From an optimization exercise on the open Yosys and OpenROAD flow, aimed at a short achievable clock period and few clock cycles; shortcuts taken in it are not production practice. In this exercise RTL edits were held to simulation tests only and were not proved equivalent to the original. Not every run is shown, and edits may drop behaviour that the tests do not exercise. Power figures rest on the tool's default switching activity, not on a simulated workload.

**design.v**
```verilog
module adder #(parameter WIDTH = 32) (
    input       [WIDTH-1:0] a, b,
    output      [WIDTH-1:0] sum
);
assign sum = a + b;
endmodule
module mux2 #(parameter WIDTH = 32) (
    input       [WIDTH-1:0] d0, d1,
    input       sel,
    output      [WIDTH-1:0] y
);
assign y = sel ? d1 : d0;
endmodule
module mux4 #(parameter WIDTH = 32) (
    input       [WIDTH-1:0] d0, d1, d2, d3,
    input       [1:0] sel,
    output      [WIDTH-1:0] y
);
assign y = (sel == 2'b00) ? d0 :
           (sel == 2'b01) ? d1 :
           (sel == 2'b10) ? d2 :
                            d3;
endmodule
module reset_ff #(parameter WIDTH = 32) (
    input       clk, rst,
    input       [WIDTH-1:0] d,
    output reg  [WIDTH-1:0] q,
    input       StallD
);
always @(posedge clk or posedge rst) begin
    if (rst) q <= 0;
    else if(!StallD)    q <= d;
end
endmodule
module imm_extend (
    input  [31:7]     instr,
    input  [ 2:0]     immsrc,
    output reg [31:0] immext
);
always @(*) begin
case (immsrc)
    3'b000: immext = {{20{instr[31]}}, instr[31:20]};
    3'b001: immext = {{20{instr[31]}}, instr[31:25], instr[11:7]};
    3'b010: immext = {{20{instr[31]}}, instr[7], instr[30:25], instr[11:8], 1'b0};
    3'b011: immext = {{12{instr[31]}}, instr[19:12], instr[20], instr[30:21], 1'b0};
    3'b100: immext = { {instr[31:12]}, 12'b0};
    3'b101: immext = {{instr[31:12]}, 12'b0};
    default:immext = 32'b0; 
endcase    
end
endmodule
module main_decoder (
    input  [6:0] op,
	 input  [2:0] funct3,
    output [1:0] ResultSrc,
    output       MemWrite, Branch, ALUSrc,
    output       RegWrite, Jump,jalr,
    output [2:0] ImmSrc,
    output [1:0] ALUOp
);
reg [12:0] controls;
always @(*) begin
    casez (op)
        7'b0000011: controls = 13'b1_000_1_0_01_00_0_0_0;  
        7'b0100011: controls = 13'b0_001_1_1_00_00_0_0_0;  
        7'b0110011: controls = 13'b1_000_0_0_00_10_0_0_0;  
        7'b1100011: controls = 13'b0_010_0_0_00_01_0_0_1;  
        7'b0010011: controls = 13'b1_000_1_0_00_10_0_0_0;  
		7'b0010111: controls = 13'b1_100_1_0_11_00_0_0_0;   
        7'b0110111: controls = 13'b1_101_1_0_11_00_0_0_0;   
		7'b1100111: controls = 13'b1_000_1_0_10_00_1_1_0;   
        7'b1101111: controls = 13'b1_011_0_0_10_00_1_0_0;  
        default:    controls = 13'b0_000_0_0_00_00_0_0_0;  
    endcase
end
assign {RegWrite, ImmSrc, ALUSrc, MemWrite, ResultSrc, ALUOp, Jump,jalr,Branch} = controls;
endmodule
module alu_decoder (
    input            opb5,
    input [2:0]      funct3,
    input            funct7b5,
    input [1:0]      ALUOp,
    output reg [2:0] ALUControl
);
always @(*) begin
    case (ALUOp)
        2'b00: ALUControl = 3'b000;              
        2'b01: ALUControl = 3'b001;              
        2'b10: begin case (funct3)  
                3'b000: begin
                    if   (funct7b5 & opb5) ALUControl = 3'b001;  
                    else                   ALUControl = 3'b000;  
                end
                3'b001:  ALUControl = 3'b100; 
                3'b010:  ALUControl = 3'b101;  
				3'b011:  ALUControl = 3'b101;  
                3'b100:  ALUControl = 3'b111; 
				3'b101:  ALUControl = 3'b110;  
                3'b110:  ALUControl = 3'b011;  
                3'b111:  ALUControl = 3'b010;  
                default: ALUControl = 3'b000;  
            endcase
            end
        default: ALUControl = 3'b000;
    endcase
end
endmodule
module controller (
    input [6:0]  op,
    input [2:0]  funct3,
    input        funct7b5,
    output       [1:0] ResultSrc,
    output       MemWrite,
    output       ALUSrc,
    output       RegWrite, Jump, jalr,Branch,
    output [2:0] ImmSrc,
    output [2:0] ALUControl
);
wire [1:0] ALUOp;
main_decoder    md (op, funct3,ResultSrc, MemWrite, Branch,
                    ALUSrc, RegWrite, Jump,jalr, ImmSrc, ALUOp);
alu_decoder     ad (op[5], funct3, funct7b5, ALUOp, ALUControl);
endmodule
module alu #(parameter WIDTH = 32) (
    input [WIDTH-1:0] a, b,
    input [2:0] ALUControl,
    output reg [WIDTH-1:0] Result,
    output Zero,
    input funct7b6, funct3_bit
);
always @(*) begin
    case(ALUControl)
        3'b000: Result = a + b;  
        3'b001: Result = a - b;  
        3'b010: Result = a & b;  
        3'b011: Result = a | b;  
        3'b100: Result = a << b[4:0];  
        3'b101: begin case (funct3_bit)
            1'b0: Result = ($signed(a) < $signed(b)) ? 1 : 0;  
            1'b1: Result = (a < b) ? 1 : 0;  
                endcase
                end
        3'b110: begin
            if(funct7b6) Result = $signed(a) >>> b[4:0];  
            else Result = a >> b[4:0];  
        end
        3'b111: Result = a ^ b;  
        default: Result = 32'b0;
    endcase
end
assign Zero = (Result == 0)?1:0;
endmodule
module branching_unit (
    input [31:0] a, b,
    input Zero,
    input [2:0] funct3,
    output reg Takebranch
);
    always @(*) begin
        case(funct3)
		  3'b000: Takebranch =Zero; 
		  3'b001: Takebranch =!Zero; 
		  3'b101: Takebranch =!($signed(a) < $signed(b)); 
		  3'b111: Takebranch =!(a < b); 
		  3'b100: Takebranch =($signed(a) < $signed(b)); 
		  3'b110: Takebranch =(a < b); 
          default:Takebranch = 0;
        endcase
    end
endmodule
module hazard_unit (
    input rst,RegWriteM,RegWriteW,
    input [4:0]RdM,RdW,
    input [4:0] rs1_addr_E,rs2_addr_E,
    output [1:0] ForwardAE,ForwardBE,
    input [1:0] ResultSrcE,
    input [4:0] Rs1D,Rs2D,RdE,
    output StallF,StallD,FlushE,
    input PCSrcE,
    output FlushD
);
wire lwstall;
assign ForwardAE = (rst==1'b1)? 2'b00 : 
                   ((RegWriteM ==1'b1) && (RdM != 5'b00000) && (RdM == rs1_addr_E)) ? 2'b10 : 
                   ((RegWriteW ==1'b1) && (RdW != 5'b00000) && (RdW == rs1_addr_E)) ? 2'b01 : 2'b00;
assign ForwardBE = (rst==1'b1)? 2'b00 : 
                   ((RegWriteM ==1'b1) && (RdM != 5'b00000) && (RdM == rs2_addr_E)) ? 2'b10 : 
                   ((RegWriteW ==1'b1) && (RdW != 5'b00000) && (RdW == rs2_addr_E)) ? 2'b01 : 2'b00;
assign lwstall = (ResultSrcE ==2'b01) & ((Rs1D == RdE) | (Rs2D == RdE));
assign StallF = lwstall;
assign StallD = lwstall;
assign FlushE = lwstall | PCSrcE;
assign FlushD = PCSrcE;
endmodule
module reg_file #(parameter DATA_WIDTH = 32) (
    input       clk,
    input       wr_en,
    input       [4:0] rd_addr1, rd_addr2, wr_addr,
    input       [DATA_WIDTH-1:0] wr_data,
    output      [DATA_WIDTH-1:0] rd_data1, rd_data2
);
reg [DATA_WIDTH-1:0] reg_file_arr [0:31];
always @(posedge clk) begin
    if (wr_en) reg_file_arr[wr_addr] <= wr_data;
end
assign rd_data1 = ( rd_addr1 == 0 ) ? 0 :
                  ( wr_en && (wr_addr == rd_addr1) ) ? wr_data : reg_file_arr[rd_addr1];
assign rd_data2 = ( rd_addr2 == 0 ) ? 0 :
                  ( wr_en && (wr_addr == rd_addr2) ) ? wr_data : reg_file_arr[rd_addr2];
endmodule
module data_mem #(
    parameter DATA_WIDTH = 32,ADDR_WIDTH = 32
) (
    input wr_en,
    input [2:0] funct3,
    input [ADDR_WIDTH-1:0] wr_addr,
    input [DATA_WIDTH-1:0] wr_data,
    output reg [DATA_WIDTH-1:0] rd_data_mem,
    output [ADDR_WIDTH-1:0] mem_addr,
    output reg [DATA_WIDTH-1:0] mem_wdata,
    output reg [3:0] mem_wmask,
    input [DATA_WIDTH-1:0] mem_rdata
);
wire [1:0] off = wr_addr[1:0];
wire [7:0] rbyte = (off == 2'd0) ? mem_rdata[7:0] :
                   (off == 2'd1) ? mem_rdata[15:8] :
                   (off == 2'd2) ? mem_rdata[23:16] : mem_rdata[31:24];
wire [15:0] rhalf = off[1] ? mem_rdata[31:16] : mem_rdata[15:0];
assign mem_addr = wr_addr;
always @(*) begin
    mem_wdata = wr_data;
    mem_wmask = 4'b0000;
    if (wr_en) begin
        case (funct3)
            3'b000: begin
                mem_wdata = {4{wr_data[7:0]}};
                mem_wmask = 4'b0001 << off;
            end
            3'b001: begin
                mem_wdata = {2{wr_data[15:0]}};
                mem_wmask = off[1] ? 4'b1100 : 4'b0011;
            end
            3'b010: begin
                mem_wdata = wr_data;
                mem_wmask = 4'b1111;
            end
            default: ;
        endcase
    end
end
always @(*) begin
    case (funct3)
        3'b000:rd_data_mem = {{24{rbyte[7]}},rbyte};
        3'b001:rd_data_mem = {{16{rhalf[15]}},rhalf};
        3'b010:rd_data_mem = mem_rdata;
        3'b100:rd_data_mem = {24'b0,rbyte};
        3'b101:rd_data_mem = {16'b0,rhalf};
        default:rd_data_mem = 32'b0;
    endcase
end
endmodule
module fetch_cycle (
    input clk,rst,PCSrcE,
    input [31:0] PCTragetE,
    output [31:0] InstrD,PCD,PCPlus4D,
    input StallF,StallD,FlushD,
    output [31:0] imem_addr,
    input  [31:0] imem_rdata
);
wire [31:0] PC_F,PCF,PCPlus4F,InstrF;
reg [31:0] InstrF_reg,PCF_reg,PCPlus4F_reg;
mux2 pcmux(PCPlus4F,PCTragetE,PCSrcE,PC_F);
reset_ff PC(clk,rst,PC_F,PCF,StallD);
assign imem_addr = PCF;
assign InstrF = imem_rdata;
adder pcadder(PCF,32'h4,PCPlus4F);
always @(posedge clk or posedge rst) begin
    if(rst==1'b1)begin
        InstrF_reg<=32'h0;
        PCF_reg<=32'h0;
        PCPlus4F_reg<=32'h0;
    end
    else if(FlushD)begin
        InstrF_reg<=32'h0;
        PCF_reg<=32'h0;
        PCPlus4F_reg<=32'h0;
    end
    else if(!StallF) begin
        InstrF_reg<=InstrF;
        PCF_reg<=PCF;
        PCPlus4F_reg<=PCPlus4F;
    end
end
assign InstrD=(rst==1'b1)?32'h0:InstrF_reg;
assign PCD=(rst==1'b1)?32'h0:PCF_reg;
assign PCPlus4D=(rst==1'b1)?32'h0:PCPlus4F_reg;
endmodule
module decode_cycle (
   input clk,rst,
   input [31:0] InstrD,PCD,PCPlus4D,
   input [31:0] RD1_D,RD2_D,
   output [31:0] RD1_E,RD2_E,ImmExtE,PCE,PCPlus4E,InstrE,
   output [4:0] RdE,
   output RegWriteE,MemWriteE,JumpE,jalrE,BranchE,ALUSrcE,
   output [2:0] ALUControlE,
   output [1:0] ResultSrcE,
   output [4:0] rs1,rs2,
   output [4:0] rs1_addr_E,rs2_addr_E,
   output [4:0] Rs1D,Rs2D,
   input FlushE,
   output luauE
);
wire [2:0] ImmSrcD;
wire [1:0] ResultSrcD;
wire [31:0] ImmExtD;
wire RegWriteD,MemWriteD,JumpD,jalrD,BranchD,ALUSrcD;
wire [2:0] ALUControlD;
wire [2:0] funct3;
wire funct7b5,luaumux;
wire [6:0] op;
wire [31:0] PC_jmp;
reg [31:0] RD1_D_r,RD2_D_r,PCD_r,PCPlus4D_r,ImmExtD_r,InstrD_r;
reg RegWriteD_r,MemWriteD_r,JumpD_r,jalrD_r,BranchD_r,ALUSrcD_r,luau_r;
reg [2:0] ALUControlD_r;
reg [1:0] ResultSrcD_r;
reg [4:0] RD_D_r;
reg [4:0] rs1_addr_E_r,rs2_addr_E_r;
controller c(op,funct3,funct7b5,ResultSrcD,MemWriteD,ALUSrcD,RegWriteD,JumpD,jalrD,BranchD,ImmSrcD,ALUControlD);
imm_extend imm( InstrD[31:7], ImmSrcD,ImmExtD);
assign Rs1D = InstrD[19:15];
assign Rs2D = InstrD[24:20];
assign funct3 = InstrD[14:12];
assign funct7b5 = InstrD[30];
assign op = InstrD[6:0];
assign rs1 = InstrD[19:15];
assign rs2 = InstrD[24:20];
assign luaumux = InstrD[5];
always @(posedge clk or posedge rst) begin
    if(rst) begin
        RD1_D_r <= 0;
        RD2_D_r <= 0;
        RD_D_r <= 0;
        PCD_r <= 0;
        PCPlus4D_r <= 0;
        ImmExtD_r <= 0;
        RegWriteD_r <= 0;
        MemWriteD_r <= 0;
        JumpD_r <= 0;
        jalrD_r <= 0;
        BranchD_r <= 0;
        ALUSrcD_r <= 0;
        ResultSrcD_r <= 0;
        ALUControlD_r <= 0;
        InstrD_r <= 0;
        rs1_addr_E_r <= 0;
        rs2_addr_E_r <= 0;
        luau_r <= 0;
    end
       else if( FlushE) begin
        RD1_D_r <= 0;
        RD2_D_r <= 0;
        RD_D_r <= 0;
        PCD_r <= 0;
        PCPlus4D_r <= 0;
        ImmExtD_r <= 0;
        RegWriteD_r <= 0;
        MemWriteD_r <= 0;
        JumpD_r <= 0;
        jalrD_r <= 0;
        BranchD_r <= 0;
        ALUSrcD_r <= 0;
        ResultSrcD_r <= 0;
        ALUControlD_r <= 0;
        InstrD_r <= 0;
        rs1_addr_E_r <= 0;
        rs2_addr_E_r <= 0;
        luau_r <= 0;
    end
    else begin
        RD1_D_r <= RD1_D;
        RD2_D_r <= RD2_D;
        RD_D_r <= InstrD[11:7];
        PCD_r <= PCD;
        PCPlus4D_r <= PCPlus4D;
        ImmExtD_r <= ImmExtD;
        RegWriteD_r <= RegWriteD;
        MemWriteD_r <= MemWriteD;
        JumpD_r <= JumpD;
        jalrD_r <= jalrD;
        BranchD_r <= BranchD;
        ALUSrcD_r <= ALUSrcD;
        ResultSrcD_r <= ResultSrcD;
        ALUControlD_r <= ALUControlD;
        InstrD_r <= InstrD;
        rs1_addr_E_r <= rs1;
        rs2_addr_E_r <= rs2;
        luau_r <= luaumux;
    end
end
assign RD1_E = RD1_D_r;
assign RD2_E = RD2_D_r;
assign ImmExtE = ImmExtD_r;
assign PCE = PCD_r;
assign PCPlus4E = PCPlus4D_r;
assign RdE = RD_D_r;
assign RegWriteE = RegWriteD_r;
assign MemWriteE = MemWriteD_r;
assign JumpE = JumpD_r;
assign jalrE = jalrD_r;
assign BranchE = BranchD_r;
assign ALUSrcE = ALUSrcD_r;
assign ALUControlE = ALUControlD_r;
assign ResultSrcE = ResultSrcD_r;
assign InstrE = InstrD_r;
assign rs1_addr_E = rs1_addr_E_r;
assign rs2_addr_E = rs2_addr_E_r;
assign luauE = luau_r;
endmodule
module execute_cycle (
    input clk,rst,
    input [31:0] InstrE,RD1_E,RD2_E,PCE,ImmExtE,PCPlus4E,
    input [4:0] RdE,
    input  RegWriteE,MemWriteE,JumpE,Jalr,BranchE,ALUSrcE,
    input [2:0] ALUControlE,
    input [1:0] ResultSrcE,
    output [31:0] PCTargetE,WriteDataM,ALUResultM,PCPlus4M,InstrM,
    output [4:0] RdM,
    output RegWriteM,MemWriteM,
    output [1:0] ResultSrcM,
    output PCSrcE,
    input [1:0] ForwardAE,ForwardBE,
    input [31:0] ResultW,
    input luauE,
    output [31:0] AuLu_ResultM
);
wire [31:0] ForwardM;
wire [31:0] SrcBE,SrcBE_F;
wire Takebranch,Zero;
wire [31:0] ALUResultE;
wire [31:0] SrcAE,auipcadderout,AuLu_ResultE,PCTargetE_w;
reg [31:0] ALUResultE_r,WriteDataE_r,PCPlus4E_r,InstrE_r,AuLu_ResultE_r;
reg [4:0] RdE_r;
reg RegWriteE_r,MemWriteE_r;
reg [1:0] ResultSrcE_r;
mux2 srcmux(SrcBE,ImmExtE,ALUSrcE,SrcBE_F);
alu alu_main(SrcAE,SrcBE_F,ALUControlE,ALUResultE,Zero,InstrE[30],InstrE[12]);
branching_unit bu(SrcAE,SrcBE_F,Zero,InstrE[14:12],Takebranch);
adder pctarget(PCE,ImmExtE,PCTargetE_w);
adder auipcadder(PCE,ImmExtE,auipcadderout);
mux2 auipcluimux(auipcadderout,ImmExtE,luauE,AuLu_ResultE);
mux4 fwdmux_m(ALUResultM,ALUResultM,PCPlus4M,AuLu_ResultM,ResultSrcM,ForwardM);
mux4 forwarda(RD1_E,ResultW,ForwardM,32'b0,ForwardAE,SrcAE);
mux4 forwardb(RD2_E,ResultW,ForwardM,32'b0,ForwardBE,SrcBE);
mux2 jalrmux(PCTargetE_w,{ALUResultE[31:1],1'b0},Jalr,PCTargetE);
assign PCSrcE = (Takebranch & BranchE) | JumpE;
always @(posedge clk or posedge rst) begin
    if(rst==1'b1) begin
        ALUResultE_r <= 0;
        WriteDataE_r <= 0;
        PCPlus4E_r <= 0;
        RdE_r <= 0;
        RegWriteE_r <= 0;
        MemWriteE_r <= 0;
        ResultSrcE_r <= 0;
        InstrE_r <= 0;
        AuLu_ResultE_r <= 0;
    end
    else begin
        ALUResultE_r <= ALUResultE;
        WriteDataE_r <= SrcBE;
        PCPlus4E_r <= PCPlus4E;
        RdE_r <= RdE;
        RegWriteE_r <= RegWriteE;
        MemWriteE_r <= MemWriteE;
        ResultSrcE_r <= ResultSrcE;
        InstrE_r <= InstrE;
        AuLu_ResultE_r <= AuLu_ResultE;
    end
end
assign ALUResultM = ALUResultE_r;
assign PCPlus4M = PCPlus4E_r;
assign WriteDataM = WriteDataE_r;
assign RdM = RdE_r;
assign RegWriteM = RegWriteE_r;
assign MemWriteM = MemWriteE_r;
assign ResultSrcM = ResultSrcE_r;
assign InstrM = InstrE_r;
assign AuLu_ResultM = AuLu_ResultE_r;
endmodule
module memory_cycle (
    input clk,rst,RegWriteM,MemWriteM,
    input [1:0] ResultSrcM,
    input [31:0] WriteDataM,ALUResultM,PCPlus4M,InstrM,
    input [4:0] RdM,
    output RegWriteW,
    output [1:0] ResultSrcW,
    output [31:0] ReadDataW,ALUResultW,PCPlus4W,
    output [4:0] RdW,
    input [31:0] AuLu_ResultM,
    output [31:0] AuLu_ResultW,
    output [31:0] dmem_addr,
    output [31:0] dmem_wdata,
    output [3:0]  dmem_wmask,
    input  [31:0] dmem_rdata
    );
wire [31:0] ReadDataM;
reg [31:0] ReadDataW_r,ALUResultW_r,PCPlus4W_r,AuLu_ResultW_r;
reg [4:0] RdW_r;
reg RegWriteW_r;
reg [1:0] ResultSrcW_r;
data_mem dm(MemWriteM,InstrM[14:12],ALUResultM,WriteDataM,ReadDataM,dmem_addr,dmem_wdata,dmem_wmask,dmem_rdata);
always @(posedge clk or posedge rst) begin
    if(rst==1'b1)begin
        ReadDataW_r <= 32'b0;
        ALUResultW_r <= 32'b0;
        PCPlus4W_r <= 32'b0;
        RdW_r <= 5'b0;
        RegWriteW_r <= 1'b0;
        ResultSrcW_r <= 2'b00;
        AuLu_ResultW_r <= 32'b0;
    end
    else begin
        ReadDataW_r <= ReadDataM;
        ALUResultW_r <= ALUResultM;
        PCPlus4W_r <= PCPlus4M;
        RdW_r <= RdM;
        RegWriteW_r <= RegWriteM;
        ResultSrcW_r <= ResultSrcM;
        AuLu_ResultW_r <= AuLu_ResultM;
    end
end
assign ReadDataW = ReadDataW_r;
assign ALUResultW = ALUResultW_r;
assign PCPlus4W = PCPlus4W_r;
assign RdW = RdW_r;
assign RegWriteW = RegWriteW_r;
assign ResultSrcW = ResultSrcW_r;
assign AuLu_ResultW = AuLu_ResultW_r;
endmodule
module writeback_cycle (
   input clk,rst,
    input [1:0] ResultSrcW,
    input [31:0] ReadDataW,ALUResultW,PCPlus4W,
    output [31:0] ResultW,
    input [31:0] AuLu_ResultW
);
mux4 resultmux(ALUResultW,ReadDataW,PCPlus4W,AuLu_ResultW,ResultSrcW,ResultW);
endmodule
module riscv_top (
    input clk,rst,
    output [31:0] imem_addr,
    input  [31:0] imem_rdata,
    output [31:0] dmem_addr,
    output [31:0] dmem_wdata,
    output [3:0]  dmem_wmask,
    input  [31:0] dmem_rdata
);
wire [31:0] PCTargetE;
wire PCSrcE,Jalr;
wire  [31:0] InstrD,PCD,PCPlus4D,InstrE;
wire  [31:0] PCE,PCPlus4E,ImmExtE,RD1_E,RD2_E;
wire [4:0] RdE;
wire RegWriteE,MemWriteE,JumpE,BranchE,ALUSrcE;
wire [2:0] ALUControlE;
wire [1:0] ResultSrcE;
wire RegWriteM,MemWriteM;
wire [1:0] ResultSrcM;
wire [31:0] WriteDataM,ALUResultM,PCPlus4M,InstrM;
wire [4:0] RdM;
wire [4:0] Rd;
wire [1:0] ResultSrcW;
wire [31:0] ReadDataW,ALUResultW,PCPlus4W;
wire RegWriteW;
wire [4:0] RdW;
wire [31:0] ResultW,AuLu_ResultM,AuLu_ResultW;
wire [4:0] rs1,rs2;
wire RegWrite;
wire [31:0] RD1_D,RD2_D;
wire [4:0] rs1_addr_E,rs2_addr_E,Rs1D,Rs2D;
wire [1:0] ForwardAE,ForwardBE;
wire StallF,StallD,FlushE,FlushD,luauE;
fetch_cycle fc(clk,rst,PCSrcE,PCTargetE,InstrD,PCD,PCPlus4D,StallF,StallD,FlushD,imem_addr,imem_rdata);
decode_cycle dc(clk,rst,InstrD,PCD,PCPlus4D,RD1_D,RD2_D,RD1_E,RD2_E,ImmExtE,PCE,PCPlus4E,InstrE,RdE,RegWriteE,MemWriteE,JumpE,Jalr,BranchE,ALUSrcE,ALUControlE,ResultSrcE,rs1,rs2,rs1_addr_E,rs2_addr_E,Rs1D,Rs2D,FlushE,luauE);
reg_file r1(clk,RegWriteW,rs1,rs2,RdW,ResultW,RD1_D,RD2_D);
execute_cycle ec(clk,rst,InstrE,RD1_E,RD2_E,PCE,ImmExtE,PCPlus4E,RdE,RegWriteE,MemWriteE,JumpE,Jalr,BranchE,ALUSrcE,ALUControlE,ResultSrcE,PCTargetE,WriteDataM,ALUResultM,PCPlus4M,InstrM,RdM,RegWriteM,MemWriteM,ResultSrcM,PCSrcE,ForwardAE,ForwardBE,ResultW,luauE,AuLu_ResultM);
memory_cycle mc(clk,rst,RegWriteM,MemWriteM,ResultSrcM,WriteDataM,ALUResultM,PCPlus4M,InstrM,RdM,RegWriteW,ResultSrcW,ReadDataW,ALUResultW,PCPlus4W,RdW,AuLu_ResultM,AuLu_ResultW,dmem_addr,dmem_wdata,dmem_wmask,dmem_rdata);
writeback_cycle wc(clk,rst,ResultSrcW,ReadDataW,ALUResultW,PCPlus4W,ResultW,AuLu_ResultW);
hazard_unit hu(rst,RegWriteM,RegWriteW,RdM,RdW,rs1_addr_E,rs2_addr_E,ForwardAE,ForwardBE,ResultSrcE,Rs1D,Rs2D,RdE,StallF,StallD,FlushE,PCSrcE,FlushD);
endmodule
```
**run.sh**
```bash
#!/bin/bash
# synth_recipe.tcl (not shown) runs the flow's synth.tcl, then flattens the netlist and writes it again
# the make line also repeats each setting of config.mk as NAME=value (left out here)
make -C /OpenROAD-flow-scripts/flow DESIGN_CONFIG=/design/flow/config.mk WORK_HOME=/design/flow/orfs CLKGATE_MAP_FILE= SYNTH_SCRIPT=/design/flow/synth_recipe.tcl finish
```
**config.mk**
```make
export PLATFORM = sky130hd
export DESIGN_NAME = riscv_top
export DESIGN_NICKNAME = riscv_top
export VERILOG_FILES = /design/flow/design.v
export SDC_FILE = /design/flow/constraint.sdc
export NUM_CORES = 4
export LEC_CHECK = 0
export CAP_MARGIN = 20
export CORE_MARGIN = 2
export CORE_UTILIZATION = 40
export PLACE_DENSITY = 0.6
export SLEW_MARGIN = 20
```
**constraint.sdc**
```tcl
create_clock -name core_clock -period 10.0 [get_ports {clk}]
set_input_delay 2.0000 -clock core_clock [delete_from_list [all_inputs] [get_ports {clk}]]
set_output_delay 2.0000 -clock core_clock [all_outputs]
set_load 0.01 [all_outputs]
```
**Run 1: hierarchy map of the flops**

The bar under the picture is 100 µm long.
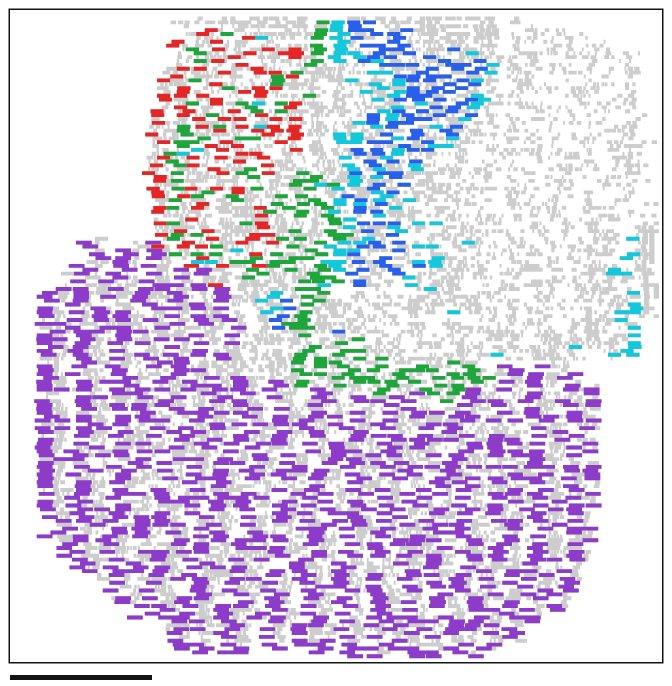
- ec: cyan (placed flops 140)
- r1: purple (placed flops 1024)
- fc: red (placed flops 126)
- mc: blue (placed flops 136; where top middle)
- dc: green (placed flops 189)

**Run 1: port wiring**

The bar under the picture is 100 µm long.
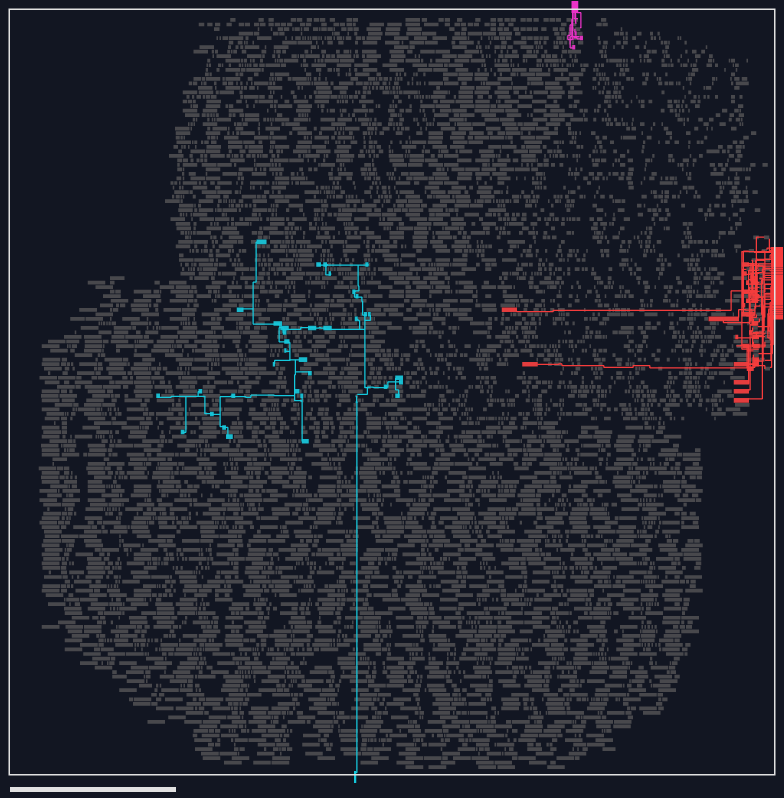
- dmem_wmask: magenta (bits 4; direction output; end cells 4; buffers 4; wire 87.6 µm)
- dmem_wdata: red (bits 32; direction output; end cells 32; buffers 32; wire 1640 µm)
- rst: cyan (bits 1; direction input; end cells 35; buffers 2; wire 819 µm)

**Run 1: I/O pins on the die edge**

Pins as bars across the die edge, other pins in grey.
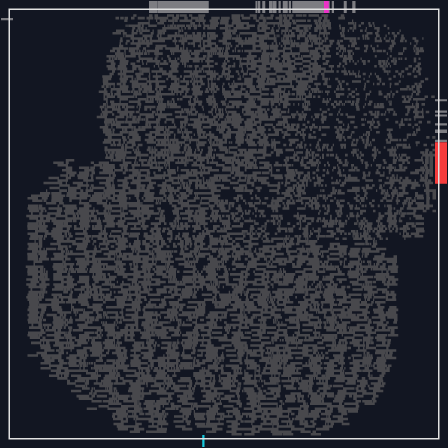
- dmem_wdata: red (pins 32; direction output; edge right)
- rst: cyan (pins 1; direction input; edge bottom)
- dmem_wmask: magenta (pins 4; direction output; edge top)
- all pins by edge: 125 top, 39 right, 1 left, 1 bottom

==> impl_results.md, run 1 <==
- Relative slew slack: 0.167
- Synthesized area: between 80000 and 90000 µm²
- Period utilisation layout: 0.950
- Final Hold Fails: 0
- Met1 Use GR: 0.442
- Vias in the first global route: 63022
- Hold path startpoint: dc.PCPlus4D_r[22]
- Site Rows: ~170
- Synth async-reset ratio: 0.366
- CTS H-tree lvls: 4
- Element type at the critical path start: primary input
- Post-Place Cells: 9830
- Distinct cells, synth: 94
- Total routed wirelength: 349000 µm
- Sequential share of the synthesized area: 0.550
- Finished Cell Area: roughly 95000 µm²
- Post-layout min period: about 9.5 ns
- I/O pin count: approximately 170
- Worst Tran Pin Value: 1.25 ns
- Grt ovf: 0
- Share of power burned in registers: 0.425
- Port Buffers: between 150 and 200
- Slowest-stage cell, CP: or4_1
- Final Non-Filler Cells: 10158
- Via Count: approximately 67000
- Ys Warns: 12
- Cts bufs inserted: between 150 and 200
- Hold buffers post-CTS: 0
- Crit. Startpoint: rst
- Sink Count: around 1600
- Combinational fraction of design power: 0.251
- Pleak: around 35 nW
- Setup bufs post-CTS: 0
- Outcome: finished clean
- Power share of the clock group: 0.324
- CP bufs+invs: 7
- TNS Setup: 0 ns
- Sw frac: 0.339
- Critical Path AT: slightly above 10 ns
- Register bit total from synthesis: roughly 1600
- Largest net degree at the start of global routing: 186
- Syn_area_per_cell: 11.4 µm²
- Top reg by flops: r1.reg_file_arr
- Met3 Usage GRT: 0.0701
- Post-DP HPWL: approximately 230000 µm
- RSZ-0062 raised after global routing: false
- Critical setup path kind: in -> reg
- GPL Wtd Cong: between 1 and 1.5
Testbench counts for the RTL of run 1, summed over its fixed seeds: cycles 81,726.
-- run 1: layer usage --
metal / wire (µm) / up-vias / part of all wire
met5: 105 / - / 0.00030
met4: 22200 / 16 / 0.063
met3: 37600 / 870 / 0.11
met2: 152000 / 4480 / 0.43
met1: 138000 / 33890 / 0.39
li1: - / 27811 / -
-- run 1: final timing paths --
kind                                       to  slack [ns]  cells past startpoint
setup / recovery                  dc.PCD_r[5]        0.50                     32
hold / removal              ec.PCPlus4E_r[22]        0.34                      0
setup reg to reg                  dc.PCD_r[5]        0.62                     30
hold reg to reg             ec.PCPlus4E_r[22]        0.34                      0
max in group asynchronous  ec.ResultSrcE_r[0]        5.83                      5
min in group asynchronous   ec.PCPlus4E_r[29]        1.80                      3
-- run 1: cell usage in the layout (no fill, tap or decap), types with 75 or more instances in the layout --
master           count
mux2i_1            372
a222oi_1           118
edfxtp_1          1024
mux2_2             165
buf_4              307
a32oi_1             75
mux4_2             190
clkbuf_16          179
nand3_1            189
a311oi_1           115
a22oi_1             83
ha_1               131
a21oi_1            385
nor3_1              81
inv_1              144
a211oi_1           101
nand2_1            938
dfrtp_1            581
clkdlybuf4s50_1    164
o22ai_1            111
xnor2_1             78
o21ai_0            451
nor2_1             444
a221oi_1            83
-- run 1: cell families after synthesis --
logic type	Yosys count	synth area share
multiplexers	727	0.119
AND/OR/NAND/NOR	2022	0.107
XOR/XNOR	108	0.0114
buffers and inverters	743	0.0355
adder cells (fa/ha/maj)	134	0.0205
flip-flops	1615	0.550
AO/OA/AOI/OAI	1892	0.157
-- run 1: cells in the mapped netlist (83+ instances only) --
cell      instances  area [µm²]
a311oi_1        115        1010
nor2_1          484        1820
a221oi_1         83         727
edfxtp_1       1024       30700
a211oi_1        102         766
ha_1            131        1640
nand3_1         190         951
a222oi_1        118        1180
o21ai_0         456        2280
mux2_2          165        1860
a22oi_1          83         623
a21oi_1         388        1940
mux2i_1         372        3720
mux4_2          190        4280
inv_1           145         544
clkbuf_1        459        1720
o22ai_1         111         694
dfrtp_1         591       14800
nand2_1         946        3550
-- run 1: area by class of cell --
cell class,count,area [µm²],area share
inverters,151,576,0.00608
clock buffers,217,4750,0.0502
flip-flops and latches,1615,45600,0.481
diodes,7,17.5,0.000185
multi-input cells,4883,34800,0.367
clock inverters,104,1290,0.0136
well taps,2688,3360,0.0355
repair buffers,493,4360,0.0461
-- run 1: power groups by stage --
stage / Clock (mW) / Combinational, mW / Sequential (mW)
after floorplan: 0 / 2.63 / 8.65
final: 6.78 / 5.26 / 8.90
after detailed placement: 0 / 5.09 / 9.01
after global placement: 0 / 5.07 / 9.00
after CTS: 6.82 / 5.11 / 8.88
after global routing: 7.09 / 5.46 / 8.93
-- run 1: metrics by stage --
stage                     hold slack, ns   util  setup WS [ns]  total power, mW
after floorplan                    0.331      -          0.269             11.3
after detailed placement           0.336  0.432        -0.0930             14.1
after CTS                          0.346  0.461          0.745             20.8
after global routing               0.352  0.461          0.173             21.5
after global placement             0.334  0.432        -0.0945             14.1
final                              0.339  0.462          0.496             20.9
-- run 1: worst register-to-register path: cells and delay by family, from the launching register on --
| family | cells | cell delay [ns] |
|---|---|---|
| AOI/OAI and AO/OA | 12 | 3.23 |
| adders and majority gates | 2 | 0.69 |
| buffers and inverters | 5 | 0.90 |
| DFF | 1 | 0.44 |
| and+or+nand+nor | 11 | 4.03 |
**Run 1: clock network drawn from the DEF**

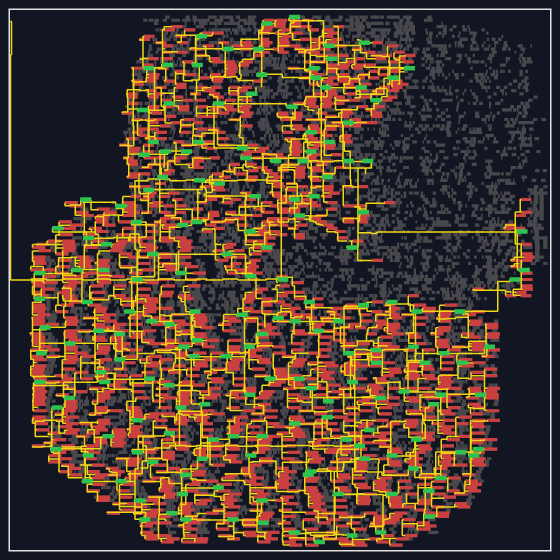

==> run 2: a larger rewrite; changed files in full <==
removed: run.sh
==> design.v <==
module add32 (
    input  [31:0] a, b,
    output [31:0] s
);
assign s = a + b;
endmodule
module sub33 (
    input  [31:0] a, b,
    output [32:0] d
);
assign d = {1'b0, a} - {1'b0, b};
endmodule
module eq32 (
    input  [31:0] a, b,
    output        eq
);
assign eq = (a == b);
endmodule
module br_check (
    input  [31:0] a_e, b_e, res_m,
    input  [3:0]  sel_eq, sel_ltu, sel_lts,
    input         inv,
    input         jalr, pred, fa, sq,
    input  [31:0] ptgt,
    output        redir
);
wire [32:0] d0 = {1'b0, a_e}   - {1'b0, b_e};
wire [32:0] d1 = {1'b0, a_e}   - {1'b0, res_m};
wire [32:0] d2 = {1'b0, res_m} - {1'b0, b_e};
wire lts0 = d0[32] ^ a_e[31]   ^ b_e[31];
wire lts1 = d1[32] ^ a_e[31]   ^ res_m[31];
wire lts2 = d2[32] ^ res_m[31] ^ b_e[31];
wire cond = (sel_eq[0]  & (a_e == b_e)) | (sel_eq[1] & (a_e == res_m)) |
            (sel_eq[2]  & (res_m == b_e)) | sel_eq[3] |
            (sel_ltu[0] & d0[32]) | (sel_ltu[1] & d1[32]) | (sel_ltu[2] & d2[32]) |
            (sel_lts[0] & lts0)   | (sel_lts[1] & lts1)   | (sel_lts[2] & lts2);
wire [31:0] a  = fa ? res_m : a_e;
wire [31:0] t  = {ptgt[31:1], a[0] ^ b_e[0]};
wire [31:0] x  = a ^ b_e ^ t;
wire [31:0] c  = {((a[30:0] & b_e[30:0]) | ((a[30:0] | b_e[30:0]) & ~t[30:0])), 1'b0};
wire jt_ok = (x == c);
assign redir = ~sq & ((cond ^ inv) | (jalr & ~(pred & jt_ok)));
endmodule
module mux2_32 (
    input  [31:0] a, b,
    input         s,
    output [31:0] y
);
assign y = s ? b : a;
endmodule
module riscv_top (
    input clk, rst,
    output [31:0] imem_addr,
    input  [31:0] imem_rdata,
    output [31:0] dmem_addr,
    output [31:0] dmem_wdata,
    output [3:0]  dmem_wmask,
    input  [31:0] dmem_rdata
);
localparam BI = 5;               
localparam BN = 1 << BI;
localparam TW = 5;               
wire        luse;                
wire        d_redir, e_redir;
wire [31:0] d_tgt, e_tgt;
reg  [31:0] pc_f;
assign imem_addr = pc_f;
reg  [BN-1:0] btb_v;
reg  [TW-1:0] btb_tag [0:BN-1];
reg  [9:0]    btb_tgt [0:BN-1];
reg  [1:0]    btb_ctr [0:BN-1];
wire [BI-1:0] f_idx   = pc_f[BI+1:2];
wire          f_hit   = btb_v[f_idx] & (btb_tag[f_idx] == pc_f[BI+TW+1:BI+2]);
wire [1:0]    f_ctr   = btb_ctr[f_idx];
wire [31:0]   f_ptgt  = {pc_f[31:12], btb_tgt[f_idx], 2'b00};
wire          f_taken = f_hit & f_ctr[1];
wire [31:0]   pc_f4   = pc_f + 32'd4;
wire [31:0] npc_d = d_redir ? d_tgt :
                    f_taken ? f_ptgt : pc_f4;
wire [31:0] npc;
mux2_32 u_npc (.a(npc_d), .b(e_tgt), .s(e_redir), .y(npc));
always @(posedge clk or posedge rst)
    if (rst) pc_f <= 32'd0;
    else     pc_f <= npc;
reg eq_q, dq_q;
always @(posedge clk or posedge rst)
    if (rst) begin eq_q <= 1'b0; dq_q <= 1'b0; end
    else     begin eq_q <= e_redir; dq_q <= d_redir; end
reg         v_d;
reg  [31:0] ir_d, pc_d, pc4_d, ptgt_d;
reg         fhit_d, ftaken_d;
reg  [1:0]  fctr_d;
always @(posedge clk or posedge rst)
    if (rst) v_d <= 1'b0;
    else     v_d <= 1'b1;
always @(posedge clk) begin
    ir_d     <= imem_rdata;
    pc_d     <= pc_f;
    pc4_d    <= pc_f4;
    ptgt_d   <= f_ptgt;
    fhit_d   <= f_hit;
    ftaken_d <= f_taken;
    fctr_d   <= f_ctr;
end
wire       vd   = v_d & ~eq_q & ~dq_q;
wire [6:0] op   = ir_d[6:0];
wire [4:0] rd   = ir_d[11:7];
wire [4:0] rs1  = ir_d[19:15];
wire [4:0] rs2  = ir_d[24:20];
wire [2:0] f3   = ir_d[14:12];
wire       f7b5 = ir_d[30];
wire is_lui   = op == 7'b0110111;
wire is_auipc = op == 7'b0010111;
wire is_jal   = op == 7'b1101111;
wire is_jalr  = op == 7'b1100111;
wire is_br    = op == 7'b1100011;
wire is_ld    = op == 7'b0000011;
wire is_st    = op == 7'b0100011;
wire is_opi   = op == 7'b0010011;
wire is_op    = op == 7'b0110011;
wire wr_d    = (is_lui | is_auipc | is_jal | is_jalr | is_ld | is_opi | is_op) & (rd != 5'd0);
wire use1_d  = is_jalr | is_br | is_ld | is_st | is_opi | is_op;
wire use2_d  = is_br | is_st | is_op;
wire alusrc  = ~(is_br | is_op);    
wire [31:0] imm_i = {{20{ir_d[31]}}, ir_d[31:20]};
wire [31:0] imm_s = {{20{ir_d[31]}}, ir_d[31:25], ir_d[11:7]};
wire [31:0] imm_b = {{20{ir_d[31]}}, ir_d[7], ir_d[30:25], ir_d[11:8], 1'b0};
wire [31:0] imm_u = {ir_d[31:12], 12'b0};
wire [31:0] imm_j = {{12{ir_d[31]}}, ir_d[19:12], ir_d[20], ir_d[30:21], 1'b0};
wire [31:0] imm_d = is_st ? imm_s : (is_lui | is_auipc) ? imm_u : imm_i;
reg         v_e, we_e, ld_e;
reg  [4:0]  rd_e;
wire        we_ev = we_e & ~eq_q;
wire        ld_ev = ld_e & ~eq_q;
reg         we_m, ld_m;
reg  [4:0]  rd_m;
reg  [31:0] res_m;
reg         we_w;
reg  [4:0]  rd_w;
reg  [31:0] res_w;
wire [31:0] ldv;                 
reg  [31:0] rf [1:31];
always @(posedge clk)
    if (we_w) rf[rd_w] <= res_w;
wire [31:0] res_mv = ld_m ? ldv : res_m;
wire m1 = we_m & (rd_m == rs1);
wire w1 = we_w & (rd_w == rs1);
wire m2 = we_m & (rd_m == rs2);
wire w2 = we_w & (rd_w == rs2);
wire [31:0] rf1 = (rs1 == 5'd0) ? 32'd0 : m1 ? res_mv : w1 ? res_w : rf[rs1];
wire [31:0] rf2 = (rs2 == 5'd0) ? 32'd0 : m2 ? res_mv : w2 ? res_w : rf[rs2];
assign luse = vd & ld_ev & ((use1_d & rs1 == rd_e) | (use2_d & rs2 == rd_e));
wire fa = use1_d & we_ev & (rd_e == rs1);
wire fs = use2_d & we_ev & (rd_e == rs2);
wire fb = fs & ~alusrc;
wire d_taken = is_jal | (is_br & (fhit_d ? fctr_d[1] : ir_d[31])) | (is_jalr & ftaken_d);
wire [31:0] tgt_b, tgt_j;
add32 u_tgt_b (.a(pc_d), .b(imm_b), .s(tgt_b));
add32 u_tgt_j (.a(pc_d), .b(imm_j), .s(tgt_j));
wire [31:0] d_btgt = ({32{is_jal}} & tgt_j) | ({32{~is_jal}} & tgt_b);
wire [31:0] bx = pc_d ^ imm_b ^ ptgt_d;
wire [31:0] bc = {((pc_d[30:0] & imm_b[30:0]) | ((pc_d[30:0] | imm_b[30:0]) & ~ptgt_d[30:0])), 1'b0};
wire [31:0] jx = pc_d ^ imm_j ^ ptgt_d;
wire [31:0] jc = {((pc_d[30:0] & imm_j[30:0]) | ((pc_d[30:0] | imm_j[30:0]) & ~ptgt_d[30:0])), 1'b0};
wire d_tgt_ok = (is_jal & (jx == jc)) | (~is_jal & (bx == bc));
assign d_redir = vd & (luse | (d_taken != ftaken_d) | (d_taken & ~is_jalr & ~d_tgt_ok));
assign d_tgt   = ({32{luse}} & pc_d) | ({32{~luse & d_taken}} & d_btgt) | ({32{~luse & ~d_taken}} & pc4_d);
wire [9:0] aop_d;
assign aop_d[0] = ((is_op | is_opi) & f3 == 3'b000 & ~(is_op & f7b5)) | is_ld | is_st | is_lui | is_auipc;  
assign aop_d[1] = is_op & f3 == 3'b000 & f7b5;              
assign aop_d[2] = (is_op | is_opi) & f3 == 3'b111;          
assign aop_d[3] = (is_op | is_opi) & f3 == 3'b110;          
assign aop_d[4] = (is_op | is_opi) & f3 == 3'b100;          
assign aop_d[5] = (is_op | is_opi) & f3 == 3'b001;          
assign aop_d[6] = (is_op | is_opi) & f3 == 3'b101;          
assign aop_d[7] = (is_op | is_opi) & f3 == 3'b010;          
assign aop_d[8] = (is_op | is_opi) & f3 == 3'b011;          
assign aop_d[9] = is_jal | is_jalr;                         
wire [31:0] a_d = is_auipc ? pc_d : is_lui ? 32'd0 : rf1;
wire [31:0] b_d = alusrc ? imm_d : rf2;
wire [3:0] psel_d = {fa & fb, fa & ~fb, ~fa & fb, ~fa & ~fb};
reg  [31:0] a_e, b_e, s_e, btgt_e, alt_e, link_e, pc_e, ptgt_e;
reg         fa_e, fb_e, fs_e;
reg  [3:0]  psel, psum, pdif;
reg  [3:0]  bs_eq, bs_ltu, bs_lts;
reg         br_inv;
reg  [9:0]  aop_e;
reg         sra_e;
reg  [2:0]  f3_e;
reg         br_e, jal_e, jalr_e, st_e, pred_e, fhit_e;
reg  [1:0]  fctr_e;
always @(posedge clk or posedge rst)
    if (rst) begin
        v_e <= 1'b0; we_e <= 1'b0; ld_e <= 1'b0; st_e <= 1'b0;
        br_e <= 1'b0; jal_e <= 1'b0; jalr_e <= 1'b0;
    end else if (~vd | luse) begin
        v_e <= 1'b0; we_e <= 1'b0; ld_e <= 1'b0; st_e <= 1'b0;
        br_e <= 1'b0; jal_e <= 1'b0; jalr_e <= 1'b0;
    end else begin
        v_e <= 1'b1; we_e <= wr_d; ld_e <= is_ld; st_e <= is_st;
        br_e <= is_br; jal_e <= is_jal; jalr_e <= is_jalr;
    end
always @(posedge clk) begin
    a_e    <= a_d;
    b_e    <= b_d;
    s_e    <= rf2;
    btgt_e <= d_btgt;
    alt_e  <= d_taken ? pc4_d : d_btgt;
    link_e <= pc4_d;
    pc_e   <= pc_d;
    ptgt_e <= ptgt_d;
    fa_e   <= fa;
    fb_e   <= fb;
    fs_e   <= fs;
    psel   <= psel_d;
    psum   <= psel_d & {4{aop_d[0]}};
    bs_eq  <= psel_d & {4{vd & ~luse & is_br & ~f3[2]}};
    bs_ltu <= psel_d & {4{vd & ~luse & is_br & f3[2] & f3[1]}};
    bs_lts <= psel_d & {4{vd & ~luse & is_br & f3[2] & ~f3[1]}};
    br_inv <= (vd & ~luse & is_br) & (f3[0] ^ d_taken);
    pdif   <= psel_d & {4{aop_d[1]}};
    aop_e  <= aop_d;
    sra_e  <= f7b5;
    f3_e   <= f3;
    rd_e   <= rd;
    pred_e <= d_taken;
    fhit_e <= fhit_d;
    fctr_e <= fctr_d;
end
wire br_ev   = br_e & ~eq_q;
wire jal_ev  = jal_e & ~eq_q;
wire jalr_ev = jalr_e & ~eq_q;
wire st_ev   = st_e & ~eq_q;
wire [31:0] A = fa_e ? res_m : a_e;
wire [31:0] B = fb_e ? res_m : b_e;
wire [31:0] S = fs_e ? res_m : s_e;
wire [31:0] asrc [0:2];
wire [31:0] bsrc [0:2];
assign asrc[0] = a_e;   assign bsrc[0] = b_e;
assign asrc[1] = a_e;   assign bsrc[1] = res_m;
assign asrc[2] = res_m; assign bsrc[2] = b_e;
wire [3:0]  p_eq, p_ltu, p_lts;
wire [31:0] p_sum [0:3];
wire [31:0] p_dif [0:3];
genvar gi;
generate
    for (gi = 0; gi < 3; gi = gi + 1) begin : g_p
        wire [32:0] d;
        sub33 u_sub (.a(asrc[gi]), .b(bsrc[gi]), .d(d));
        add32 u_add (.a(asrc[gi]), .b(bsrc[gi]), .s(p_sum[gi]));
        eq32  u_eq  (.a(asrc[gi]), .b(bsrc[gi]), .eq(p_eq[gi]));
        assign p_dif[gi] = d[31:0];
        assign p_ltu[gi] = d[32];
        assign p_lts[gi] = (asrc[gi][31] != bsrc[gi][31]) ? asrc[gi][31] : d[32];
    end
endgenerate
assign p_sum[3] = {res_m[30:0], 1'b0};
assign p_dif[3] = 32'd0;
assign p_eq[3]  = 1'b1;
assign p_ltu[3] = 1'b0;
assign p_lts[3] = 1'b0;
wire eq   = |(psel & p_eq);
wire lt_u = |(psel & p_ltu);
wire lt_s = |(psel & p_lts);
wire [31:0] sum = fa_e ? p_sum[2] : p_sum[0];
wire [31:0] arith = ({32{psum[0]}} & p_sum[0]) | ({32{psum[1]}} & p_sum[1])
                  | ({32{psum[2]}} & p_sum[2]) | ({32{psum[3]}} & p_sum[3])
                  | ({32{pdif[0]}} & p_dif[0]) | ({32{pdif[1]}} & p_dif[1])
                  | ({32{pdif[2]}} & p_dif[2]) | ({32{pdif[3]}} & p_dif[3]);
wire [31:0] shl0 = a_e << B[4:0];
wire [31:0] shl1 = res_m << B[4:0];
wire [31:0] shr0 = $signed({sra_e & a_e[31], a_e}) >>> B[4:0];
wire [31:0] shr1 = $signed({sra_e & res_m[31], res_m}) >>> B[4:0];
wire [31:0] shl  = fa_e ? shl1 : shl0;
wire [31:0] shr  = fa_e ? shr1 : shr0;
wire [31:0] res_e = arith
                  | ({32{aop_e[2]}} & (A & B))
                  | ({32{aop_e[3]}} & (A | B))
                  | ({32{aop_e[4]}} & (A ^ B))
                  | ({32{aop_e[5]}} & shl)
                  | ({32{aop_e[6]}} & shr)
                  | {31'd0, (aop_e[7] & lt_s) | (aop_e[8] & lt_u)}
                  | ({32{aop_e[9]}} & link_e);
wire cond  = f3_e[2] ? (f3_e[1] ? lt_u : lt_s) : eq;
wire taken = cond ^ f3_e[0];
br_check u_brc (.a_e(a_e), .b_e(b_e), .res_m(res_m), .sel_eq(bs_eq), .sel_ltu(bs_ltu),
                .sel_lts(bs_lts), .inv(br_inv), .jalr(jalr_e), .pred(pred_e), .fa(fa_e),
                .sq(eq_q), .ptgt(ptgt_e), .redir(e_redir));
assign e_tgt   = jalr_e ? {sum[31:1], 1'b0} : alt_e;
wire [BI-1:0] e_idx = pc_e[BI+1:2];
wire btb_alloc = jal_ev | jalr_ev | (br_ev & taken);
wire btb_dec   = br_ev & ~taken & fhit_e;
wire [1:0] ctr_new = (jal_e | jalr_e) ? 2'b11 :
                     taken ? (fhit_e ? (fctr_e == 2'b11 ? 2'b11 : fctr_e + 2'b01) : 2'b10) :
                             (fctr_e == 2'b00 ? 2'b00 : fctr_e - 2'b01);
reg           u_alloc, u_dec;
reg  [BI-1:0] u_idx;
reg  [TW-1:0] u_tag;
reg  [9:0]    u_tgt;
reg  [1:0]    u_ctr;
always @(posedge clk or posedge rst)
    if (rst) begin u_alloc <= 1'b0; u_dec <= 1'b0; end
    else     begin u_alloc <= btb_alloc; u_dec <= btb_dec; end
always @(posedge clk) begin
    u_idx <= e_idx;
    u_tag <= pc_e[BI+TW+1:BI+2];
    u_tgt <= jalr_e ? sum[11:2] : btgt_e[11:2];
    u_ctr <= ctr_new;
end
always @(posedge clk or posedge rst)
    if (rst) btb_v <= {BN{1'b0}};
    else if (u_alloc) btb_v[u_idx] <= 1'b1;
always @(posedge clk) begin
    if (u_alloc) begin
        btb_tag[u_idx] <= u_tag;
        btb_tgt[u_idx] <= u_tgt;
    end
    if (u_alloc | u_dec) btb_ctr[u_idx] <= u_ctr;
end
wire [31:0] wdata_e = f3_e[1] ? S : f3_e[0] ? {2{S[15:0]}} : {4{S[7:0]}};
wire [3:0]  wmask_e = f3_e[1] ? 4'b1111 :
                      f3_e[0] ? (sum[1] ? 4'b1100 : 4'b0011) :
                                (4'b0001 << sum[1:0]);
reg  [31:0] addr_m, wdata_m;
reg  [3:0]  wmask_m;
reg  [2:0]  f3_m;
always @(posedge clk or posedge rst)
    if (rst) begin
        wmask_m <= 4'b0; we_m <= 1'b0; ld_m <= 1'b0;
    end else begin
        wmask_m <= st_ev ? wmask_e : 4'b0;
        we_m    <= we_ev;
        ld_m    <= ld_ev;
    end
always @(posedge clk) begin
    addr_m  <= sum;
    wdata_m <= wdata_e;
    res_m   <= res_e;
    rd_m    <= rd_e;
    f3_m    <= f3_e;
end
assign dmem_addr  = addr_m;
assign dmem_wdata = wdata_m;
assign dmem_wmask = wmask_m;
wire [1:0]  off   = addr_m[1:0];
wire [7:0]  lbyte = off[1] ? (off[0] ? dmem_rdata[31:24] : dmem_rdata[23:16])
                           : (off[0] ? dmem_rdata[15:8]  : dmem_rdata[7:0]);
wire [15:0] lhalf = off[1] ? dmem_rdata[31:16] : dmem_rdata[15:0];
assign ldv = f3_m[1] ? dmem_rdata :
             f3_m[0] ? {{16{lhalf[15] & ~f3_m[2]}}, lhalf} :
                       {{24{lbyte[7] & ~f3_m[2]}}, lbyte};
always @(posedge clk or posedge rst)
    if (rst) we_w <= 1'b0;
    else     we_w <= we_m;
always @(posedge clk) begin
    res_w <= res_mv;
    rd_w  <= rd_m;
end
endmodule
==> flow/run.sh <==
#!/bin/bash
set -uo pipefail
bash standard.sh SETUP_SLACK_MARGIN=7 finish > standard_flow.log 2>&1
==> standard.sh <==
#!/bin/bash
# synth_recipe.tcl (not shown) runs the flow's synth.tcl, then flattens the netlist and writes it again
# the make line also repeats each setting of config.mk as NAME=value (left out here)
make -C /OpenROAD-flow-scripts/flow DESIGN_CONFIG=/design/flow/config.mk WORK_HOME=/design/flow/orfs CLKGATE_MAP_FILE= SYNTH_SCRIPT=/design/flow/synth_recipe.tcl "${@:-finish}"
==> config.mk <==
export PLATFORM = sky130hd
export DESIGN_NAME = riscv_top
export DESIGN_NICKNAME = riscv_top
export VERILOG_FILES = /design/flow/design.v
export SDC_FILE = /design/flow/constraint.sdc
export NUM_CORES = 4
export LEC_CHECK = 0
export CAP_MARGIN = 20
export CORE_MARGIN = 2
export CORE_UTILIZATION = 40
export PLACE_DENSITY = 0.6
export SLEW_MARGIN = 20
export SYNTH_HIERARCHICAL = 1
export SYNTH_MINIMUM_KEEP_SIZE = 0
**Run 2: clock network drawn from the DEF**

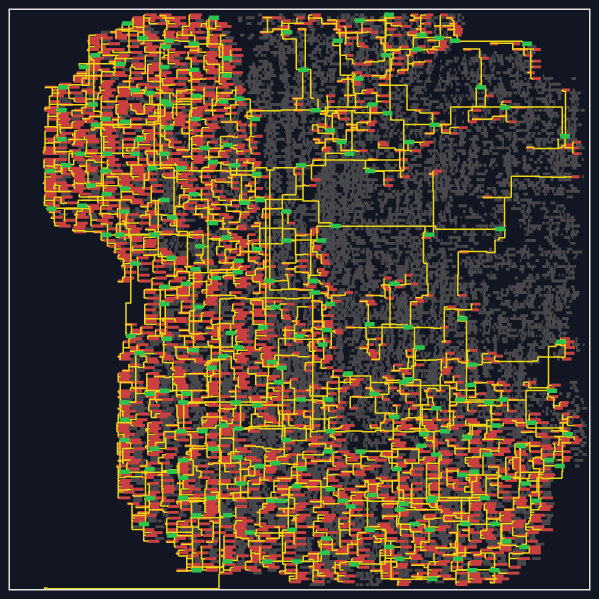
- clock wires: yellow (length 27.6 mm)
- flip-flops: red (count 2145)
- cells driving clock nets: green (count 232)
- flops lie: all over the die
- routed clock nets: 233

**Run 2: I/O pins on the die edge**

Pins as bars across the die edge, other pins in grey.
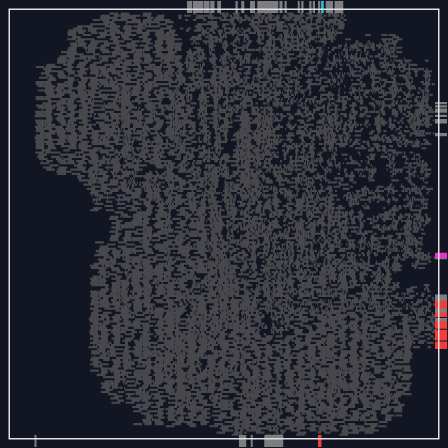
- dmem_wmask: magenta (pins 4; direction output; edge right)
- dmem_wdata: red (pins 32; direction output; edge 29 right, 3 bottom)
- rst: cyan (pins 1; direction input; edge top)
- all pins by edge: 73 top, 59 right, 34 bottom

**Run 2: met3 routing**

The bar under the picture is 200 µm long.
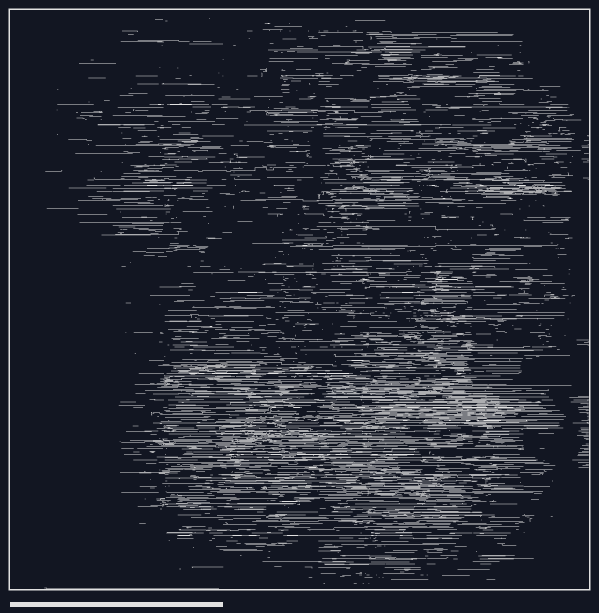
- share of all routed wire: 12%
- nets with wire on the layer: 1774
- wire length on this layer: 60.0 mm
- longest straight run: 209 µm
- main direction: horizontal
met3 Usage GRT: 0.0794
total routed wirelength: 509000 µm
Via Count: 93218

==> run 2 against run 1 <==
Compared with the run above:
- via count rose by 39%
- register-to-register slack gained 5.4 ns
- sequential share of layout area shrank 8.1 points
- non-clock buffer count rose by 716
- sequential power grew 29%
- total power is 45% higher
- highest routed layer unchanged
==> impl_results.md, run 2 <==
- Outcome: finished clean
- Vias in the first global route: approximately 88000
- Combinational fraction of design power: 0.335
- Register area: 59300 µm²
- Ys Warns: 7
- Syn_area_per_cell: ~13 µm²
- Worst Tran Pin Value: 1.18 ns
- Share of power burned in registers: 0.378
- Final Hold Fails: 0
- I/O pin count: around 170
- Flop2flop setup slack: approximately 6 ns
- Met1 Use GR: 0.425
- CTS H-tree lvls: 4
- Layout cells sized above 1: 0.344
- TNS Setup: 0 ns
- DR iter-0 viols: 13461
- Critical setup path kind: reg -> reg
- Period utilisation layout: 0.402
- Sw frac: 0.349
- Pleak: 54.8 nW
- Port Buffers: roughly 170
- Synth-to-Final Area Change: 26.8%
- Critical path fanouts, max: 5
- Biggest regs: rf x992, btb_tgt x320, btb_tag x160
- Site Rows: 198
- Element type at the critical path start: flip-flop
- Critical Path AT: roughly 4.8 ns
- Relative slew slack: 0.187
- Largest net degree at the start of global routing: between 60 and 70
- Pre-CTS worst setup slack: ~4.4 ns
- Power share of the clock group: 0.287
- Wirelength per Cell: roughly 36 µm
- Cts bufs inserted: 232
- CTS root buf: clkbuf_16
- RSZ-0062 raised after global routing: true
- Post-DP HPWL: around 310000 µm
- Synthesized area: between 100000 and 150000 µm²
- Max-cap violations: 0
- Post-layout min period: about 4.0 ns
- Most common cell after layout, fill and taps aside: edfxtp_1
- Finished Cell Area: around 150000 µm²
- Most frequent cells in the layout: 1536 x edfxtp_1, 709 x buf_4, 632 x nor2_1
- Grt ovf: 0
- Crit path setup slack, layout: between 5 and 6 ns
- Max FFs per register: 992
- # setup viols final: 0
- Post-DRT Antenna Nets: 0
- Top reg by flops: rf
- Multi-input gate area: 61200 µm²
- Sink Count: 2145
- GPL Wtd Cong: 1.03
Testbench counts for the RTL of run 2, summed over its fixed seeds: cycles 66,585.
## run 2: changes by cell type in the layout (fill, tap and decap cells not counted), moves of 148 or more
cell	previous run	this run
ha_1	131	325
buf_4	307	709
inv_1	144	359
o21ai_0	451	244
nand2_1	938	528
buf_6	1	172
a21oi_2	2	150
dfxtp_1	0	341
edfxtp_1	1024	1536
xor2_1	30	245
dfrtp_1	581	48
nor2_1	444	632
mux4_2	190	619
## run 2: power by group through the flow
| stage | sequential [mW] | clock, mW | combinational (mW) |
|---|---|---|---|
| after floorplan | 11.2 | 0 | 5.24 |
| after global placement | 11.8 | 0 | 7.80 |
| after detailed placement | 11.8 | 0 | 7.85 |
| after CTS | 11.4 | 8.74 | 9.33 |
| after global routing | 11.5 | 9.08 | 10.6 |
| final | 11.5 | 8.70 | 10.2 |
## run 2: repair_timing
action / 4_1_cts / 5_1_grt
hold buffers: 0 / 0
gates cloned: 62 / 32
setup endpoints to repair: 805 / 409
pin swaps: 222 / 248
buffers inserted: 463 / 265
gates resized for setup: 1523 / 714
## run 2: metrics by stage
step                      std cells  utilization  hold WS (ns)  total power [mW]
after floorplan                9324            -         0.310              16.4
after global placement        13058        0.427         0.314              19.6
after detailed placement      13058        0.427         0.312              19.6
after CTS                     13999        0.488         0.315              29.5
after global routing          14311        0.509         0.328              31.2
final                         14321        0.509         0.319              30.4
## run 2: area by class of cell
type                    instances  share of cell area
clock buffers                 307              0.0430
clock inverters               109             0.00767
well taps                    3900              0.0329
multi-input cells            6227               0.413
flip-flops and latches       2145               0.400
diodes                         24            0.000405
repair buffers               1209              0.0919
inverters                     399              0.0105
repair inverters                1           0.0000338
## run 2: worst paths after layout
kind / start / end / depth (start not counted)
hold reg to reg: pc4_d[7] / link_e[7] / 0
setup reg to reg: res_m[5] / res_m[17] / 12
max in group asynchronous: rst / jalr_e / 3
min in group asynchronous: rst / pc_f[24] / 2
setup / recovery: res_m[5] / res_m[17] / 12
hold / removal: pc4_d[7] / link_e[7] / 0
## run 2: worst max-delay path: stages, from the launching register on
cell	delay, ns
dfxtp_4	0.37
buf_12	0.14
ha_4	0.28
nand4_1	0.21
buf_4	0.21
nor2_2	0.27
o311ai_2	0.20
a21boi_2	0.30
mux2i_1	0.11
and3_1	0.17
a222oi_1	0.93
o211ai_1	0.21
or3_4	0.39
## run 2: per-layer routing
metal	vias up	part of all wire	wire length (µm)
met5	-	0.00026	133
met4	18	0.085	43200
met3	1684	0.12	60000
met2	6670	0.43	218000
met1	47100	0.37	188000
li1	37746	-	-
**Run 2: port wiring**

The bar under the picture is 200 µm long.
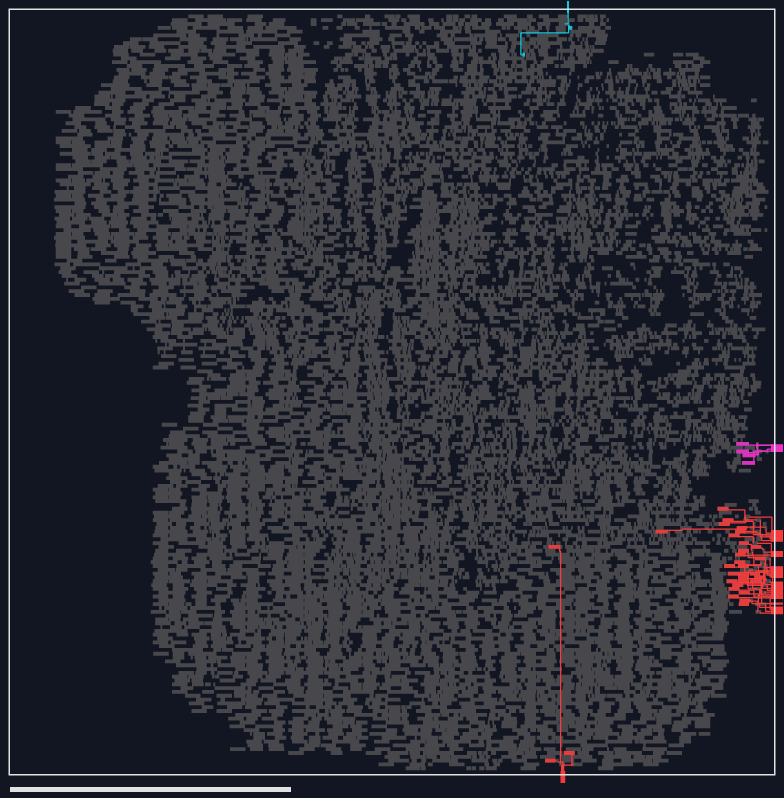

--- run 3 (changed files replaced; the others as in run 2) ---
==> design.v <==
module mux2_32 (
    input  [31:0] a, b,
    input         s,
    output [31:0] y
);
assign y = s ? b : a;
endmodule
module alu_e (
    input  [31:0] a_e, b_e, s_e, res_m, link,
    input         fa, fb, fs,
    input  [3:0]  psum, pdif, psel,
    input  [7:0]  aop,
    input         sra,
    input  [1:0]  f3,            
    output [31:0] res,
    output [31:0] addr,          
    output [31:0] wdata,
    output [3:0]  wmask          
);
wire [31:0] A = fa ? res_m : a_e;
wire [31:0] B = fb ? res_m : b_e;
wire [31:0] S = fs ? res_m : s_e;
wire [31:0] s0 = a_e + b_e;
wire [31:0] s1 = a_e + res_m;
wire [31:0] s2 = res_m + b_e;
wire [31:0] s3 = {res_m[30:0], 1'b0};
wire [32:0] d0 = {1'b0, a_e}   - {1'b0, b_e};
wire [32:0] d1 = {1'b0, a_e}   - {1'b0, res_m};
wire [32:0] d2 = {1'b0, res_m} - {1'b0, b_e};
wire ltu = (psel[0] & d0[32]) | (psel[1] & d1[32]) | (psel[2] & d2[32]);
wire lts = (psel[0] & (d0[32] ^ a_e[31] ^ b_e[31])) |
           (psel[1] & (d1[32] ^ a_e[31] ^ res_m[31])) |
           (psel[2] & (d2[32] ^ res_m[31] ^ b_e[31]));
wire [31:0] shl0 = a_e << B[4:0];
wire [31:0] shl1 = res_m << B[4:0];
wire [31:0] shr0 = $signed({sra & a_e[31], a_e}) >>> B[4:0];
wire [31:0] shr1 = $signed({sra & res_m[31], res_m}) >>> B[4:0];
wire [31:0] shl  = fa ? shl1 : shl0;
wire [31:0] shr  = fa ? shr1 : shr0;
assign res = ({32{psum[0]}} & s0) | ({32{psum[1]}} & s1)
           | ({32{psum[2]}} & s2) | ({32{psum[3]}} & s3)
           | ({32{pdif[0]}} & d0[31:0]) | ({32{pdif[1]}} & d1[31:0])
           | ({32{pdif[2]}} & d2[31:0])
           | ({32{aop[0]}} & (A & B))
           | ({32{aop[1]}} & (A | B))
           | ({32{aop[2]}} & (A ^ B))
           | ({32{aop[3]}} & shl)
           | ({32{aop[4]}} & shr)
           | {31'd0, (aop[5] & lts) | (aop[6] & ltu)}
           | ({32{aop[7]}} & link);
assign addr  = fa ? s2 : s0;
assign wdata = f3[1] ? S : f3[0] ? {2{S[15:0]}} : {4{S[7:0]}};
assign wmask = f3[1] ? 4'b1111 :
               f3[0] ? (addr[1] ? 4'b1100 : 4'b0011) :
                       (4'b0001 << addr[1:0]);
endmodule
module br_check (
    input  [31:0] a_e, b_e, res_m,
    input  [3:0]  sel_eq, sel_ltu, sel_lts,
    input         inv, f3_0,
    input         jalr, pred, fa, sq,
    input  [31:0] ptgt,
    output        redir,
    output        taken
);
wire [32:0] d0 = {1'b0, a_e}   - {1'b0, b_e};
wire [32:0] d1 = {1'b0, a_e}   - {1'b0, res_m};
wire [32:0] d2 = {1'b0, res_m} - {1'b0, b_e};
wire lts0 = d0[32] ^ a_e[31]   ^ b_e[31];
wire lts1 = d1[32] ^ a_e[31]   ^ res_m[31];
wire lts2 = d2[32] ^ res_m[31] ^ b_e[31];
wire cond = (sel_eq[0]  & (a_e == b_e)) | (sel_eq[1] & (a_e == res_m)) |
            (sel_eq[2]  & (res_m == b_e)) | sel_eq[3] |
            (sel_ltu[0] & d0[32]) | (sel_ltu[1] & d1[32]) | (sel_ltu[2] & d2[32]) |
            (sel_lts[0] & lts0)   | (sel_lts[1] & lts1)   | (sel_lts[2] & lts2);
wire [31:0] a  = fa ? res_m : a_e;
wire [31:0] t  = {ptgt[31:1], a[0] ^ b_e[0]};
wire [31:0] x  = a ^ b_e ^ t;
wire [31:0] c  = {((a[30:0] & b_e[30:0]) | ((a[30:0] | b_e[30:0]) & ~t[30:0])), 1'b0};
wire jt_ok = (x == c);
assign redir = ~sq & ((cond ^ inv) | (jalr & ~(pred & jt_ok)));
assign taken = cond ^ f3_0;
endmodule
module dec_redirect (
    input  [31:0] ir, pc, pc4, ptgt,
    input         fhit, ftaken,
    input  [1:0]  fctr,
    input         valid, luse,
    output        taken,
    output [31:0] btgt,         
    output        redir,
    output [31:0] tgt
);
wire [6:0] op = ir[6:0];
wire is_jal  = op == 7'b1101111;
wire is_jalr = op == 7'b1100111;
wire is_br   = op == 7'b1100011;
wire [31:0] imm_b = {{20{ir[31]}}, ir[7], ir[30:25], ir[11:8], 1'b0};
wire [31:0] imm_j = {{12{ir[31]}}, ir[19:12], ir[20], ir[30:21], 1'b0};
assign taken = is_jal | (is_br & (fhit ? fctr[1] : ir[31])) | (is_jalr & ftaken);
wire [31:0] tgt_b = pc + imm_b;
wire [31:0] tgt_j = pc + imm_j;
assign btgt = ({32{is_jal}} & tgt_j) | ({32{~is_jal}} & tgt_b);
wire [31:0] bx = pc ^ imm_b ^ ptgt;
wire [31:0] bc = {((pc[30:0] & imm_b[30:0]) | ((pc[30:0] | imm_b[30:0]) & ~ptgt[30:0])), 1'b0};
wire [31:0] jx = pc ^ imm_j ^ ptgt;
wire [31:0] jc = {((pc[30:0] & imm_j[30:0]) | ((pc[30:0] | imm_j[30:0]) & ~ptgt[30:0])), 1'b0};
wire tgt_ok = (is_jal & (jx == jc)) | (~is_jal & (bx == bc));
assign redir = valid & (luse | (taken != ftaken) | (taken & ~is_jalr & ~tgt_ok));
assign tgt   = ({32{luse}} & pc) | ({32{~luse & taken}} & btgt) | ({32{~luse & ~taken}} & pc4);
endmodule
module riscv_top (
    input clk, rst,
    output [31:0] imem_addr,
    input  [31:0] imem_rdata,
    output [31:0] dmem_addr,
    output [31:0] dmem_wdata,
    output [3:0]  dmem_wmask,
    input  [31:0] dmem_rdata
);
localparam BI = 5;               
localparam BN = 1 << BI;
localparam TW = 5;               
wire        luse;                
wire        d_redir, e_redir;
wire [31:0] d_tgt, e_tgt;
reg  [31:0] pc_f;
assign imem_addr = pc_f;
reg  [BN-1:0] btb_v;
reg  [TW-1:0] btb_tag [0:BN-1];
reg  [9:0]    btb_tgt [0:BN-1];
reg  [1:0]    btb_ctr [0:BN-1];
wire [BI-1:0] f_idx   = pc_f[BI+1:2];
wire          f_hit   = btb_v[f_idx] & (btb_tag[f_idx] == pc_f[BI+TW+1:BI+2]);
wire [1:0]    f_ctr   = btb_ctr[f_idx];
wire [31:0]   f_ptgt  = {pc_f[31:12], btb_tgt[f_idx], 2'b00};
wire          f_taken = f_hit & f_ctr[1];
wire [31:0]   pc_f4   = pc_f + 32'd4;
wire [31:0] npc_f = f_taken ? f_ptgt : pc_f4;
wire [31:0] npc_d, npc;
mux2_32 u_npc_d (.a(npc_f), .b(d_tgt), .s(d_redir), .y(npc_d));
mux2_32 u_npc_e (.a(npc_d), .b(e_tgt), .s(e_redir), .y(npc));
always @(posedge clk or posedge rst)
    if (rst) pc_f <= 32'd0;
    else     pc_f <= npc;
reg eq_q, dq_q;
always @(posedge clk or posedge rst)
    if (rst) begin eq_q <= 1'b0; dq_q <= 1'b0; end
    else     begin eq_q <= e_redir; dq_q <= d_redir; end
reg         v_d;
reg  [31:0] ir_d, pc_d, pc4_d, ptgt_d;
reg         fhit_d, ftaken_d;
reg  [1:0]  fctr_d;
always @(posedge clk or posedge rst)
    if (rst) v_d <= 1'b0;
    else     v_d <= 1'b1;
always @(posedge clk) begin
    ir_d     <= imem_rdata;
    pc_d     <= pc_f;
    pc4_d    <= pc_f4;
    ptgt_d   <= f_ptgt;
    fhit_d   <= f_hit;
    ftaken_d <= f_taken;
    fctr_d   <= f_ctr;
end
wire       vd   = v_d & ~eq_q & ~dq_q;
wire [6:0] op   = ir_d[6:0];
wire [4:0] rd   = ir_d[11:7];
wire [4:0] rs1  = ir_d[19:15];
wire [4:0] rs2  = ir_d[24:20];
wire [2:0] f3   = ir_d[14:12];
wire       f7b5 = ir_d[30];
wire is_lui   = op == 7'b0110111;
wire is_auipc = op == 7'b0010111;
wire is_jal   = op == 7'b1101111;
wire is_jalr  = op == 7'b1100111;
wire is_br    = op == 7'b1100011;
wire is_ld    = op == 7'b0000011;
wire is_st    = op == 7'b0100011;
wire is_opi   = op == 7'b0010011;
wire is_op    = op == 7'b0110011;
wire wr_d    = (is_lui | is_auipc | is_jal | is_jalr | is_ld | is_opi | is_op) & (rd != 5'd0);
wire use1_d  = is_jalr | is_br | is_ld | is_st | is_opi | is_op;
wire use2_d  = is_br | is_st | is_op;
wire alusrc  = ~(is_br | is_op);    
wire [31:0] imm_i = {{20{ir_d[31]}}, ir_d[31:20]};
wire [31:0] imm_s = {{20{ir_d[31]}}, ir_d[31:25], ir_d[11:7]};
wire [31:0] imm_u = {ir_d[31:12], 12'b0};
wire [31:0] imm_d = is_st ? imm_s : (is_lui | is_auipc) ? imm_u : imm_i;
reg         we_e, ld_e;
reg  [4:0]  rd_e;
wire        we_ev = we_e & ~eq_q;
wire        ld_ev = ld_e & ~eq_q;
reg         we_m, ld_m;
reg  [4:0]  rd_m;
reg  [31:0] res_m;
reg         we_w;
reg  [4:0]  rd_w;
reg  [31:0] res_w;
wire [31:0] ldv;                 
reg  [31:0] rf [1:31];
always @(posedge clk)
    if (we_w) rf[rd_w] <= res_w;
wire [31:0] res_mv = ld_m ? ldv : res_m;
wire m1 = we_m & (rd_m == rs1);
wire w1 = we_w & (rd_w == rs1);
wire m2 = we_m & (rd_m == rs2);
wire w2 = we_w & (rd_w == rs2);
wire [31:0] rf1 = (rs1 == 5'd0) ? 32'd0 : m1 ? res_mv : w1 ? res_w : rf[rs1];
wire [31:0] rf2 = (rs2 == 5'd0) ? 32'd0 : m2 ? res_mv : w2 ? res_w : rf[rs2];
assign luse = vd & ld_ev & ((use1_d & rs1 == rd_e) | (use2_d & rs2 == rd_e));
wire fa = use1_d & we_ev & (rd_e == rs1);
wire fs = use2_d & we_ev & (rd_e == rs2);
wire fb = fs & ~alusrc;
wire        d_taken;
wire [31:0] d_btgt;
dec_redirect u_dred (.ir(ir_d), .pc(pc_d), .pc4(pc4_d), .ptgt(ptgt_d), .fhit(fhit_d),
                     .ftaken(ftaken_d), .fctr(fctr_d), .valid(vd), .luse(luse),
                     .taken(d_taken), .btgt(d_btgt), .redir(d_redir), .tgt(d_tgt));
wire is_add = ((is_op | is_opi) & f3 == 3'b000 & ~(is_op & f7b5)) | is_ld | is_st | is_lui | is_auipc;
wire is_sub = is_op & f3 == 3'b000 & f7b5;
wire [7:0] aop_d;
assign aop_d[0] = (is_op | is_opi) & f3 == 3'b111;          
assign aop_d[1] = (is_op | is_opi) & f3 == 3'b110;          
assign aop_d[2] = (is_op | is_opi) & f3 == 3'b100;          
assign aop_d[3] = (is_op | is_opi) & f3 == 3'b001;          
assign aop_d[4] = (is_op | is_opi) & f3 == 3'b101;          
assign aop_d[5] = (is_op | is_opi) & f3 == 3'b010;          
assign aop_d[6] = (is_op | is_opi) & f3 == 3'b011;          
assign aop_d[7] = is_jal | is_jalr;                         
wire [31:0] a_d = is_auipc ? pc_d : is_lui ? 32'd0 : rf1;
wire [31:0] b_d = alusrc ? imm_d : rf2;
wire [3:0] psel_d = {fa & fb, fa & ~fb, ~fa & fb, ~fa & ~fb};
wire       br_d   = vd & ~luse & is_br;
reg  [31:0] a_e, b_e, s_e, btgt_e, alt_e, link_e, pc_e, ptgt_e;
reg         fa_e, fb_e, fs_e;
reg  [3:0]  psel, psum, pdif;
reg  [3:0]  bs_eq, bs_ltu, bs_lts;
reg         br_inv;
reg  [7:0]  aop_e;
reg         sra_e;
reg  [2:0]  f3_e;
reg         br_e, jal_e, jalr_e, st_e, pred_e, fhit_e;
reg  [1:0]  fctr_e;
always @(posedge clk or posedge rst)
    if (rst) begin
        we_e <= 1'b0; ld_e <= 1'b0; st_e <= 1'b0;
        br_e <= 1'b0; jal_e <= 1'b0; jalr_e <= 1'b0;
    end else if (~vd | luse) begin
        we_e <= 1'b0; ld_e <= 1'b0; st_e <= 1'b0;
        br_e <= 1'b0; jal_e <= 1'b0; jalr_e <= 1'b0;
    end else begin
        we_e <= wr_d; ld_e <= is_ld; st_e <= is_st;
        br_e <= is_br; jal_e <= is_jal; jalr_e <= is_jalr;
    end
always @(posedge clk) begin
    a_e    <= a_d;
    b_e    <= b_d;
    s_e    <= rf2;
    btgt_e <= d_btgt;
    alt_e  <= d_taken ? pc4_d : d_btgt;
    link_e <= pc4_d;
    pc_e   <= pc_d;
    ptgt_e <= ptgt_d;
    fa_e   <= fa;
    fb_e   <= fb;
    fs_e   <= fs;
    psel   <= psel_d;
    psum   <= psel_d & {4{is_add}};
    pdif   <= psel_d & {4{is_sub}};
    bs_eq  <= psel_d & {4{br_d & ~f3[2]}};
    bs_ltu <= psel_d & {4{br_d & f3[2] & f3[1]}};
    bs_lts <= psel_d & {4{br_d & f3[2] & ~f3[1]}};
    br_inv <= br_d & (f3[0] ^ d_taken);
    aop_e  <= aop_d;
    sra_e  <= f7b5;
    f3_e   <= f3;
    rd_e   <= rd;
    pred_e <= d_taken;
    fhit_e <= fhit_d;
    fctr_e <= fctr_d;
end
wire br_ev   = br_e & ~eq_q;
wire jal_ev  = jal_e & ~eq_q;
wire jalr_ev = jalr_e & ~eq_q;
wire st_ev   = st_e & ~eq_q;
wire [31:0] res_e, sum, wdata_e;
wire [3:0]  wmask_e;
alu_e u_alu (.a_e(a_e), .b_e(b_e), .s_e(s_e), .res_m(res_m), .link(link_e),
             .fa(fa_e), .fb(fb_e), .fs(fs_e), .psum(psum), .pdif(pdif), .psel(psel),
             .aop(aop_e), .sra(sra_e), .f3(f3_e[1:0]),
             .res(res_e), .addr(sum), .wdata(wdata_e), .wmask(wmask_e));
wire taken;
br_check u_brc (.a_e(a_e), .b_e(b_e), .res_m(res_m), .sel_eq(bs_eq), .sel_ltu(bs_ltu),
                .sel_lts(bs_lts), .inv(br_inv), .f3_0(f3_e[0]), .jalr(jalr_e), .pred(pred_e),
                .fa(fa_e), .sq(eq_q), .ptgt(ptgt_e), .redir(e_redir), .taken(taken));
assign e_tgt = jalr_e ? {sum[31:1], 1'b0} : alt_e;
wire [BI-1:0] e_idx = pc_e[BI+1:2];
wire btb_alloc = jal_ev | jalr_ev | (br_ev & taken);
wire btb_dec   = br_ev & ~taken & fhit_e;
wire [1:0] ctr_new = (jal_e | jalr_e) ? 2'b11 :
                     taken ? (fhit_e ? (fctr_e == 2'b11 ? 2'b11 : fctr_e + 2'b01) : 2'b10) :
                             (fctr_e == 2'b00 ? 2'b00 : fctr_e - 2'b01);
reg           u_alloc, u_dec;
reg  [BI-1:0] u_idx;
reg  [TW-1:0] u_tag;
reg  [9:0]    u_tgt;
reg  [1:0]    u_ctr;
always @(posedge clk or posedge rst)
    if (rst) begin u_alloc <= 1'b0; u_dec <= 1'b0; end
    else     begin u_alloc <= btb_alloc; u_dec <= btb_dec; end
always @(posedge clk) begin
    u_idx <= e_idx;
    u_tag <= pc_e[BI+TW+1:BI+2];
    u_tgt <= jalr_e ? sum[11:2] : btgt_e[11:2];
    u_ctr <= ctr_new;
end
always @(posedge clk or posedge rst)
    if (rst) btb_v <= {BN{1'b0}};
    else if (u_alloc) btb_v[u_idx] <= 1'b1;
always @(posedge clk) begin
    if (u_alloc) begin
        btb_tag[u_idx] <= u_tag;
        btb_tgt[u_idx] <= u_tgt;
    end
    if (u_alloc | u_dec) btb_ctr[u_idx] <= u_ctr;
end
reg  [31:0] addr_m, wdata_m;
reg  [3:0]  wmask_m;
reg  [2:0]  f3_m;
always @(posedge clk or posedge rst)
    if (rst) begin
        wmask_m <= 4'b0; we_m <= 1'b0; ld_m <= 1'b0;
    end else begin
        wmask_m <= st_ev ? wmask_e : 4'b0;
        we_m    <= we_ev;
        ld_m    <= ld_ev;
    end
always @(posedge clk) begin
    addr_m  <= sum;
    wdata_m <= wdata_e;
    res_m   <= res_e;
    rd_m    <= rd_e;
    f3_m    <= f3_e;
end
assign dmem_addr  = addr_m;
assign dmem_wdata = wdata_m;
assign dmem_wmask = wmask_m;
wire [1:0]  off   = addr_m[1:0];
wire [7:0]  lbyte = off[1] ? (off[0] ? dmem_rdata[31:24] : dmem_rdata[23:16])
                           : (off[0] ? dmem_rdata[15:8]  : dmem_rdata[7:0]);
wire [15:0] lhalf = off[1] ? dmem_rdata[31:16] : dmem_rdata[15:0];
assign ldv = f3_m[1] ? dmem_rdata :
             f3_m[0] ? {{16{lhalf[15] & ~f3_m[2]}}, lhalf} :
                       {{24{lbyte[7] & ~f3_m[2]}}, lbyte};
always @(posedge clk or posedge rst)
    if (rst) we_w <= 1'b0;
    else     we_w <= we_m;
always @(posedge clk) begin
    res_w <= res_mv;
    rd_w  <= rd_m;
end
endmodule
**Run 3: port wiring**

The bar under the picture is 200 µm long.
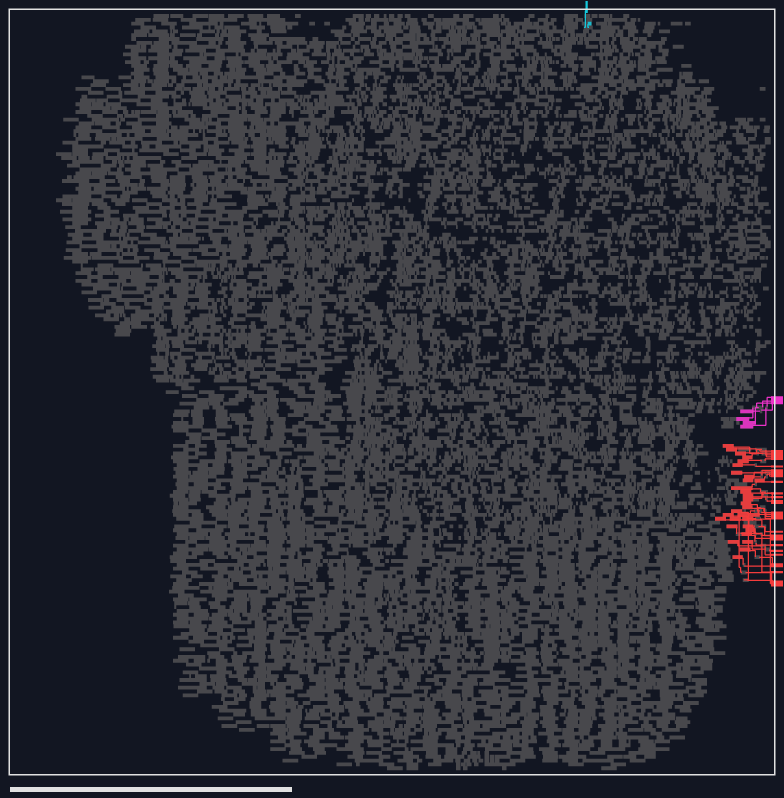
- dmem_wmask: magenta (bits 4; direction output; end cells 4; buffers 4; wire 105 µm)
- rst: cyan (bits 1; direction input; end cells 1; buffers 1; wire 16.3 µm)
- dmem_wdata: red (bits 32; direction output; end cells 32; buffers 32; wire 865 µm)

**Run 3: I/O pins on the die edge**

Pins as bars across the die edge, other pins in grey.
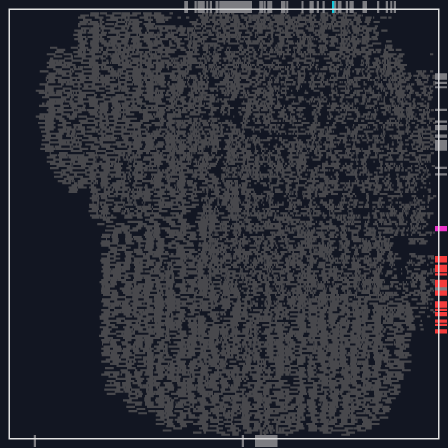
- dmem_wdata: red (pins 32; direction output; edge right)
- rst: cyan (pins 1; direction input; edge top)
- dmem_wmask: magenta (pins 4; direction output; edge right)
- all pins by edge: 72 top, 63 right, 31 bottom

**Run 3: clock network drawn from the DEF**

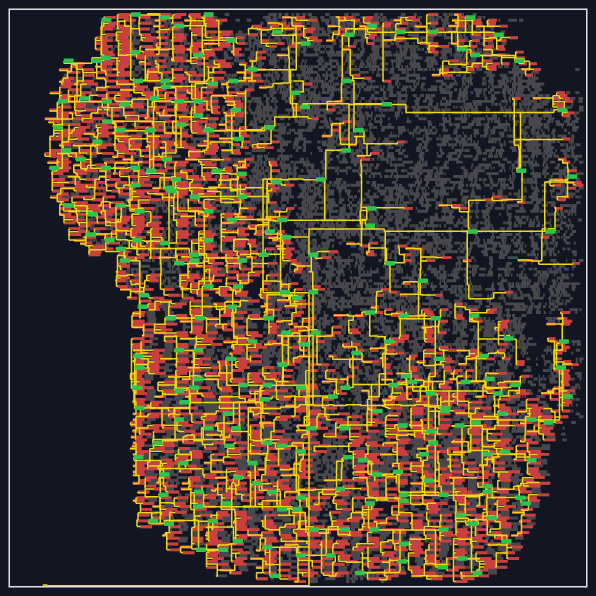
- clock wires: yellow (length 27.5 mm)
- flip-flops: red (count 2144)
- cells driving clock nets: green (count 231)
- flops lie: all over the die
- routed clock nets: 232
power share of the clock group: 0.265
worst-skew pair later-pin latency: 0.95 ns
skew final: 0.0964 ns
clock group power: 8.87 mW

==> run 3 against run 2 <==
Compared with the run above:
- die area down 1.1%
- via count shrank 4.9%
- combinational power grew 23%
- sequential share of layout area is 0.34 points higher
- routed wire length decreased by 6.4%
- global-route usage shrank 1.8 points
- hold slack got worse by 0.017 ns
==> impl_results.md, run 3 <==
- Pre-CTS worst setup slack: between 4 and 5 ns
- Max Buffers Root-to-Sink: 4
- # setup viols final: 0
- CP most frequent cell: buf_12
- Element type at the critical path start: flip-flop
- Total routed wirelength: around 480000 µm
- Post-DP HPWL: just under 300000 µm
- Hold buffers post-CTS: 0
- Wirelength per Cell: between 30 and 40 µm
- CTS H-tree lvls: 4
- Worst Tran Pin Value: approximately 1.3 ns
- CTS root buf: clkbuf_16
- Outcome: finished clean
- Port Buffers: roughly 170
- TNS Setup: 0 ns
- Slowest-stage cell, CP: nor4_4
- Post-DRT Antenna Nets: 0
- Sink Count: approximately 2100
- Pleak: roughly 53 nW
- Site Rows: about 200
- Grt ovf: 0
- Critical setup path kind: reg -> reg
- Most common cell after layout, fill and taps aside: edfxtp_1
- Relative slew slack: 0.115
- Max FFs per register: 992
- Ys Warns: 7
- GPL Wtd Cong: between 0.9 and 1
- Post-layout min period: 4.19 ns
- Critical Path Max Stage Delay: about 0.51 ns
- Flop2flop setup slack: about 5.8 ns
- Via Count: between 80000 and 90000
- CP bufs+invs: 5
- Layout cells sized above 1: 0.351
- Total power: 33.5 mW
- I/O pin count: 166
- Most frequent cells in the layout: 1536 x edfxtp_1, 590 x buf_4, 574 x mux4_2
- Critical path fanouts, max: 4
- Crit path setup slack, layout: about 5.8 ns
- Vias in the first global route: 84901
- Cts bufs inserted: 231
- Max-cap violations: 0
- Largest net degree at the start of global routing: 66
- Synth-to-Final Area Change: 27.0%
- Biggest regs: rf x992, btb_tgt x320, btb_tag x160
- Critical Path AT: around 5 ns
- Synthesized area: around 120000 µm²
- Period utilisation layout: 0.419
- RSZ-0062 raised after global routing: true
- Top reg by flops: rf
- Crit path cell chain: buf_6 -> inv_4 -> ha_4 -> nand4_1 -> nor4_4 -> o31a_1 -> nor3_2 -> or4_1 -> a2111o_1 -> xnor2_2 -> a21oi_4 -> buf_12 -> buf_16 -> buf_12 -> mux2_4
- Final design utilization: 0.510
- Fin Hold WS: 0.302 ns
Testbench counts for the RTL of run 3, summed over its fixed seeds: cycles 66,585.
==> run 3: final cells by class <==
type | instances | area [µm²]
fillers | 24070 | 141000
flip-flops and latches | 2144 | 59200
clock inverters | 153 | 1580
clock buffers | 269 | 6150
inverters | 489 | 1910
repair buffers | 1149 | 13600
well taps | 3781 | 4730
multi-input cells | 5882 | 59500
diodes | 22 | 55.1
==> run 3: through the flow <==
stage / area, µm² / cells
floorplan: 116000 / 9117
global placement: 122000 / 12703
detailed placement: 122000 / 12706
CTS: 142000 / 13651
global route: 147000 / 13874
finish: 147000 / 13889
==> run 3: report_power, final <==
group	total (mW)	switching [mW]	internal (mW)
registers	12.1	1.26	10.9
logic	12.5	7.34	5.14
clock network	8.87	3.74	5.14
==> run 3: routing by layer <==
metal	wire length, µm	vias up	GRT usage
li1	-	36534	-
met1	180000	45003	0.404
met2	209000	5787	0.468
met3	50700	1355	0.0674
met4	37200	14	0.198
met5	95	-	0
==> run 3: final timing paths <==
path / from / to / depth (start not counted)
min in group asynchronous: rst / pc_f[31] / 3
worst max register to register: b_e[28] / pc_f[1] / 15
worst max-delay path: b_e[28] / pc_f[1] / 15
worst min-delay path: pc_e[9] / u_tag[2] / 0
worst min register to register: pc_e[9] / u_tag[2] / 0
max in group asynchronous: rst / ld_m / 4
==> run 3: timing repair <==
item,CTS,global route
buffers inserted,461,185
resized for setup,2010,486
endpoints found under the setup margin,651,475
cloned,62,27
pin swaps,265,210
**Run 3: met3 routing**

The bar under the picture is 200 µm long.
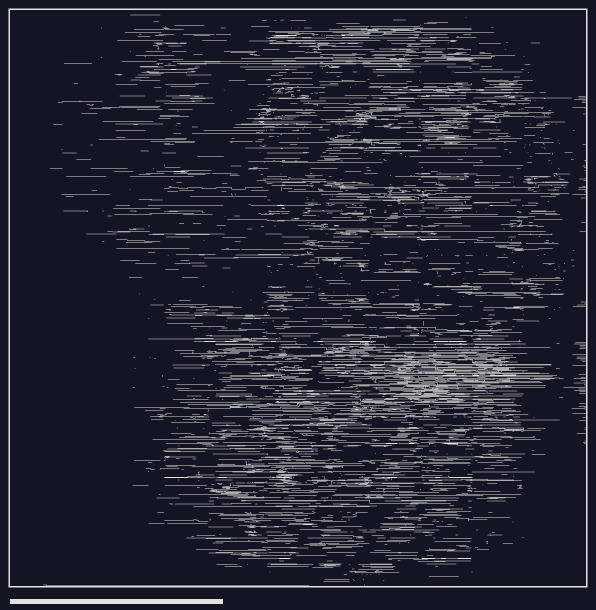

==> run 3 -> run 4 <==
--- a/design.v
+++ b/design.v
@@ -62,4 +62,5 @@
     input  [31:0] ptgt,
     output        redir,
+    output        jmis,
     output        taken
 );
@@ -79,9 +80,13 @@
 wire [31:0] c  = {((a[30:0] & b_e[30:0]) | ((a[30:0] | b_e[30:0]) & ~t[30:0])), 1'b0};
 wire jt_ok = (x == c);
-assign redir = ~sq & ((cond ^ inv) | (jalr & ~(pred & jt_ok)));
+assign redir = ~sq & (cond ^ inv);
+assign jmis  = ~sq & jalr & ~(pred & jt_ok);
 assign taken = cond ^ f3_0;
 endmodule
 module dec_redirect (
-    input  [31:0] ir, pc, pc4, ptgt,
+    input  [31:0] ir, pc, pc4,
+    input  [9:0]  ptgt,
+    input  [19:0] pu_p1, pu_m1,
+    input  [11:0] pv_p1, pv_m1,
     input         fhit, ftaken,
     input  [1:0]  fctr,
@@ -96,15 +101,20 @@
 wire is_jalr = op == 7'b1100111;
 wire is_br   = op == 7'b1100011;
-wire [31:0] imm_b = {{20{ir[31]}}, ir[7], ir[30:25], ir[11:8], 1'b0};
-wire [31:0] imm_j = {{12{ir[31]}}, ir[19:12], ir[20], ir[30:21], 1'b0};
-assign taken = is_jal | (is_br & (fhit ? fctr[1] : ir[31])) | (is_jalr & ftaken);
-wire [31:0] tgt_b = pc + imm_b;
-wire [31:0] tgt_j = pc + imm_j;
+wire s = ir[31];
+assign taken = is_jal | (is_br & (fhit ? fctr[1] : s)) | (is_jalr & ftaken);
+wire [12:0] lb = {1'b0, pc[11:0]} + {1'b0, ir[7], ir[30:25], ir[11:8], 1'b0};
+wire [19:0] ub = (lb[12] == s) ? pc[31:12] : (lb[12] ? pu_p1 : pu_m1);
+wire [31:0] tgt_b = {ub, lb[11:0]};
+wire [12:0] lj = {1'b0, pc[11:0]} + {1'b0, ir[20], ir[30:21], 1'b0};
+wire [8:0]  mj0 = {1'b0, pc[19:12]} + {1'b0, ir[19:12]};
+wire [8:0]  mj1 = {1'b0, pc[19:12]} + {1'b0, ir[19:12]} + 9'd1;
+wire [8:0]  mj  = lj[12] ? mj1 : mj0;
+wire [11:0] uj = (mj[8] == s) ? pc[31:20] : (mj[8] ? pv_p1 : pv_m1);
+wire [31:0] tgt_j = {uj, mj[7:0], lj[11:0]};
 assign btgt = ({32{is_jal}} & tgt_j) | ({32{~is_jal}} & tgt_b);
-wire [31:0] bx = pc ^ imm_b ^ ptgt;
-wire [31:0] bc = {((pc[30:0] & imm_b[30:0]) | ((pc[30:0] | imm_b[30:0]) & ~ptgt[30:0])), 1'b0};
-wire [31:0] jx = pc ^ imm_j ^ ptgt;
-wire [31:0] jc = {((pc[30:0] & imm_j[30:0]) | ((pc[30:0] | imm_j[30:0]) & ~ptgt[30:0])), 1'b0};
-wire tgt_ok = (is_jal & (jx == jc)) | (~is_jal & (bx == bc));
+wire ok_b = (lb[12] == s) & (lb[11:2] == ptgt) & (lb[1:0] == 2'b00);
+wire ok_j = (lj[12] ? (s & (ir[19:12] == 8'hff)) : (~s & (ir[19:12] == 8'h00))) &
+            (lj[11:2] == ptgt) & (lj[1:0] == 2'b00);
+wire tgt_ok = (is_jal & ok_j) | (~is_jal & ok_b);
 assign redir = valid & (luse | (taken != ftaken) | (taken & ~is_jalr & ~tgt_ok));
 assign tgt   = ({32{luse}} & pc) | ({32{~luse & taken}} & btgt) | ({32{~luse & ~taken}} & pc4);
@@ -123,6 +133,6 @@
 localparam TW = 5;               
 wire        luse;                
-wire        d_redir, e_redir;
-wire [31:0] d_tgt, e_tgt;
+wire        d_redir;
+wire [31:0] d_tgt;
 reg  [31:0] pc_f;
 assign imem_addr = pc_f;
@@ -137,17 +147,25 @@
 wire          f_taken = f_hit & f_ctr[1];
 wire [31:0]   pc_f4   = pc_f + 32'd4;
-wire [31:0] npc_f = f_taken ? f_ptgt : pc_f4;
-wire [31:0] npc_d, npc;
-mux2_32 u_npc_d (.a(npc_f), .b(d_tgt), .s(d_redir), .y(npc_d));
-mux2_32 u_npc_e (.a(npc_d), .b(e_tgt), .s(e_redir), .y(npc));
+reg         mq, mq_q;            
+reg         mq_jalr;             
+reg  [31:0] alt_m;               
+reg  [31:0] addr_m;
+wire [31:0] npc_m = mq ? (mq_jalr ? {addr_m[31:1], 1'b0} : alt_m) : pc_f4;
+wire [31:0] npc_f, npc;
+mux2_32 u_npc_f (.a(npc_m), .b(f_ptgt), .s(f_taken & ~mq), .y(npc_f));
+mux2_32 u_npc_d (.a(npc_f), .b(d_tgt), .s(d_redir), .y(npc));
 always @(posedge clk or posedge rst)
     if (rst) pc_f <= 32'd0;
     else     pc_f <= npc;
-reg eq_q, dq_q;
+reg  dq_q;
+wire bmis, jmis;
 always @(posedge clk or posedge rst)
-    if (rst) begin eq_q <= 1'b0; dq_q <= 1'b0; end
-    else     begin eq_q <= e_redir; dq_q <= d_redir; end
+    if (rst) begin dq_q <= 1'b0; mq <= 1'b0; mq_q <= 1'b0; end
+    else     begin dq_q <= d_redir; mq <= bmis | jmis; mq_q <= mq; end
+wire sq_e = mq;
 reg         v_d;
 reg  [31:0] ir_d, pc_d, pc4_d, ptgt_d;
+reg  [19:0] pu_p1_d, pu_m1_d;
+reg  [11:0] pv_p1_d, pv_m1_d;
 reg         fhit_d, ftaken_d;
 reg  [1:0]  fctr_d;
@@ -159,4 +177,8 @@
     pc_d     <= pc_f;
     pc4_d    <= pc_f4;
+    pu_p1_d  <= pc_f[31:12] + 20'd1;
+    pu_m1_d  <= pc_f[31:12] - 20'd1;
+    pv_p1_d  <= pc_f[31:20] + 12'd1;
+    pv_m1_d  <= pc_f[31:20] - 12'd1;
     ptgt_d   <= f_ptgt;
     fhit_d   <= f_hit;
@@ -164,5 +186,5 @@
     fctr_d   <= f_ctr;
 end
-wire       vd   = v_d & ~eq_q & ~dq_q;
+wire       vd   = v_d & ~dq_q & ~mq & ~mq_q;
 wire [6:0] op   = ir_d[6:0];
 wire [4:0] rd   = ir_d[11:7];
@@ -190,6 +212,6 @@
 reg         we_e, ld_e;
 reg  [4:0]  rd_e;
-wire        we_ev = we_e & ~eq_q;
-wire        ld_ev = ld_e & ~eq_q;
+wire        we_ev = we_e & ~sq_e;
+wire        ld_ev = ld_e & ~sq_e;
 reg         we_m, ld_m;
 reg  [4:0]  rd_m;
@@ -215,5 +237,6 @@
 wire        d_taken;
 wire [31:0] d_btgt;
-dec_redirect u_dred (.ir(ir_d), .pc(pc_d), .pc4(pc4_d), .ptgt(ptgt_d), .fhit(fhit_d),
+dec_redirect u_dred (.ir(ir_d), .pc(pc_d), .pc4(pc4_d), .ptgt(ptgt_d[11:2]),
+                     .pu_p1(pu_p1_d), .pu_m1(pu_m1_d), .pv_p1(pv_p1_d), .pv_m1(pv_m1_d), .fhit(fhit_d),
                      .ftaken(ftaken_d), .fctr(fctr_d), .valid(vd), .luse(luse),
                      .taken(d_taken), .btgt(d_btgt), .redir(d_redir), .tgt(d_tgt));
@@ -254,4 +277,13 @@
         br_e <= is_br; jal_e <= is_jal; jalr_e <= is_jalr;
     end
+always @(posedge clk or posedge rst)
+    if (rst) begin
+        bs_eq <= 4'd0; bs_ltu <= 4'd0; bs_lts <= 4'd0; br_inv <= 1'b0;
+    end else begin
+        bs_eq  <= psel_d & {4{br_d & ~f3[2]}};
+        bs_ltu <= psel_d & {4{br_d & f3[2] & f3[1]}};
+        bs_lts <= psel_d & {4{br_d & f3[2] & ~f3[1]}};
+        br_inv <= br_d & (f3[0] ^ d_taken);
+    end
 always @(posedge clk) begin
     a_e    <= a_d;
@@ -269,8 +301,4 @@
     psum   <= psel_d & {4{is_add}};
     pdif   <= psel_d & {4{is_sub}};
-    bs_eq  <= psel_d & {4{br_d & ~f3[2]}};
-    bs_ltu <= psel_d & {4{br_d & f3[2] & f3[1]}};
-    bs_lts <= psel_d & {4{br_d & f3[2] & ~f3[1]}};
-    br_inv <= br_d & (f3[0] ^ d_taken);
     aop_e  <= aop_d;
     sra_e  <= f7b5;
@@ -281,8 +309,8 @@
     fctr_e <= fctr_d;
 end
-wire br_ev   = br_e & ~eq_q;
-wire jal_ev  = jal_e & ~eq_q;
-wire jalr_ev = jalr_e & ~eq_q;
-wire st_ev   = st_e & ~eq_q;
+wire br_ev   = br_e & ~sq_e;
+wire jal_ev  = jal_e & ~sq_e;
+wire jalr_ev = jalr_e & ~sq_e;
+wire st_ev   = st_e & ~sq_e;
 wire [31:0] res_e, sum, wdata_e;
 wire [3:0]  wmask_e;
@@ -294,26 +322,33 @@
 br_check u_brc (.a_e(a_e), .b_e(b_e), .res_m(res_m), .sel_eq(bs_eq), .sel_ltu(bs_ltu),
                 .sel_lts(bs_lts), .inv(br_inv), .f3_0(f3_e[0]), .jalr(jalr_e), .pred(pred_e),
-                .fa(fa_e), .sq(eq_q), .ptgt(ptgt_e), .redir(e_redir), .taken(taken));
-assign e_tgt = jalr_e ? {sum[31:1], 1'b0} : alt_e;
-wire [BI-1:0] e_idx = pc_e[BI+1:2];
-wire btb_alloc = jal_ev | jalr_ev | (br_ev & taken);
-wire btb_dec   = br_ev & ~taken & fhit_e;
-wire [1:0] ctr_new = (jal_e | jalr_e) ? 2'b11 :
-                     taken ? (fhit_e ? (fctr_e == 2'b11 ? 2'b11 : fctr_e + 2'b01) : 2'b10) :
-                             (fctr_e == 2'b00 ? 2'b00 : fctr_e - 2'b01);
-reg           u_alloc, u_dec;
+                .fa(fa_e), .sq(sq_e), .ptgt(ptgt_e), .redir(bmis), .jmis(jmis),
+                .taken(taken));
+always @(posedge clk) begin
+    alt_m   <= alt_e;
+    mq_jalr <= jalr_e;
+end
+reg           u_br, u_jump, u_jalr, u_taken, u_hit;
+reg  [1:0]    u_fctr;
 reg  [BI-1:0] u_idx;
 reg  [TW-1:0] u_tag;
-reg  [9:0]    u_tgt;
-reg  [1:0]    u_ctr;
+reg  [9:0]    u_btgt, u_jtgt;
 always @(posedge clk or posedge rst)
-    if (rst) begin u_alloc <= 1'b0; u_dec <= 1'b0; end
-    else     begin u_alloc <= btb_alloc; u_dec <= btb_dec; end
+    if (rst) begin u_br <= 1'b0; u_jump <= 1'b0; end
+    else     begin u_br <= br_ev; u_jump <= jal_ev | jalr_ev; end
 always @(posedge clk) begin
-    u_idx <= e_idx;
-    u_tag <= pc_e[BI+TW+1:BI+2];
-    u_tgt <= jalr_e ? sum[11:2] : btgt_e[11:2];
-    u_ctr <= ctr_new;
+    u_jalr  <= jalr_e;
+    u_taken <= taken;
+    u_hit   <= fhit_e;
+    u_fctr  <= fctr_e;
+    u_idx   <= pc_e[BI+1:2];
+    u_tag   <= pc_e[BI+TW+1:BI+2];
+    u_btgt  <= btgt_e[11:2];
+    u_jtgt  <= sum[11:2];
 end
+wire u_alloc = u_jump | (u_br & u_taken);
+wire u_dec   = u_br & ~u_taken & u_hit;
+wire [1:0] u_ctr = u_jump ? 2'b11 :
+                   u_taken ? (u_hit ? (u_fctr == 2'b11 ? 2'b11 : u_fctr + 2'b01) : 2'b10) :
+                             (u_fctr == 2'b00 ? 2'b00 : u_fctr - 2'b01);
 always @(posedge clk or posedge rst)
     if (rst) btb_v <= {BN{1'b0}};
@@ -322,9 +357,9 @@
     if (u_alloc) begin
         btb_tag[u_idx] <= u_tag;
-        btb_tgt[u_idx] <= u_tgt;
+        btb_tgt[u_idx] <= u_jalr ? u_jtgt : u_btgt;
     end
     if (u_alloc | u_dec) btb_ctr[u_idx] <= u_ctr;
 end
-reg  [31:0] addr_m, wdata_m;
+reg  [31:0] wdata_m;
 reg  [3:0]  wmask_m;
 reg  [2:0]  f3_m;
--- a/config.mk
+++ b/config.mk
@@ -8,6 +8,6 @@
 export CAP_MARGIN = 20
 export CORE_MARGIN = 2
-export CORE_UTILIZATION = 40
-export PLACE_DENSITY = 0.6
+export CORE_UTILIZATION = 35
+export PLACE_DENSITY = 0.45
 export SLEW_MARGIN = 20
 export SYNTH_HIERARCHICAL = 1
**Run 4: met3 routing**

The bar under the picture is 200 µm long.
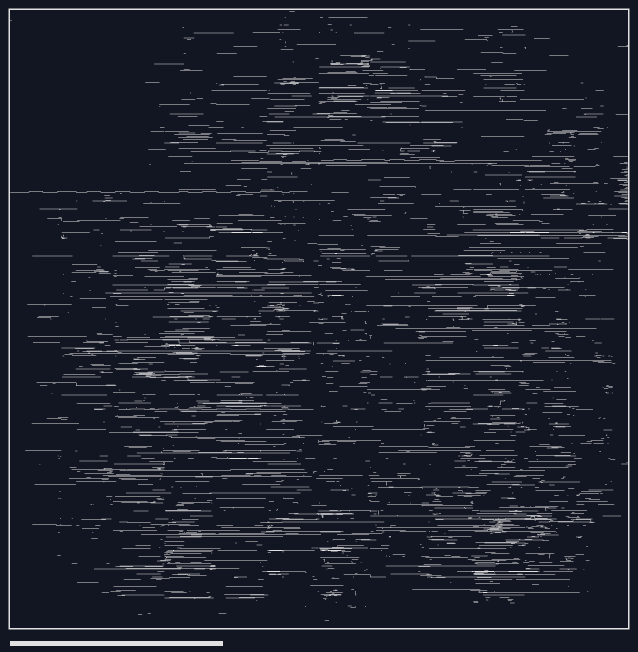
- main direction: horizontal
- share of all routed wire: 6.8%
- nets with wire on the layer: 1176
- wire length on this layer: 35.1 mm

**Run 4: I/O pins on the die edge**

Pins as bars across the die edge, other pins in grey.
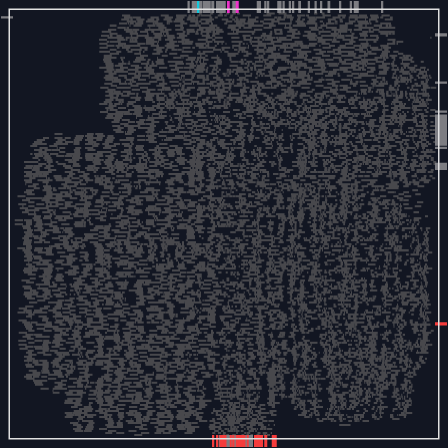
- rst: cyan (pins 1; direction input; edge top)
- dmem_wmask: magenta (pins 4; direction output; edge top)
- dmem_wdata: red (pins 32; direction output; edge 30 bottom, 2 right)

==> run 4 against run 3 <==
Compared with the run above:
- non-clock buffer count increased by 38
- area after synthesis increased by 0.55%
- die area increased by 15%
- register-to-register slack improved by 0.50 ns
- global-route usage decreased by 1.3 points
- setup slack improved by 0.49 ns
- final cell count increased by 5.5%
- clock power increased by about 10%
- sequential power increased by 8%
- largest power group unchanged
==> impl_results.md, run 4 <==
- Reg2reg start: pc_f[4]
- Max-cap violations: 0
- Reg2reg end: pc_f[30]
- Wirelength per Cell: roughly 35 µm
- Synth-to-Final Area Change: 28.0%
- Fillcell total: between 20000 and 30000
- FF-to-FF path depth: 15
- Top Usage Layer GRT: met2
- Total routed wirelength: 519000 µm
- Cts bufs inserted: 271
- Worst Tran Pin Value: ~1.2 ns
- Critical Path AT: ~1.7 ns
- Relative slew slack: 0.209
- CTS H-tree lvls: 5
- Multi-input gate area: 58300 µm²
- Worst Hold Path EP: alt_m[10]
- Outcome: finished clean
- DP Area: between 100000 and 150000 µm²
- CTS root buf: clkbuf_16
- Period utilisation layout: 0.370
- Ys Warns: 7
- Most common cell after layout, fill and taps aside: edfxtp_1
- Post-DP HPWL: around 330000 µm
- Max Buffers Root-to-Sink: 4
- Syn_area_per_cell: ~13 µm²
- Skew final: 0.0599 ns
- Sink Count: around 2200
- Top reg by flops: rf
- Synthesized area: between 100000 and 150000 µm²
- Worst-skew pair later-pin latency: approximately 0.9 ns
- Met3 Usage GRT: 0.0470
- Critical setup path kind: reg -> out
- Via Count: approximately 88000
- Flop2flop setup slack: between 6 and 7 ns
- I/O pin count: roughly 170
- DR iter-0 viols: just over 9000
- Layout cells sized above 1: 0.339
- Post-layout min period: ~3.7 ns
- RSZ-0062 raised after global routing: true
- Hold Path Stages: 0
- GPL Wtd Cong: approximately 0.96
- Most frequent cells in the layout: 1536 x edfxtp_1, 671 x buf_4, 568 x nand2_1
- Post-DRT Antenna Nets: 0
- Site Rows: 211
- Largest net degree at the start of global routing: 70
- Grt ovf: 0
- Element type at the critical path start: flip-flop
- Register area: between 60000 and 70000 µm²
Testbench counts for the RTL of run 4, summed over its fixed seeds: cycles 68,954.
**Run 4: clock network drawn from the DEF**

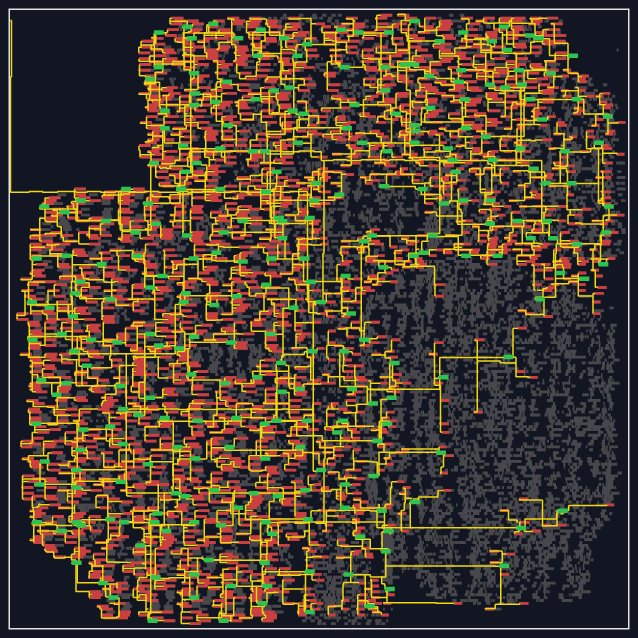
- clock wires: yellow (length 31.8 mm)
- cells driving clock nets: green (count 271)
- flip-flops: red (count 2242)
- flops lie: all over the die
- routed clock nets: 272

run 4: timing repair:
action | CTS | global route
resized for setup | 2017 | 428
setup buffers | 470 | 185
setup endpoints to repair | 567 | 347
hold buffers | 0 | 0
cloned | 65 | 13
pin swaps | 255 | 248
run 4: layout make-up:
class / instances / share of cell area
inverter: 378 / 0.00996
multi-input combinational: 5972 / 0.392
timing repair buffer: 1187 / 0.0905
antenna: 18 / 0.000303
tap: 4366 / 0.0367
sequential: 2242 / 0.412
clock buffer: 352 / 0.0502
clock inverter: 131 / 0.00798
run 4: report_power, final:
group	internal (mW)	leakage, nW	switching (mW)
registers	11.6	20.3	1.51
logic	5.60	29.2	8.01
clock network	5.74	4.24	4.06
run 4: how the worst max path moves through the flow:
stage	start	endpoint	slack [ns]	cells past startpoint
2_1_floorplan	dmem_rdata[31]	b_e[12]	6.38	7
3_5_place_dp	dmem_rdata[31]	a_e[11]	4.75	7
5_1_grt	pc_f[2]	imem_addr[2]	6.27	2
6_report	pc_f[3]	imem_addr[3]	6.30	2
3_3_place_gp	dmem_rdata[31]	a_e[9]	4.73	7
4_1_cts	pc_f[2]	imem_addr[2]	6.24	2
run 4: metal layers:
| metal | wire length, µm | vias up |
|---|---|---|
| met5 | 107 | - |
| met4 | 31200 | 14 |
| met3 | 35100 | 1020 |
| met2 | 242000 | 3871 |
| met1 | 210000 | 45744 |
| li1 | - | 37142 |
run 4: through the flow:
step | std cells | total power [mW] | setup slack [ns] | hold WS, ns | util
6_report | 14646 | 36.5 | 6.30 | 0.315 | 0.450
5_1_grt | 14635 | 37.7 | 6.27 | 0.324 | 0.450
4_1_cts | 14430 | 35.8 | 6.24 | 0.318 | 0.439
3_5_place_dp | 13412 | 23.3 | 4.75 | 0.312 | 0.374
3_3_place_gp | 13407 | 23.3 | 4.73 | 0.310 | 0.374
2_1_floorplan | 9227 | 18.7 | 6.38 | 0.310 | -
run 4: worst max-delay path, cell delays in order, from the launching register on:
cell and delay (ns):
dfrtp_4 0.52, buf_16 0.16, buf_6 0.12
**Run 4: port wiring**

The bar under the picture is 200 µm long.
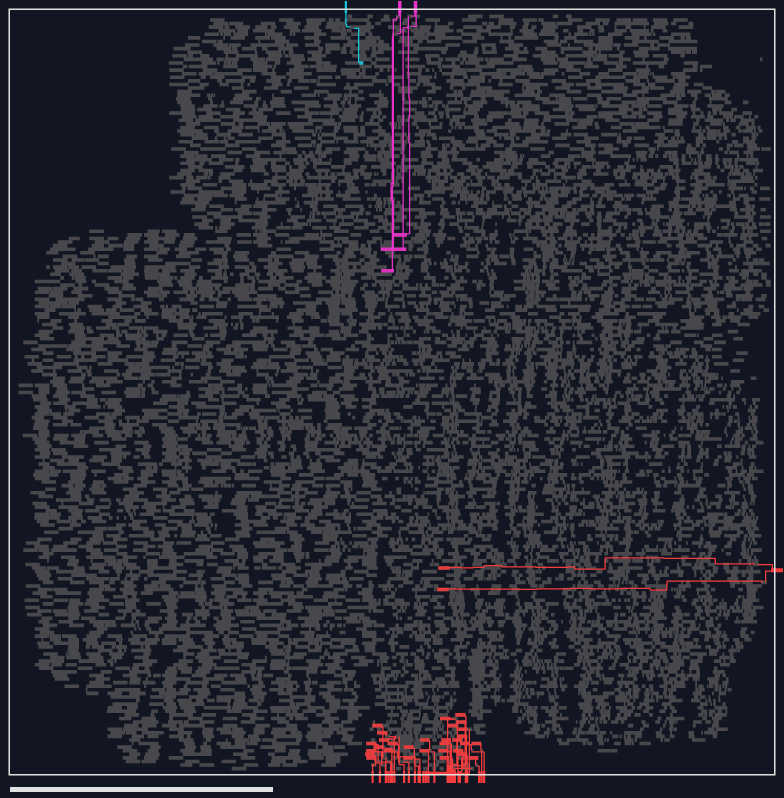

==> run 4 -> run 5 <==
--- a/design.v
+++ b/design.v
@@ -32,8 +32,8 @@
            (psel[1] & (d1[32] ^ a_e[31] ^ res_m[31])) |
            (psel[2] & (d2[32] ^ res_m[31] ^ b_e[31]));
-wire [31:0] shl0 = a_e << B[4:0];
-wire [31:0] shl1 = res_m << B[4:0];
-wire [31:0] shr0 = $signed({sra & a_e[31], a_e}) >>> B[4:0];
-wire [31:0] shr1 = $signed({sra & res_m[31], res_m}) >>> B[4:0];
+wire [31:0] shl0 = a_e << b_e[4:0];
+wire [31:0] shl1 = res_m << b_e[4:0];
+wire [31:0] shr0 = $signed({sra & a_e[31], a_e}) >>> b_e[4:0];
+wire [31:0] shr1 = $signed({sra & res_m[31], res_m}) >>> b_e[4:0];
 wire [31:0] shl  = fa ? shl1 : shl0;
 wire [31:0] shr  = fa ? shr1 : shr0;
@@ -102,4 +102,7 @@
 wire is_br   = op == 7'b1100011;
 wire s = ir[31];
+function sum_is (input [12:0] a, input [12:0] b, input [12:0] t);
+    sum_is = ((a ^ b ^ t) == {((a[11:0] & b[11:0]) | ((a[11:0] | b[11:0]) & ~t[11:0])), 1'b0});
+endfunction
 assign taken = is_jal | (is_br & (fhit ? fctr[1] : s)) | (is_jalr & ftaken);
 wire [12:0] lb = {1'b0, pc[11:0]} + {1'b0, ir[7], ir[30:25], ir[11:8], 1'b0};
@@ -113,7 +116,10 @@
 wire [31:0] tgt_j = {uj, mj[7:0], lj[11:0]};
 assign btgt = ({32{is_jal}} & tgt_j) | ({32{~is_jal}} & tgt_b);
-wire ok_b = (lb[12] == s) & (lb[11:2] == ptgt) & (lb[1:0] == 2'b00);
-wire ok_j = (lj[12] ? (s & (ir[19:12] == 8'hff)) : (~s & (ir[19:12] == 8'h00))) &
-            (lj[11:2] == ptgt) & (lj[1:0] == 2'b00);
+wire [12:0] pa = {1'b0, pc[11:0]};
+wire [12:0] ob = {1'b0, ir[7], ir[30:25], ir[11:8], 1'b0};
+wire [12:0] oj = {1'b0, ir[20], ir[30:21], 1'b0};
+wire ok_b = sum_is(pa, ob, {s, ptgt, 2'b00});
+wire ok_j = (sum_is(pa, oj, {1'b1, ptgt, 2'b00}) & s & (ir[19:12] == 8'hff)) |
+            (sum_is(pa, oj, {1'b0, ptgt, 2'b00}) & ~s & (ir[19:12] == 8'h00));
 wire tgt_ok = (is_jal & ok_j) | (~is_jal & ok_b);
 assign redir = valid & (luse | (taken != ftaken) | (taken & ~is_jalr & ~tgt_ok));
@@ -141,8 +147,22 @@
 reg  [9:0]    btb_tgt [0:BN-1];
 reg  [1:0]    btb_ctr [0:BN-1];
-wire [BI-1:0] f_idx   = pc_f[BI+1:2];
-wire          f_hit   = btb_v[f_idx] & (btb_tag[f_idx] == pc_f[BI+TW+1:BI+2]);
-wire [1:0]    f_ctr   = btb_ctr[f_idx];
-wire [31:0]   f_ptgt  = {pc_f[31:12], btb_tgt[f_idx], 2'b00};
+reg  [BN-1:0] foh;
+reg  [TW-1:0] r_tag;
+reg  [9:0]    r_tgt;
+reg  [1:0]    r_ctr;
+reg           r_v;
+integer bi;
+always @(*) begin
+    r_tag = {TW{1'b0}}; r_tgt = 10'd0; r_ctr = 2'd0; r_v = 1'b0;
+    for (bi = 0; bi < BN; bi = bi + 1) begin
+        r_tag = r_tag | ({TW{foh[bi]}} & btb_tag[bi]);
+        r_tgt = r_tgt | ({10{foh[bi]}} & btb_tgt[bi]);
+        r_ctr = r_ctr | ({2{foh[bi]}} & btb_ctr[bi]);
+        r_v   = r_v   | (foh[bi] & btb_v[bi]);
+    end
+end
+wire          f_hit   = r_v & (r_tag == pc_f[BI+TW+1:BI+2]);
+wire [1:0]    f_ctr   = r_ctr;
+wire [31:0]   f_ptgt  = {pc_f[31:12], r_tgt, 2'b00};
 wire          f_taken = f_hit & f_ctr[1];
 wire [31:0]   pc_f4   = pc_f + 32'd4;
@@ -158,4 +178,14 @@
     if (rst) pc_f <= 32'd0;
     else     pc_f <= npc;
+function [BN-1:0] onehot (input [BI-1:0] x);
+    onehot = {{(BN-1){1'b0}}, 1'b1} << x;
+endfunction
+wire [BN-1:0] foh_m = mq ? onehot(mq_jalr ? addr_m[BI+1:2] : alt_m[BI+1:2])
+                         : {foh[BN-2:0], foh[BN-1]};
+wire [BN-1:0] foh_f = (f_taken & ~mq) ? onehot(r_tgt[BI-1:0]) : foh_m;
+wire [BN-1:0] foh_n = d_redir ? onehot(d_tgt[BI+1:2]) : foh_f;
+always @(posedge clk or posedge rst)
+    if (rst) foh <= {{(BN-1){1'b0}}, 1'b1};
+    else     foh <= foh_n;
 reg  dq_q;
 wire bmis, jmis;
@@ -231,5 +261,7 @@
 wire [31:0] rf1 = (rs1 == 5'd0) ? 32'd0 : m1 ? res_mv : w1 ? res_w : rf[rs1];
 wire [31:0] rf2 = (rs2 == 5'd0) ? 32'd0 : m2 ? res_mv : w2 ? res_w : rf[rs2];
-assign luse = vd & ld_ev & ((use1_d & rs1 == rd_e) | (use2_d & rs2 == rd_e));
+wire sh_d = is_op & (f3 == 3'b001 | f3 == 3'b101);
+assign luse = vd & ((ld_ev & ((use1_d & rs1 == rd_e) | (use2_d & rs2 == rd_e))) |
+                    (sh_d & we_ev & rs2 == rd_e));
 wire fa = use1_d & we_ev & (rd_e == rs1);
 wire fs = use2_d & we_ev & (rd_e == rs2);
**Run 5: port wiring**

The bar under the picture is 200 µm long.
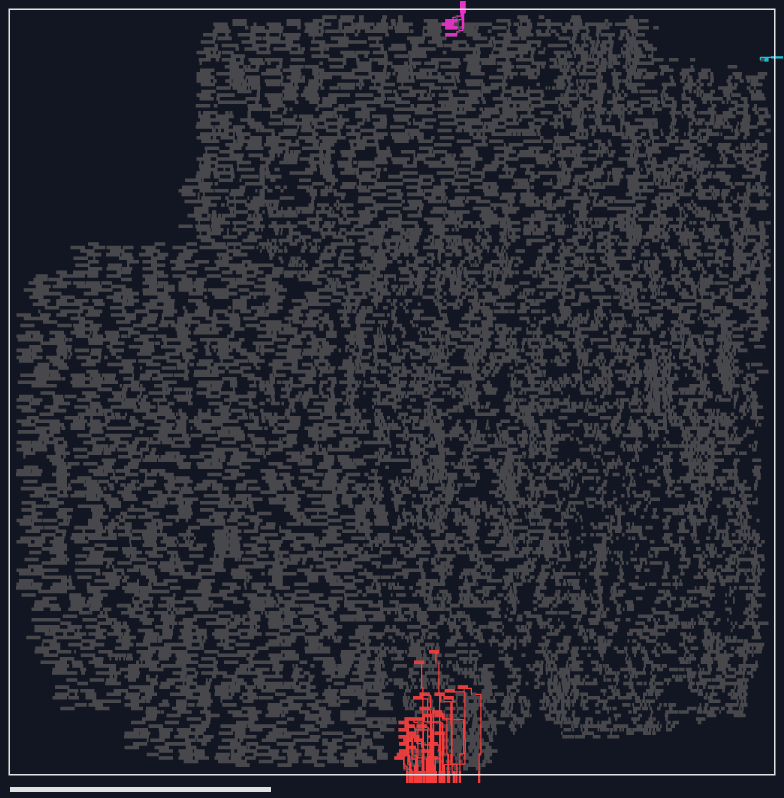
- rst: cyan (bits 1; direction input; end cells 1; buffers 1; wire 12.2 µm)
- dmem_wdata: red (bits 32; direction output; end cells 32; buffers 32; wire 1410 µm)
- dmem_wmask: magenta (bits 4; direction output; end cells 4; buffers 4; wire 64.5 µm)
I/O pin count: 166
Port Buffers: 165

**Run 5: I/O pins on the die edge**

Pins as bars across the die edge, other pins in grey.
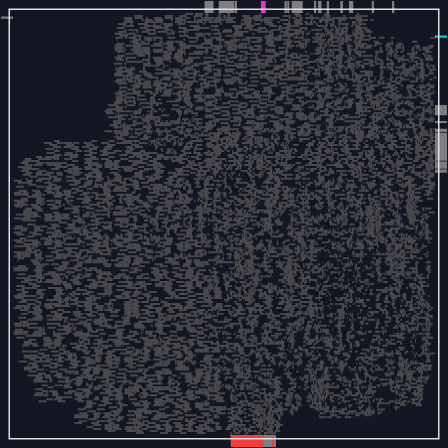
- dmem_wdata: red (pins 32; direction output; edge bottom)
- rst: cyan (pins 1; direction input; edge right)
- dmem_wmask: magenta (pins 4; direction output; edge top)
- all pins by edge: 65 bottom, 52 top, 48 right, 1 left

==> run 5 against run 4 <==
Compared with the run above:
- design area is 2.2% higher
- die area grew 2.1%
- still clean
- setup slack gained 0.090 ns
- largest cell class unchanged
- critical endpoint is now imem_addr[11]
- routed wire length rose by 10%
- critical path depth down 1
- register-to-register slack gained 0.08 ns
- synthesized cell count increased by 3.2%
- utilization rose by 0.090 points
- final cell count up 3.3%
- sequential cell count up 32
- non-clock buffer count up 57
- clock skew shrank 0.0083 ns
- highest routed layer unchanged
==> impl_results.md, run 5 <==
- Hold path startpoint: fctr_e[0]
- RSZ-0062 raised after global routing: true
- Max FFs per register: 992
- Combinational fraction of design power: 0.361
- Site Rows: 213
- Worst Tran Pin Value: approximately 1.2 ns
- Total routed wirelength: 573000 µm
- Pleak: 55.0 nW
- Relative slew slack: 0.180
- Most frequent cells in the layout: 1536 x edfxtp_1, 692 x buf_4, 554 x nor2_1
- Critical Path Max Stage Delay: ~0.56 ns
- Met2 GRT Util: 0.508
- Max-cap violations: 0
- Crit. Startpoint: pc_f[11]
- Met3 Usage GRT: 0.0628
- Outcome: finished clean
- Slowest-stage cell, CP: dfrtp_4
- Sw frac: 0.369
- GPL Wtd Cong: ~1
- DR iter-0 viols: 10960
- Crit path cell chain: buf_6
- Crit-path leading delay family: flip-flops
- Fin Hold WS: around 0.31 ns
- Largest net degree at the start of global routing: between 100 and 150
- Final design utilization: 0.451
Testbench counts for the RTL of run 5, summed over its fixed seeds: cycles 69,050.
**Run 5: clock network drawn from the DEF**

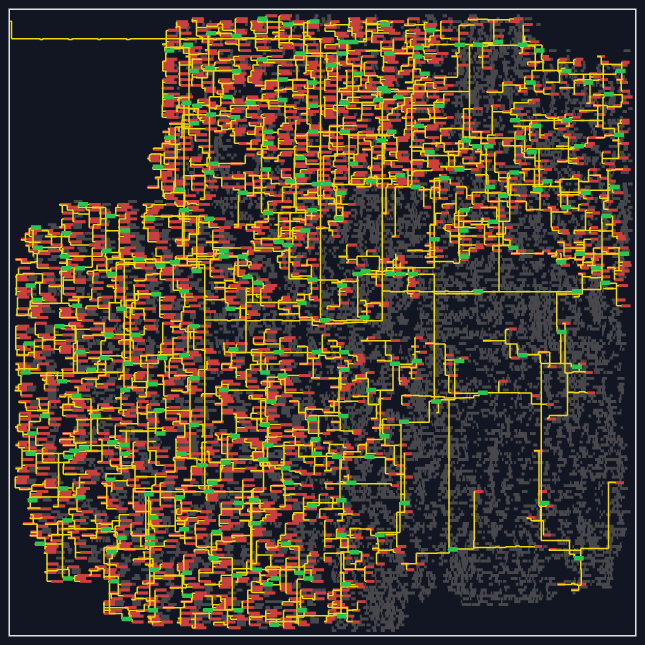
- clock wires: yellow (length 32.5 mm)
- flip-flops: red (count 2274)
- cells driving clock nets: green (count 273)
- flops lie: all over the die
- routed clock nets: 274

## run 5: changes by cell type in the layout (fill, tap and decap cells not counted), sizes merged, moves of 51 or more
cell | previous run | this run
a211oi | 123 | 72
a21oi | 592 | 493
a22oi | 147 | 376
buf | 1076 | 1141
mux2i | 505 | 372
nor2 | 514 | 660
## run 5: final timing paths
check                                 to  slack (ns)  cells past startpoint
max                        imem_addr[11]        6.39                      1
max reg2reg                    res_m[25]        6.39                      9
max in group asynchronous             mq        7.16                      3
min                            u_fctr[0]        0.31                      0
min reg2reg                    u_fctr[0]        0.31                      0
min in group asynchronous       pc_f[28]        1.51                      2
## run 5: per-layer routing
layer	vias up	wire (µm)
met5	-	74
met4	12	40200
met3	1271	48700
met2	5046	259000
met1	48330	225000
li1	38306	-
## run 5: per-stage QoR
| stage | area [µm²] | cells |
|---|---|---|
| after global placement | 127000 | 13848 |
| after CTS | 148000 | 14889 |
| after global routing | 152000 | 15115 |
| after detailed placement | 127000 | 13852 |
| final | 152000 | 15132 |
| after floorplan | 120000 | 9525 |
## run 5: power groups by stage
stage | combinational [mW] | clock [mW] | sequential (mW)
2_1_floorplan | 5.35 | 0 | 12.3
3_3_place_gp | 9.19 | 0 | 13.0
3_5_place_dp | 9.22 | 0 | 13.0
4_1_cts | 11.8 | 10.2 | 12.6
5_1_grt | 13.3 | 10.6 | 12.7
6_report | 12.8 | 10.1 | 12.6
## run 5: layout make-up
type | count | area [µm²] | area share
Sequential cell | 2274 | 62000 | 0.408
Inverter | 429 | 1830 | 0.0121
Timing Repair Buffer | 1244 | 14000 | 0.0919
Multi-Input combinational cell | 6157 | 59500 | 0.392
Antenna cell | 23 | 57.6 | 0.000379
Tap cell | 4515 | 5650 | 0.0372
Clock inverter | 111 | 1170 | 0.00767
Clock buffer | 376 | 7760 | 0.0511
Timing Repair inverter | 3 | 32.5 | 0.000214
## run 5: timing repair
item,in CTS,in global routing
pin swaps,279,232
buffers inserted,502,200
gates resized for setup,2026,461
hold buffers,0,0
setup endpoints to repair,675,332
cloned,48,20

afterwards: timing with drivers on the ports:
The results above use ideal ports. As a check the final layouts listed here were re-extracted and re-timed, cells and wires unchanged.
Step 1 sets driving cells, clkbuf_16 on the clock port and buf_2 on the other inputs (assumed; they add their load-dependent delay and slew).
Step 2 times the ports against the registers' clock, not the clock port: input delays grow and output delays shrink by t, the midpoint of the rising clock arrivals with the driver on.
Three values: ideal ports, drivers, drivers and shift; two values: the first two.
run	t, ns	setup WS [ns]	worst setup path at the end	latest minus earliest clock arrival (ns)
run 1	0.932	0.496 / 0.446 / -0.486	input to register	0.066 / 0.066
run 2	0.998	5.985 / 5.985 / 5.969	input to register	0.113 / 0.113
run 3	0.998	5.809 / 5.809 / 5.809	register to register	0.103 / 0.103
run 4	0.970	6.302 / 6.202 / 5.858	input to register	0.063 / 0.063
run 5	1.010	6.392 / 6.276 / 5.751	input to register	0.062 / 0.061
With both steps, setup timing fails in run 1, where it was met with ideal ports. The setup slack of run 1, which loses most, moves by -0.050 ns with the drivers and by -0.982 ns with both steps.
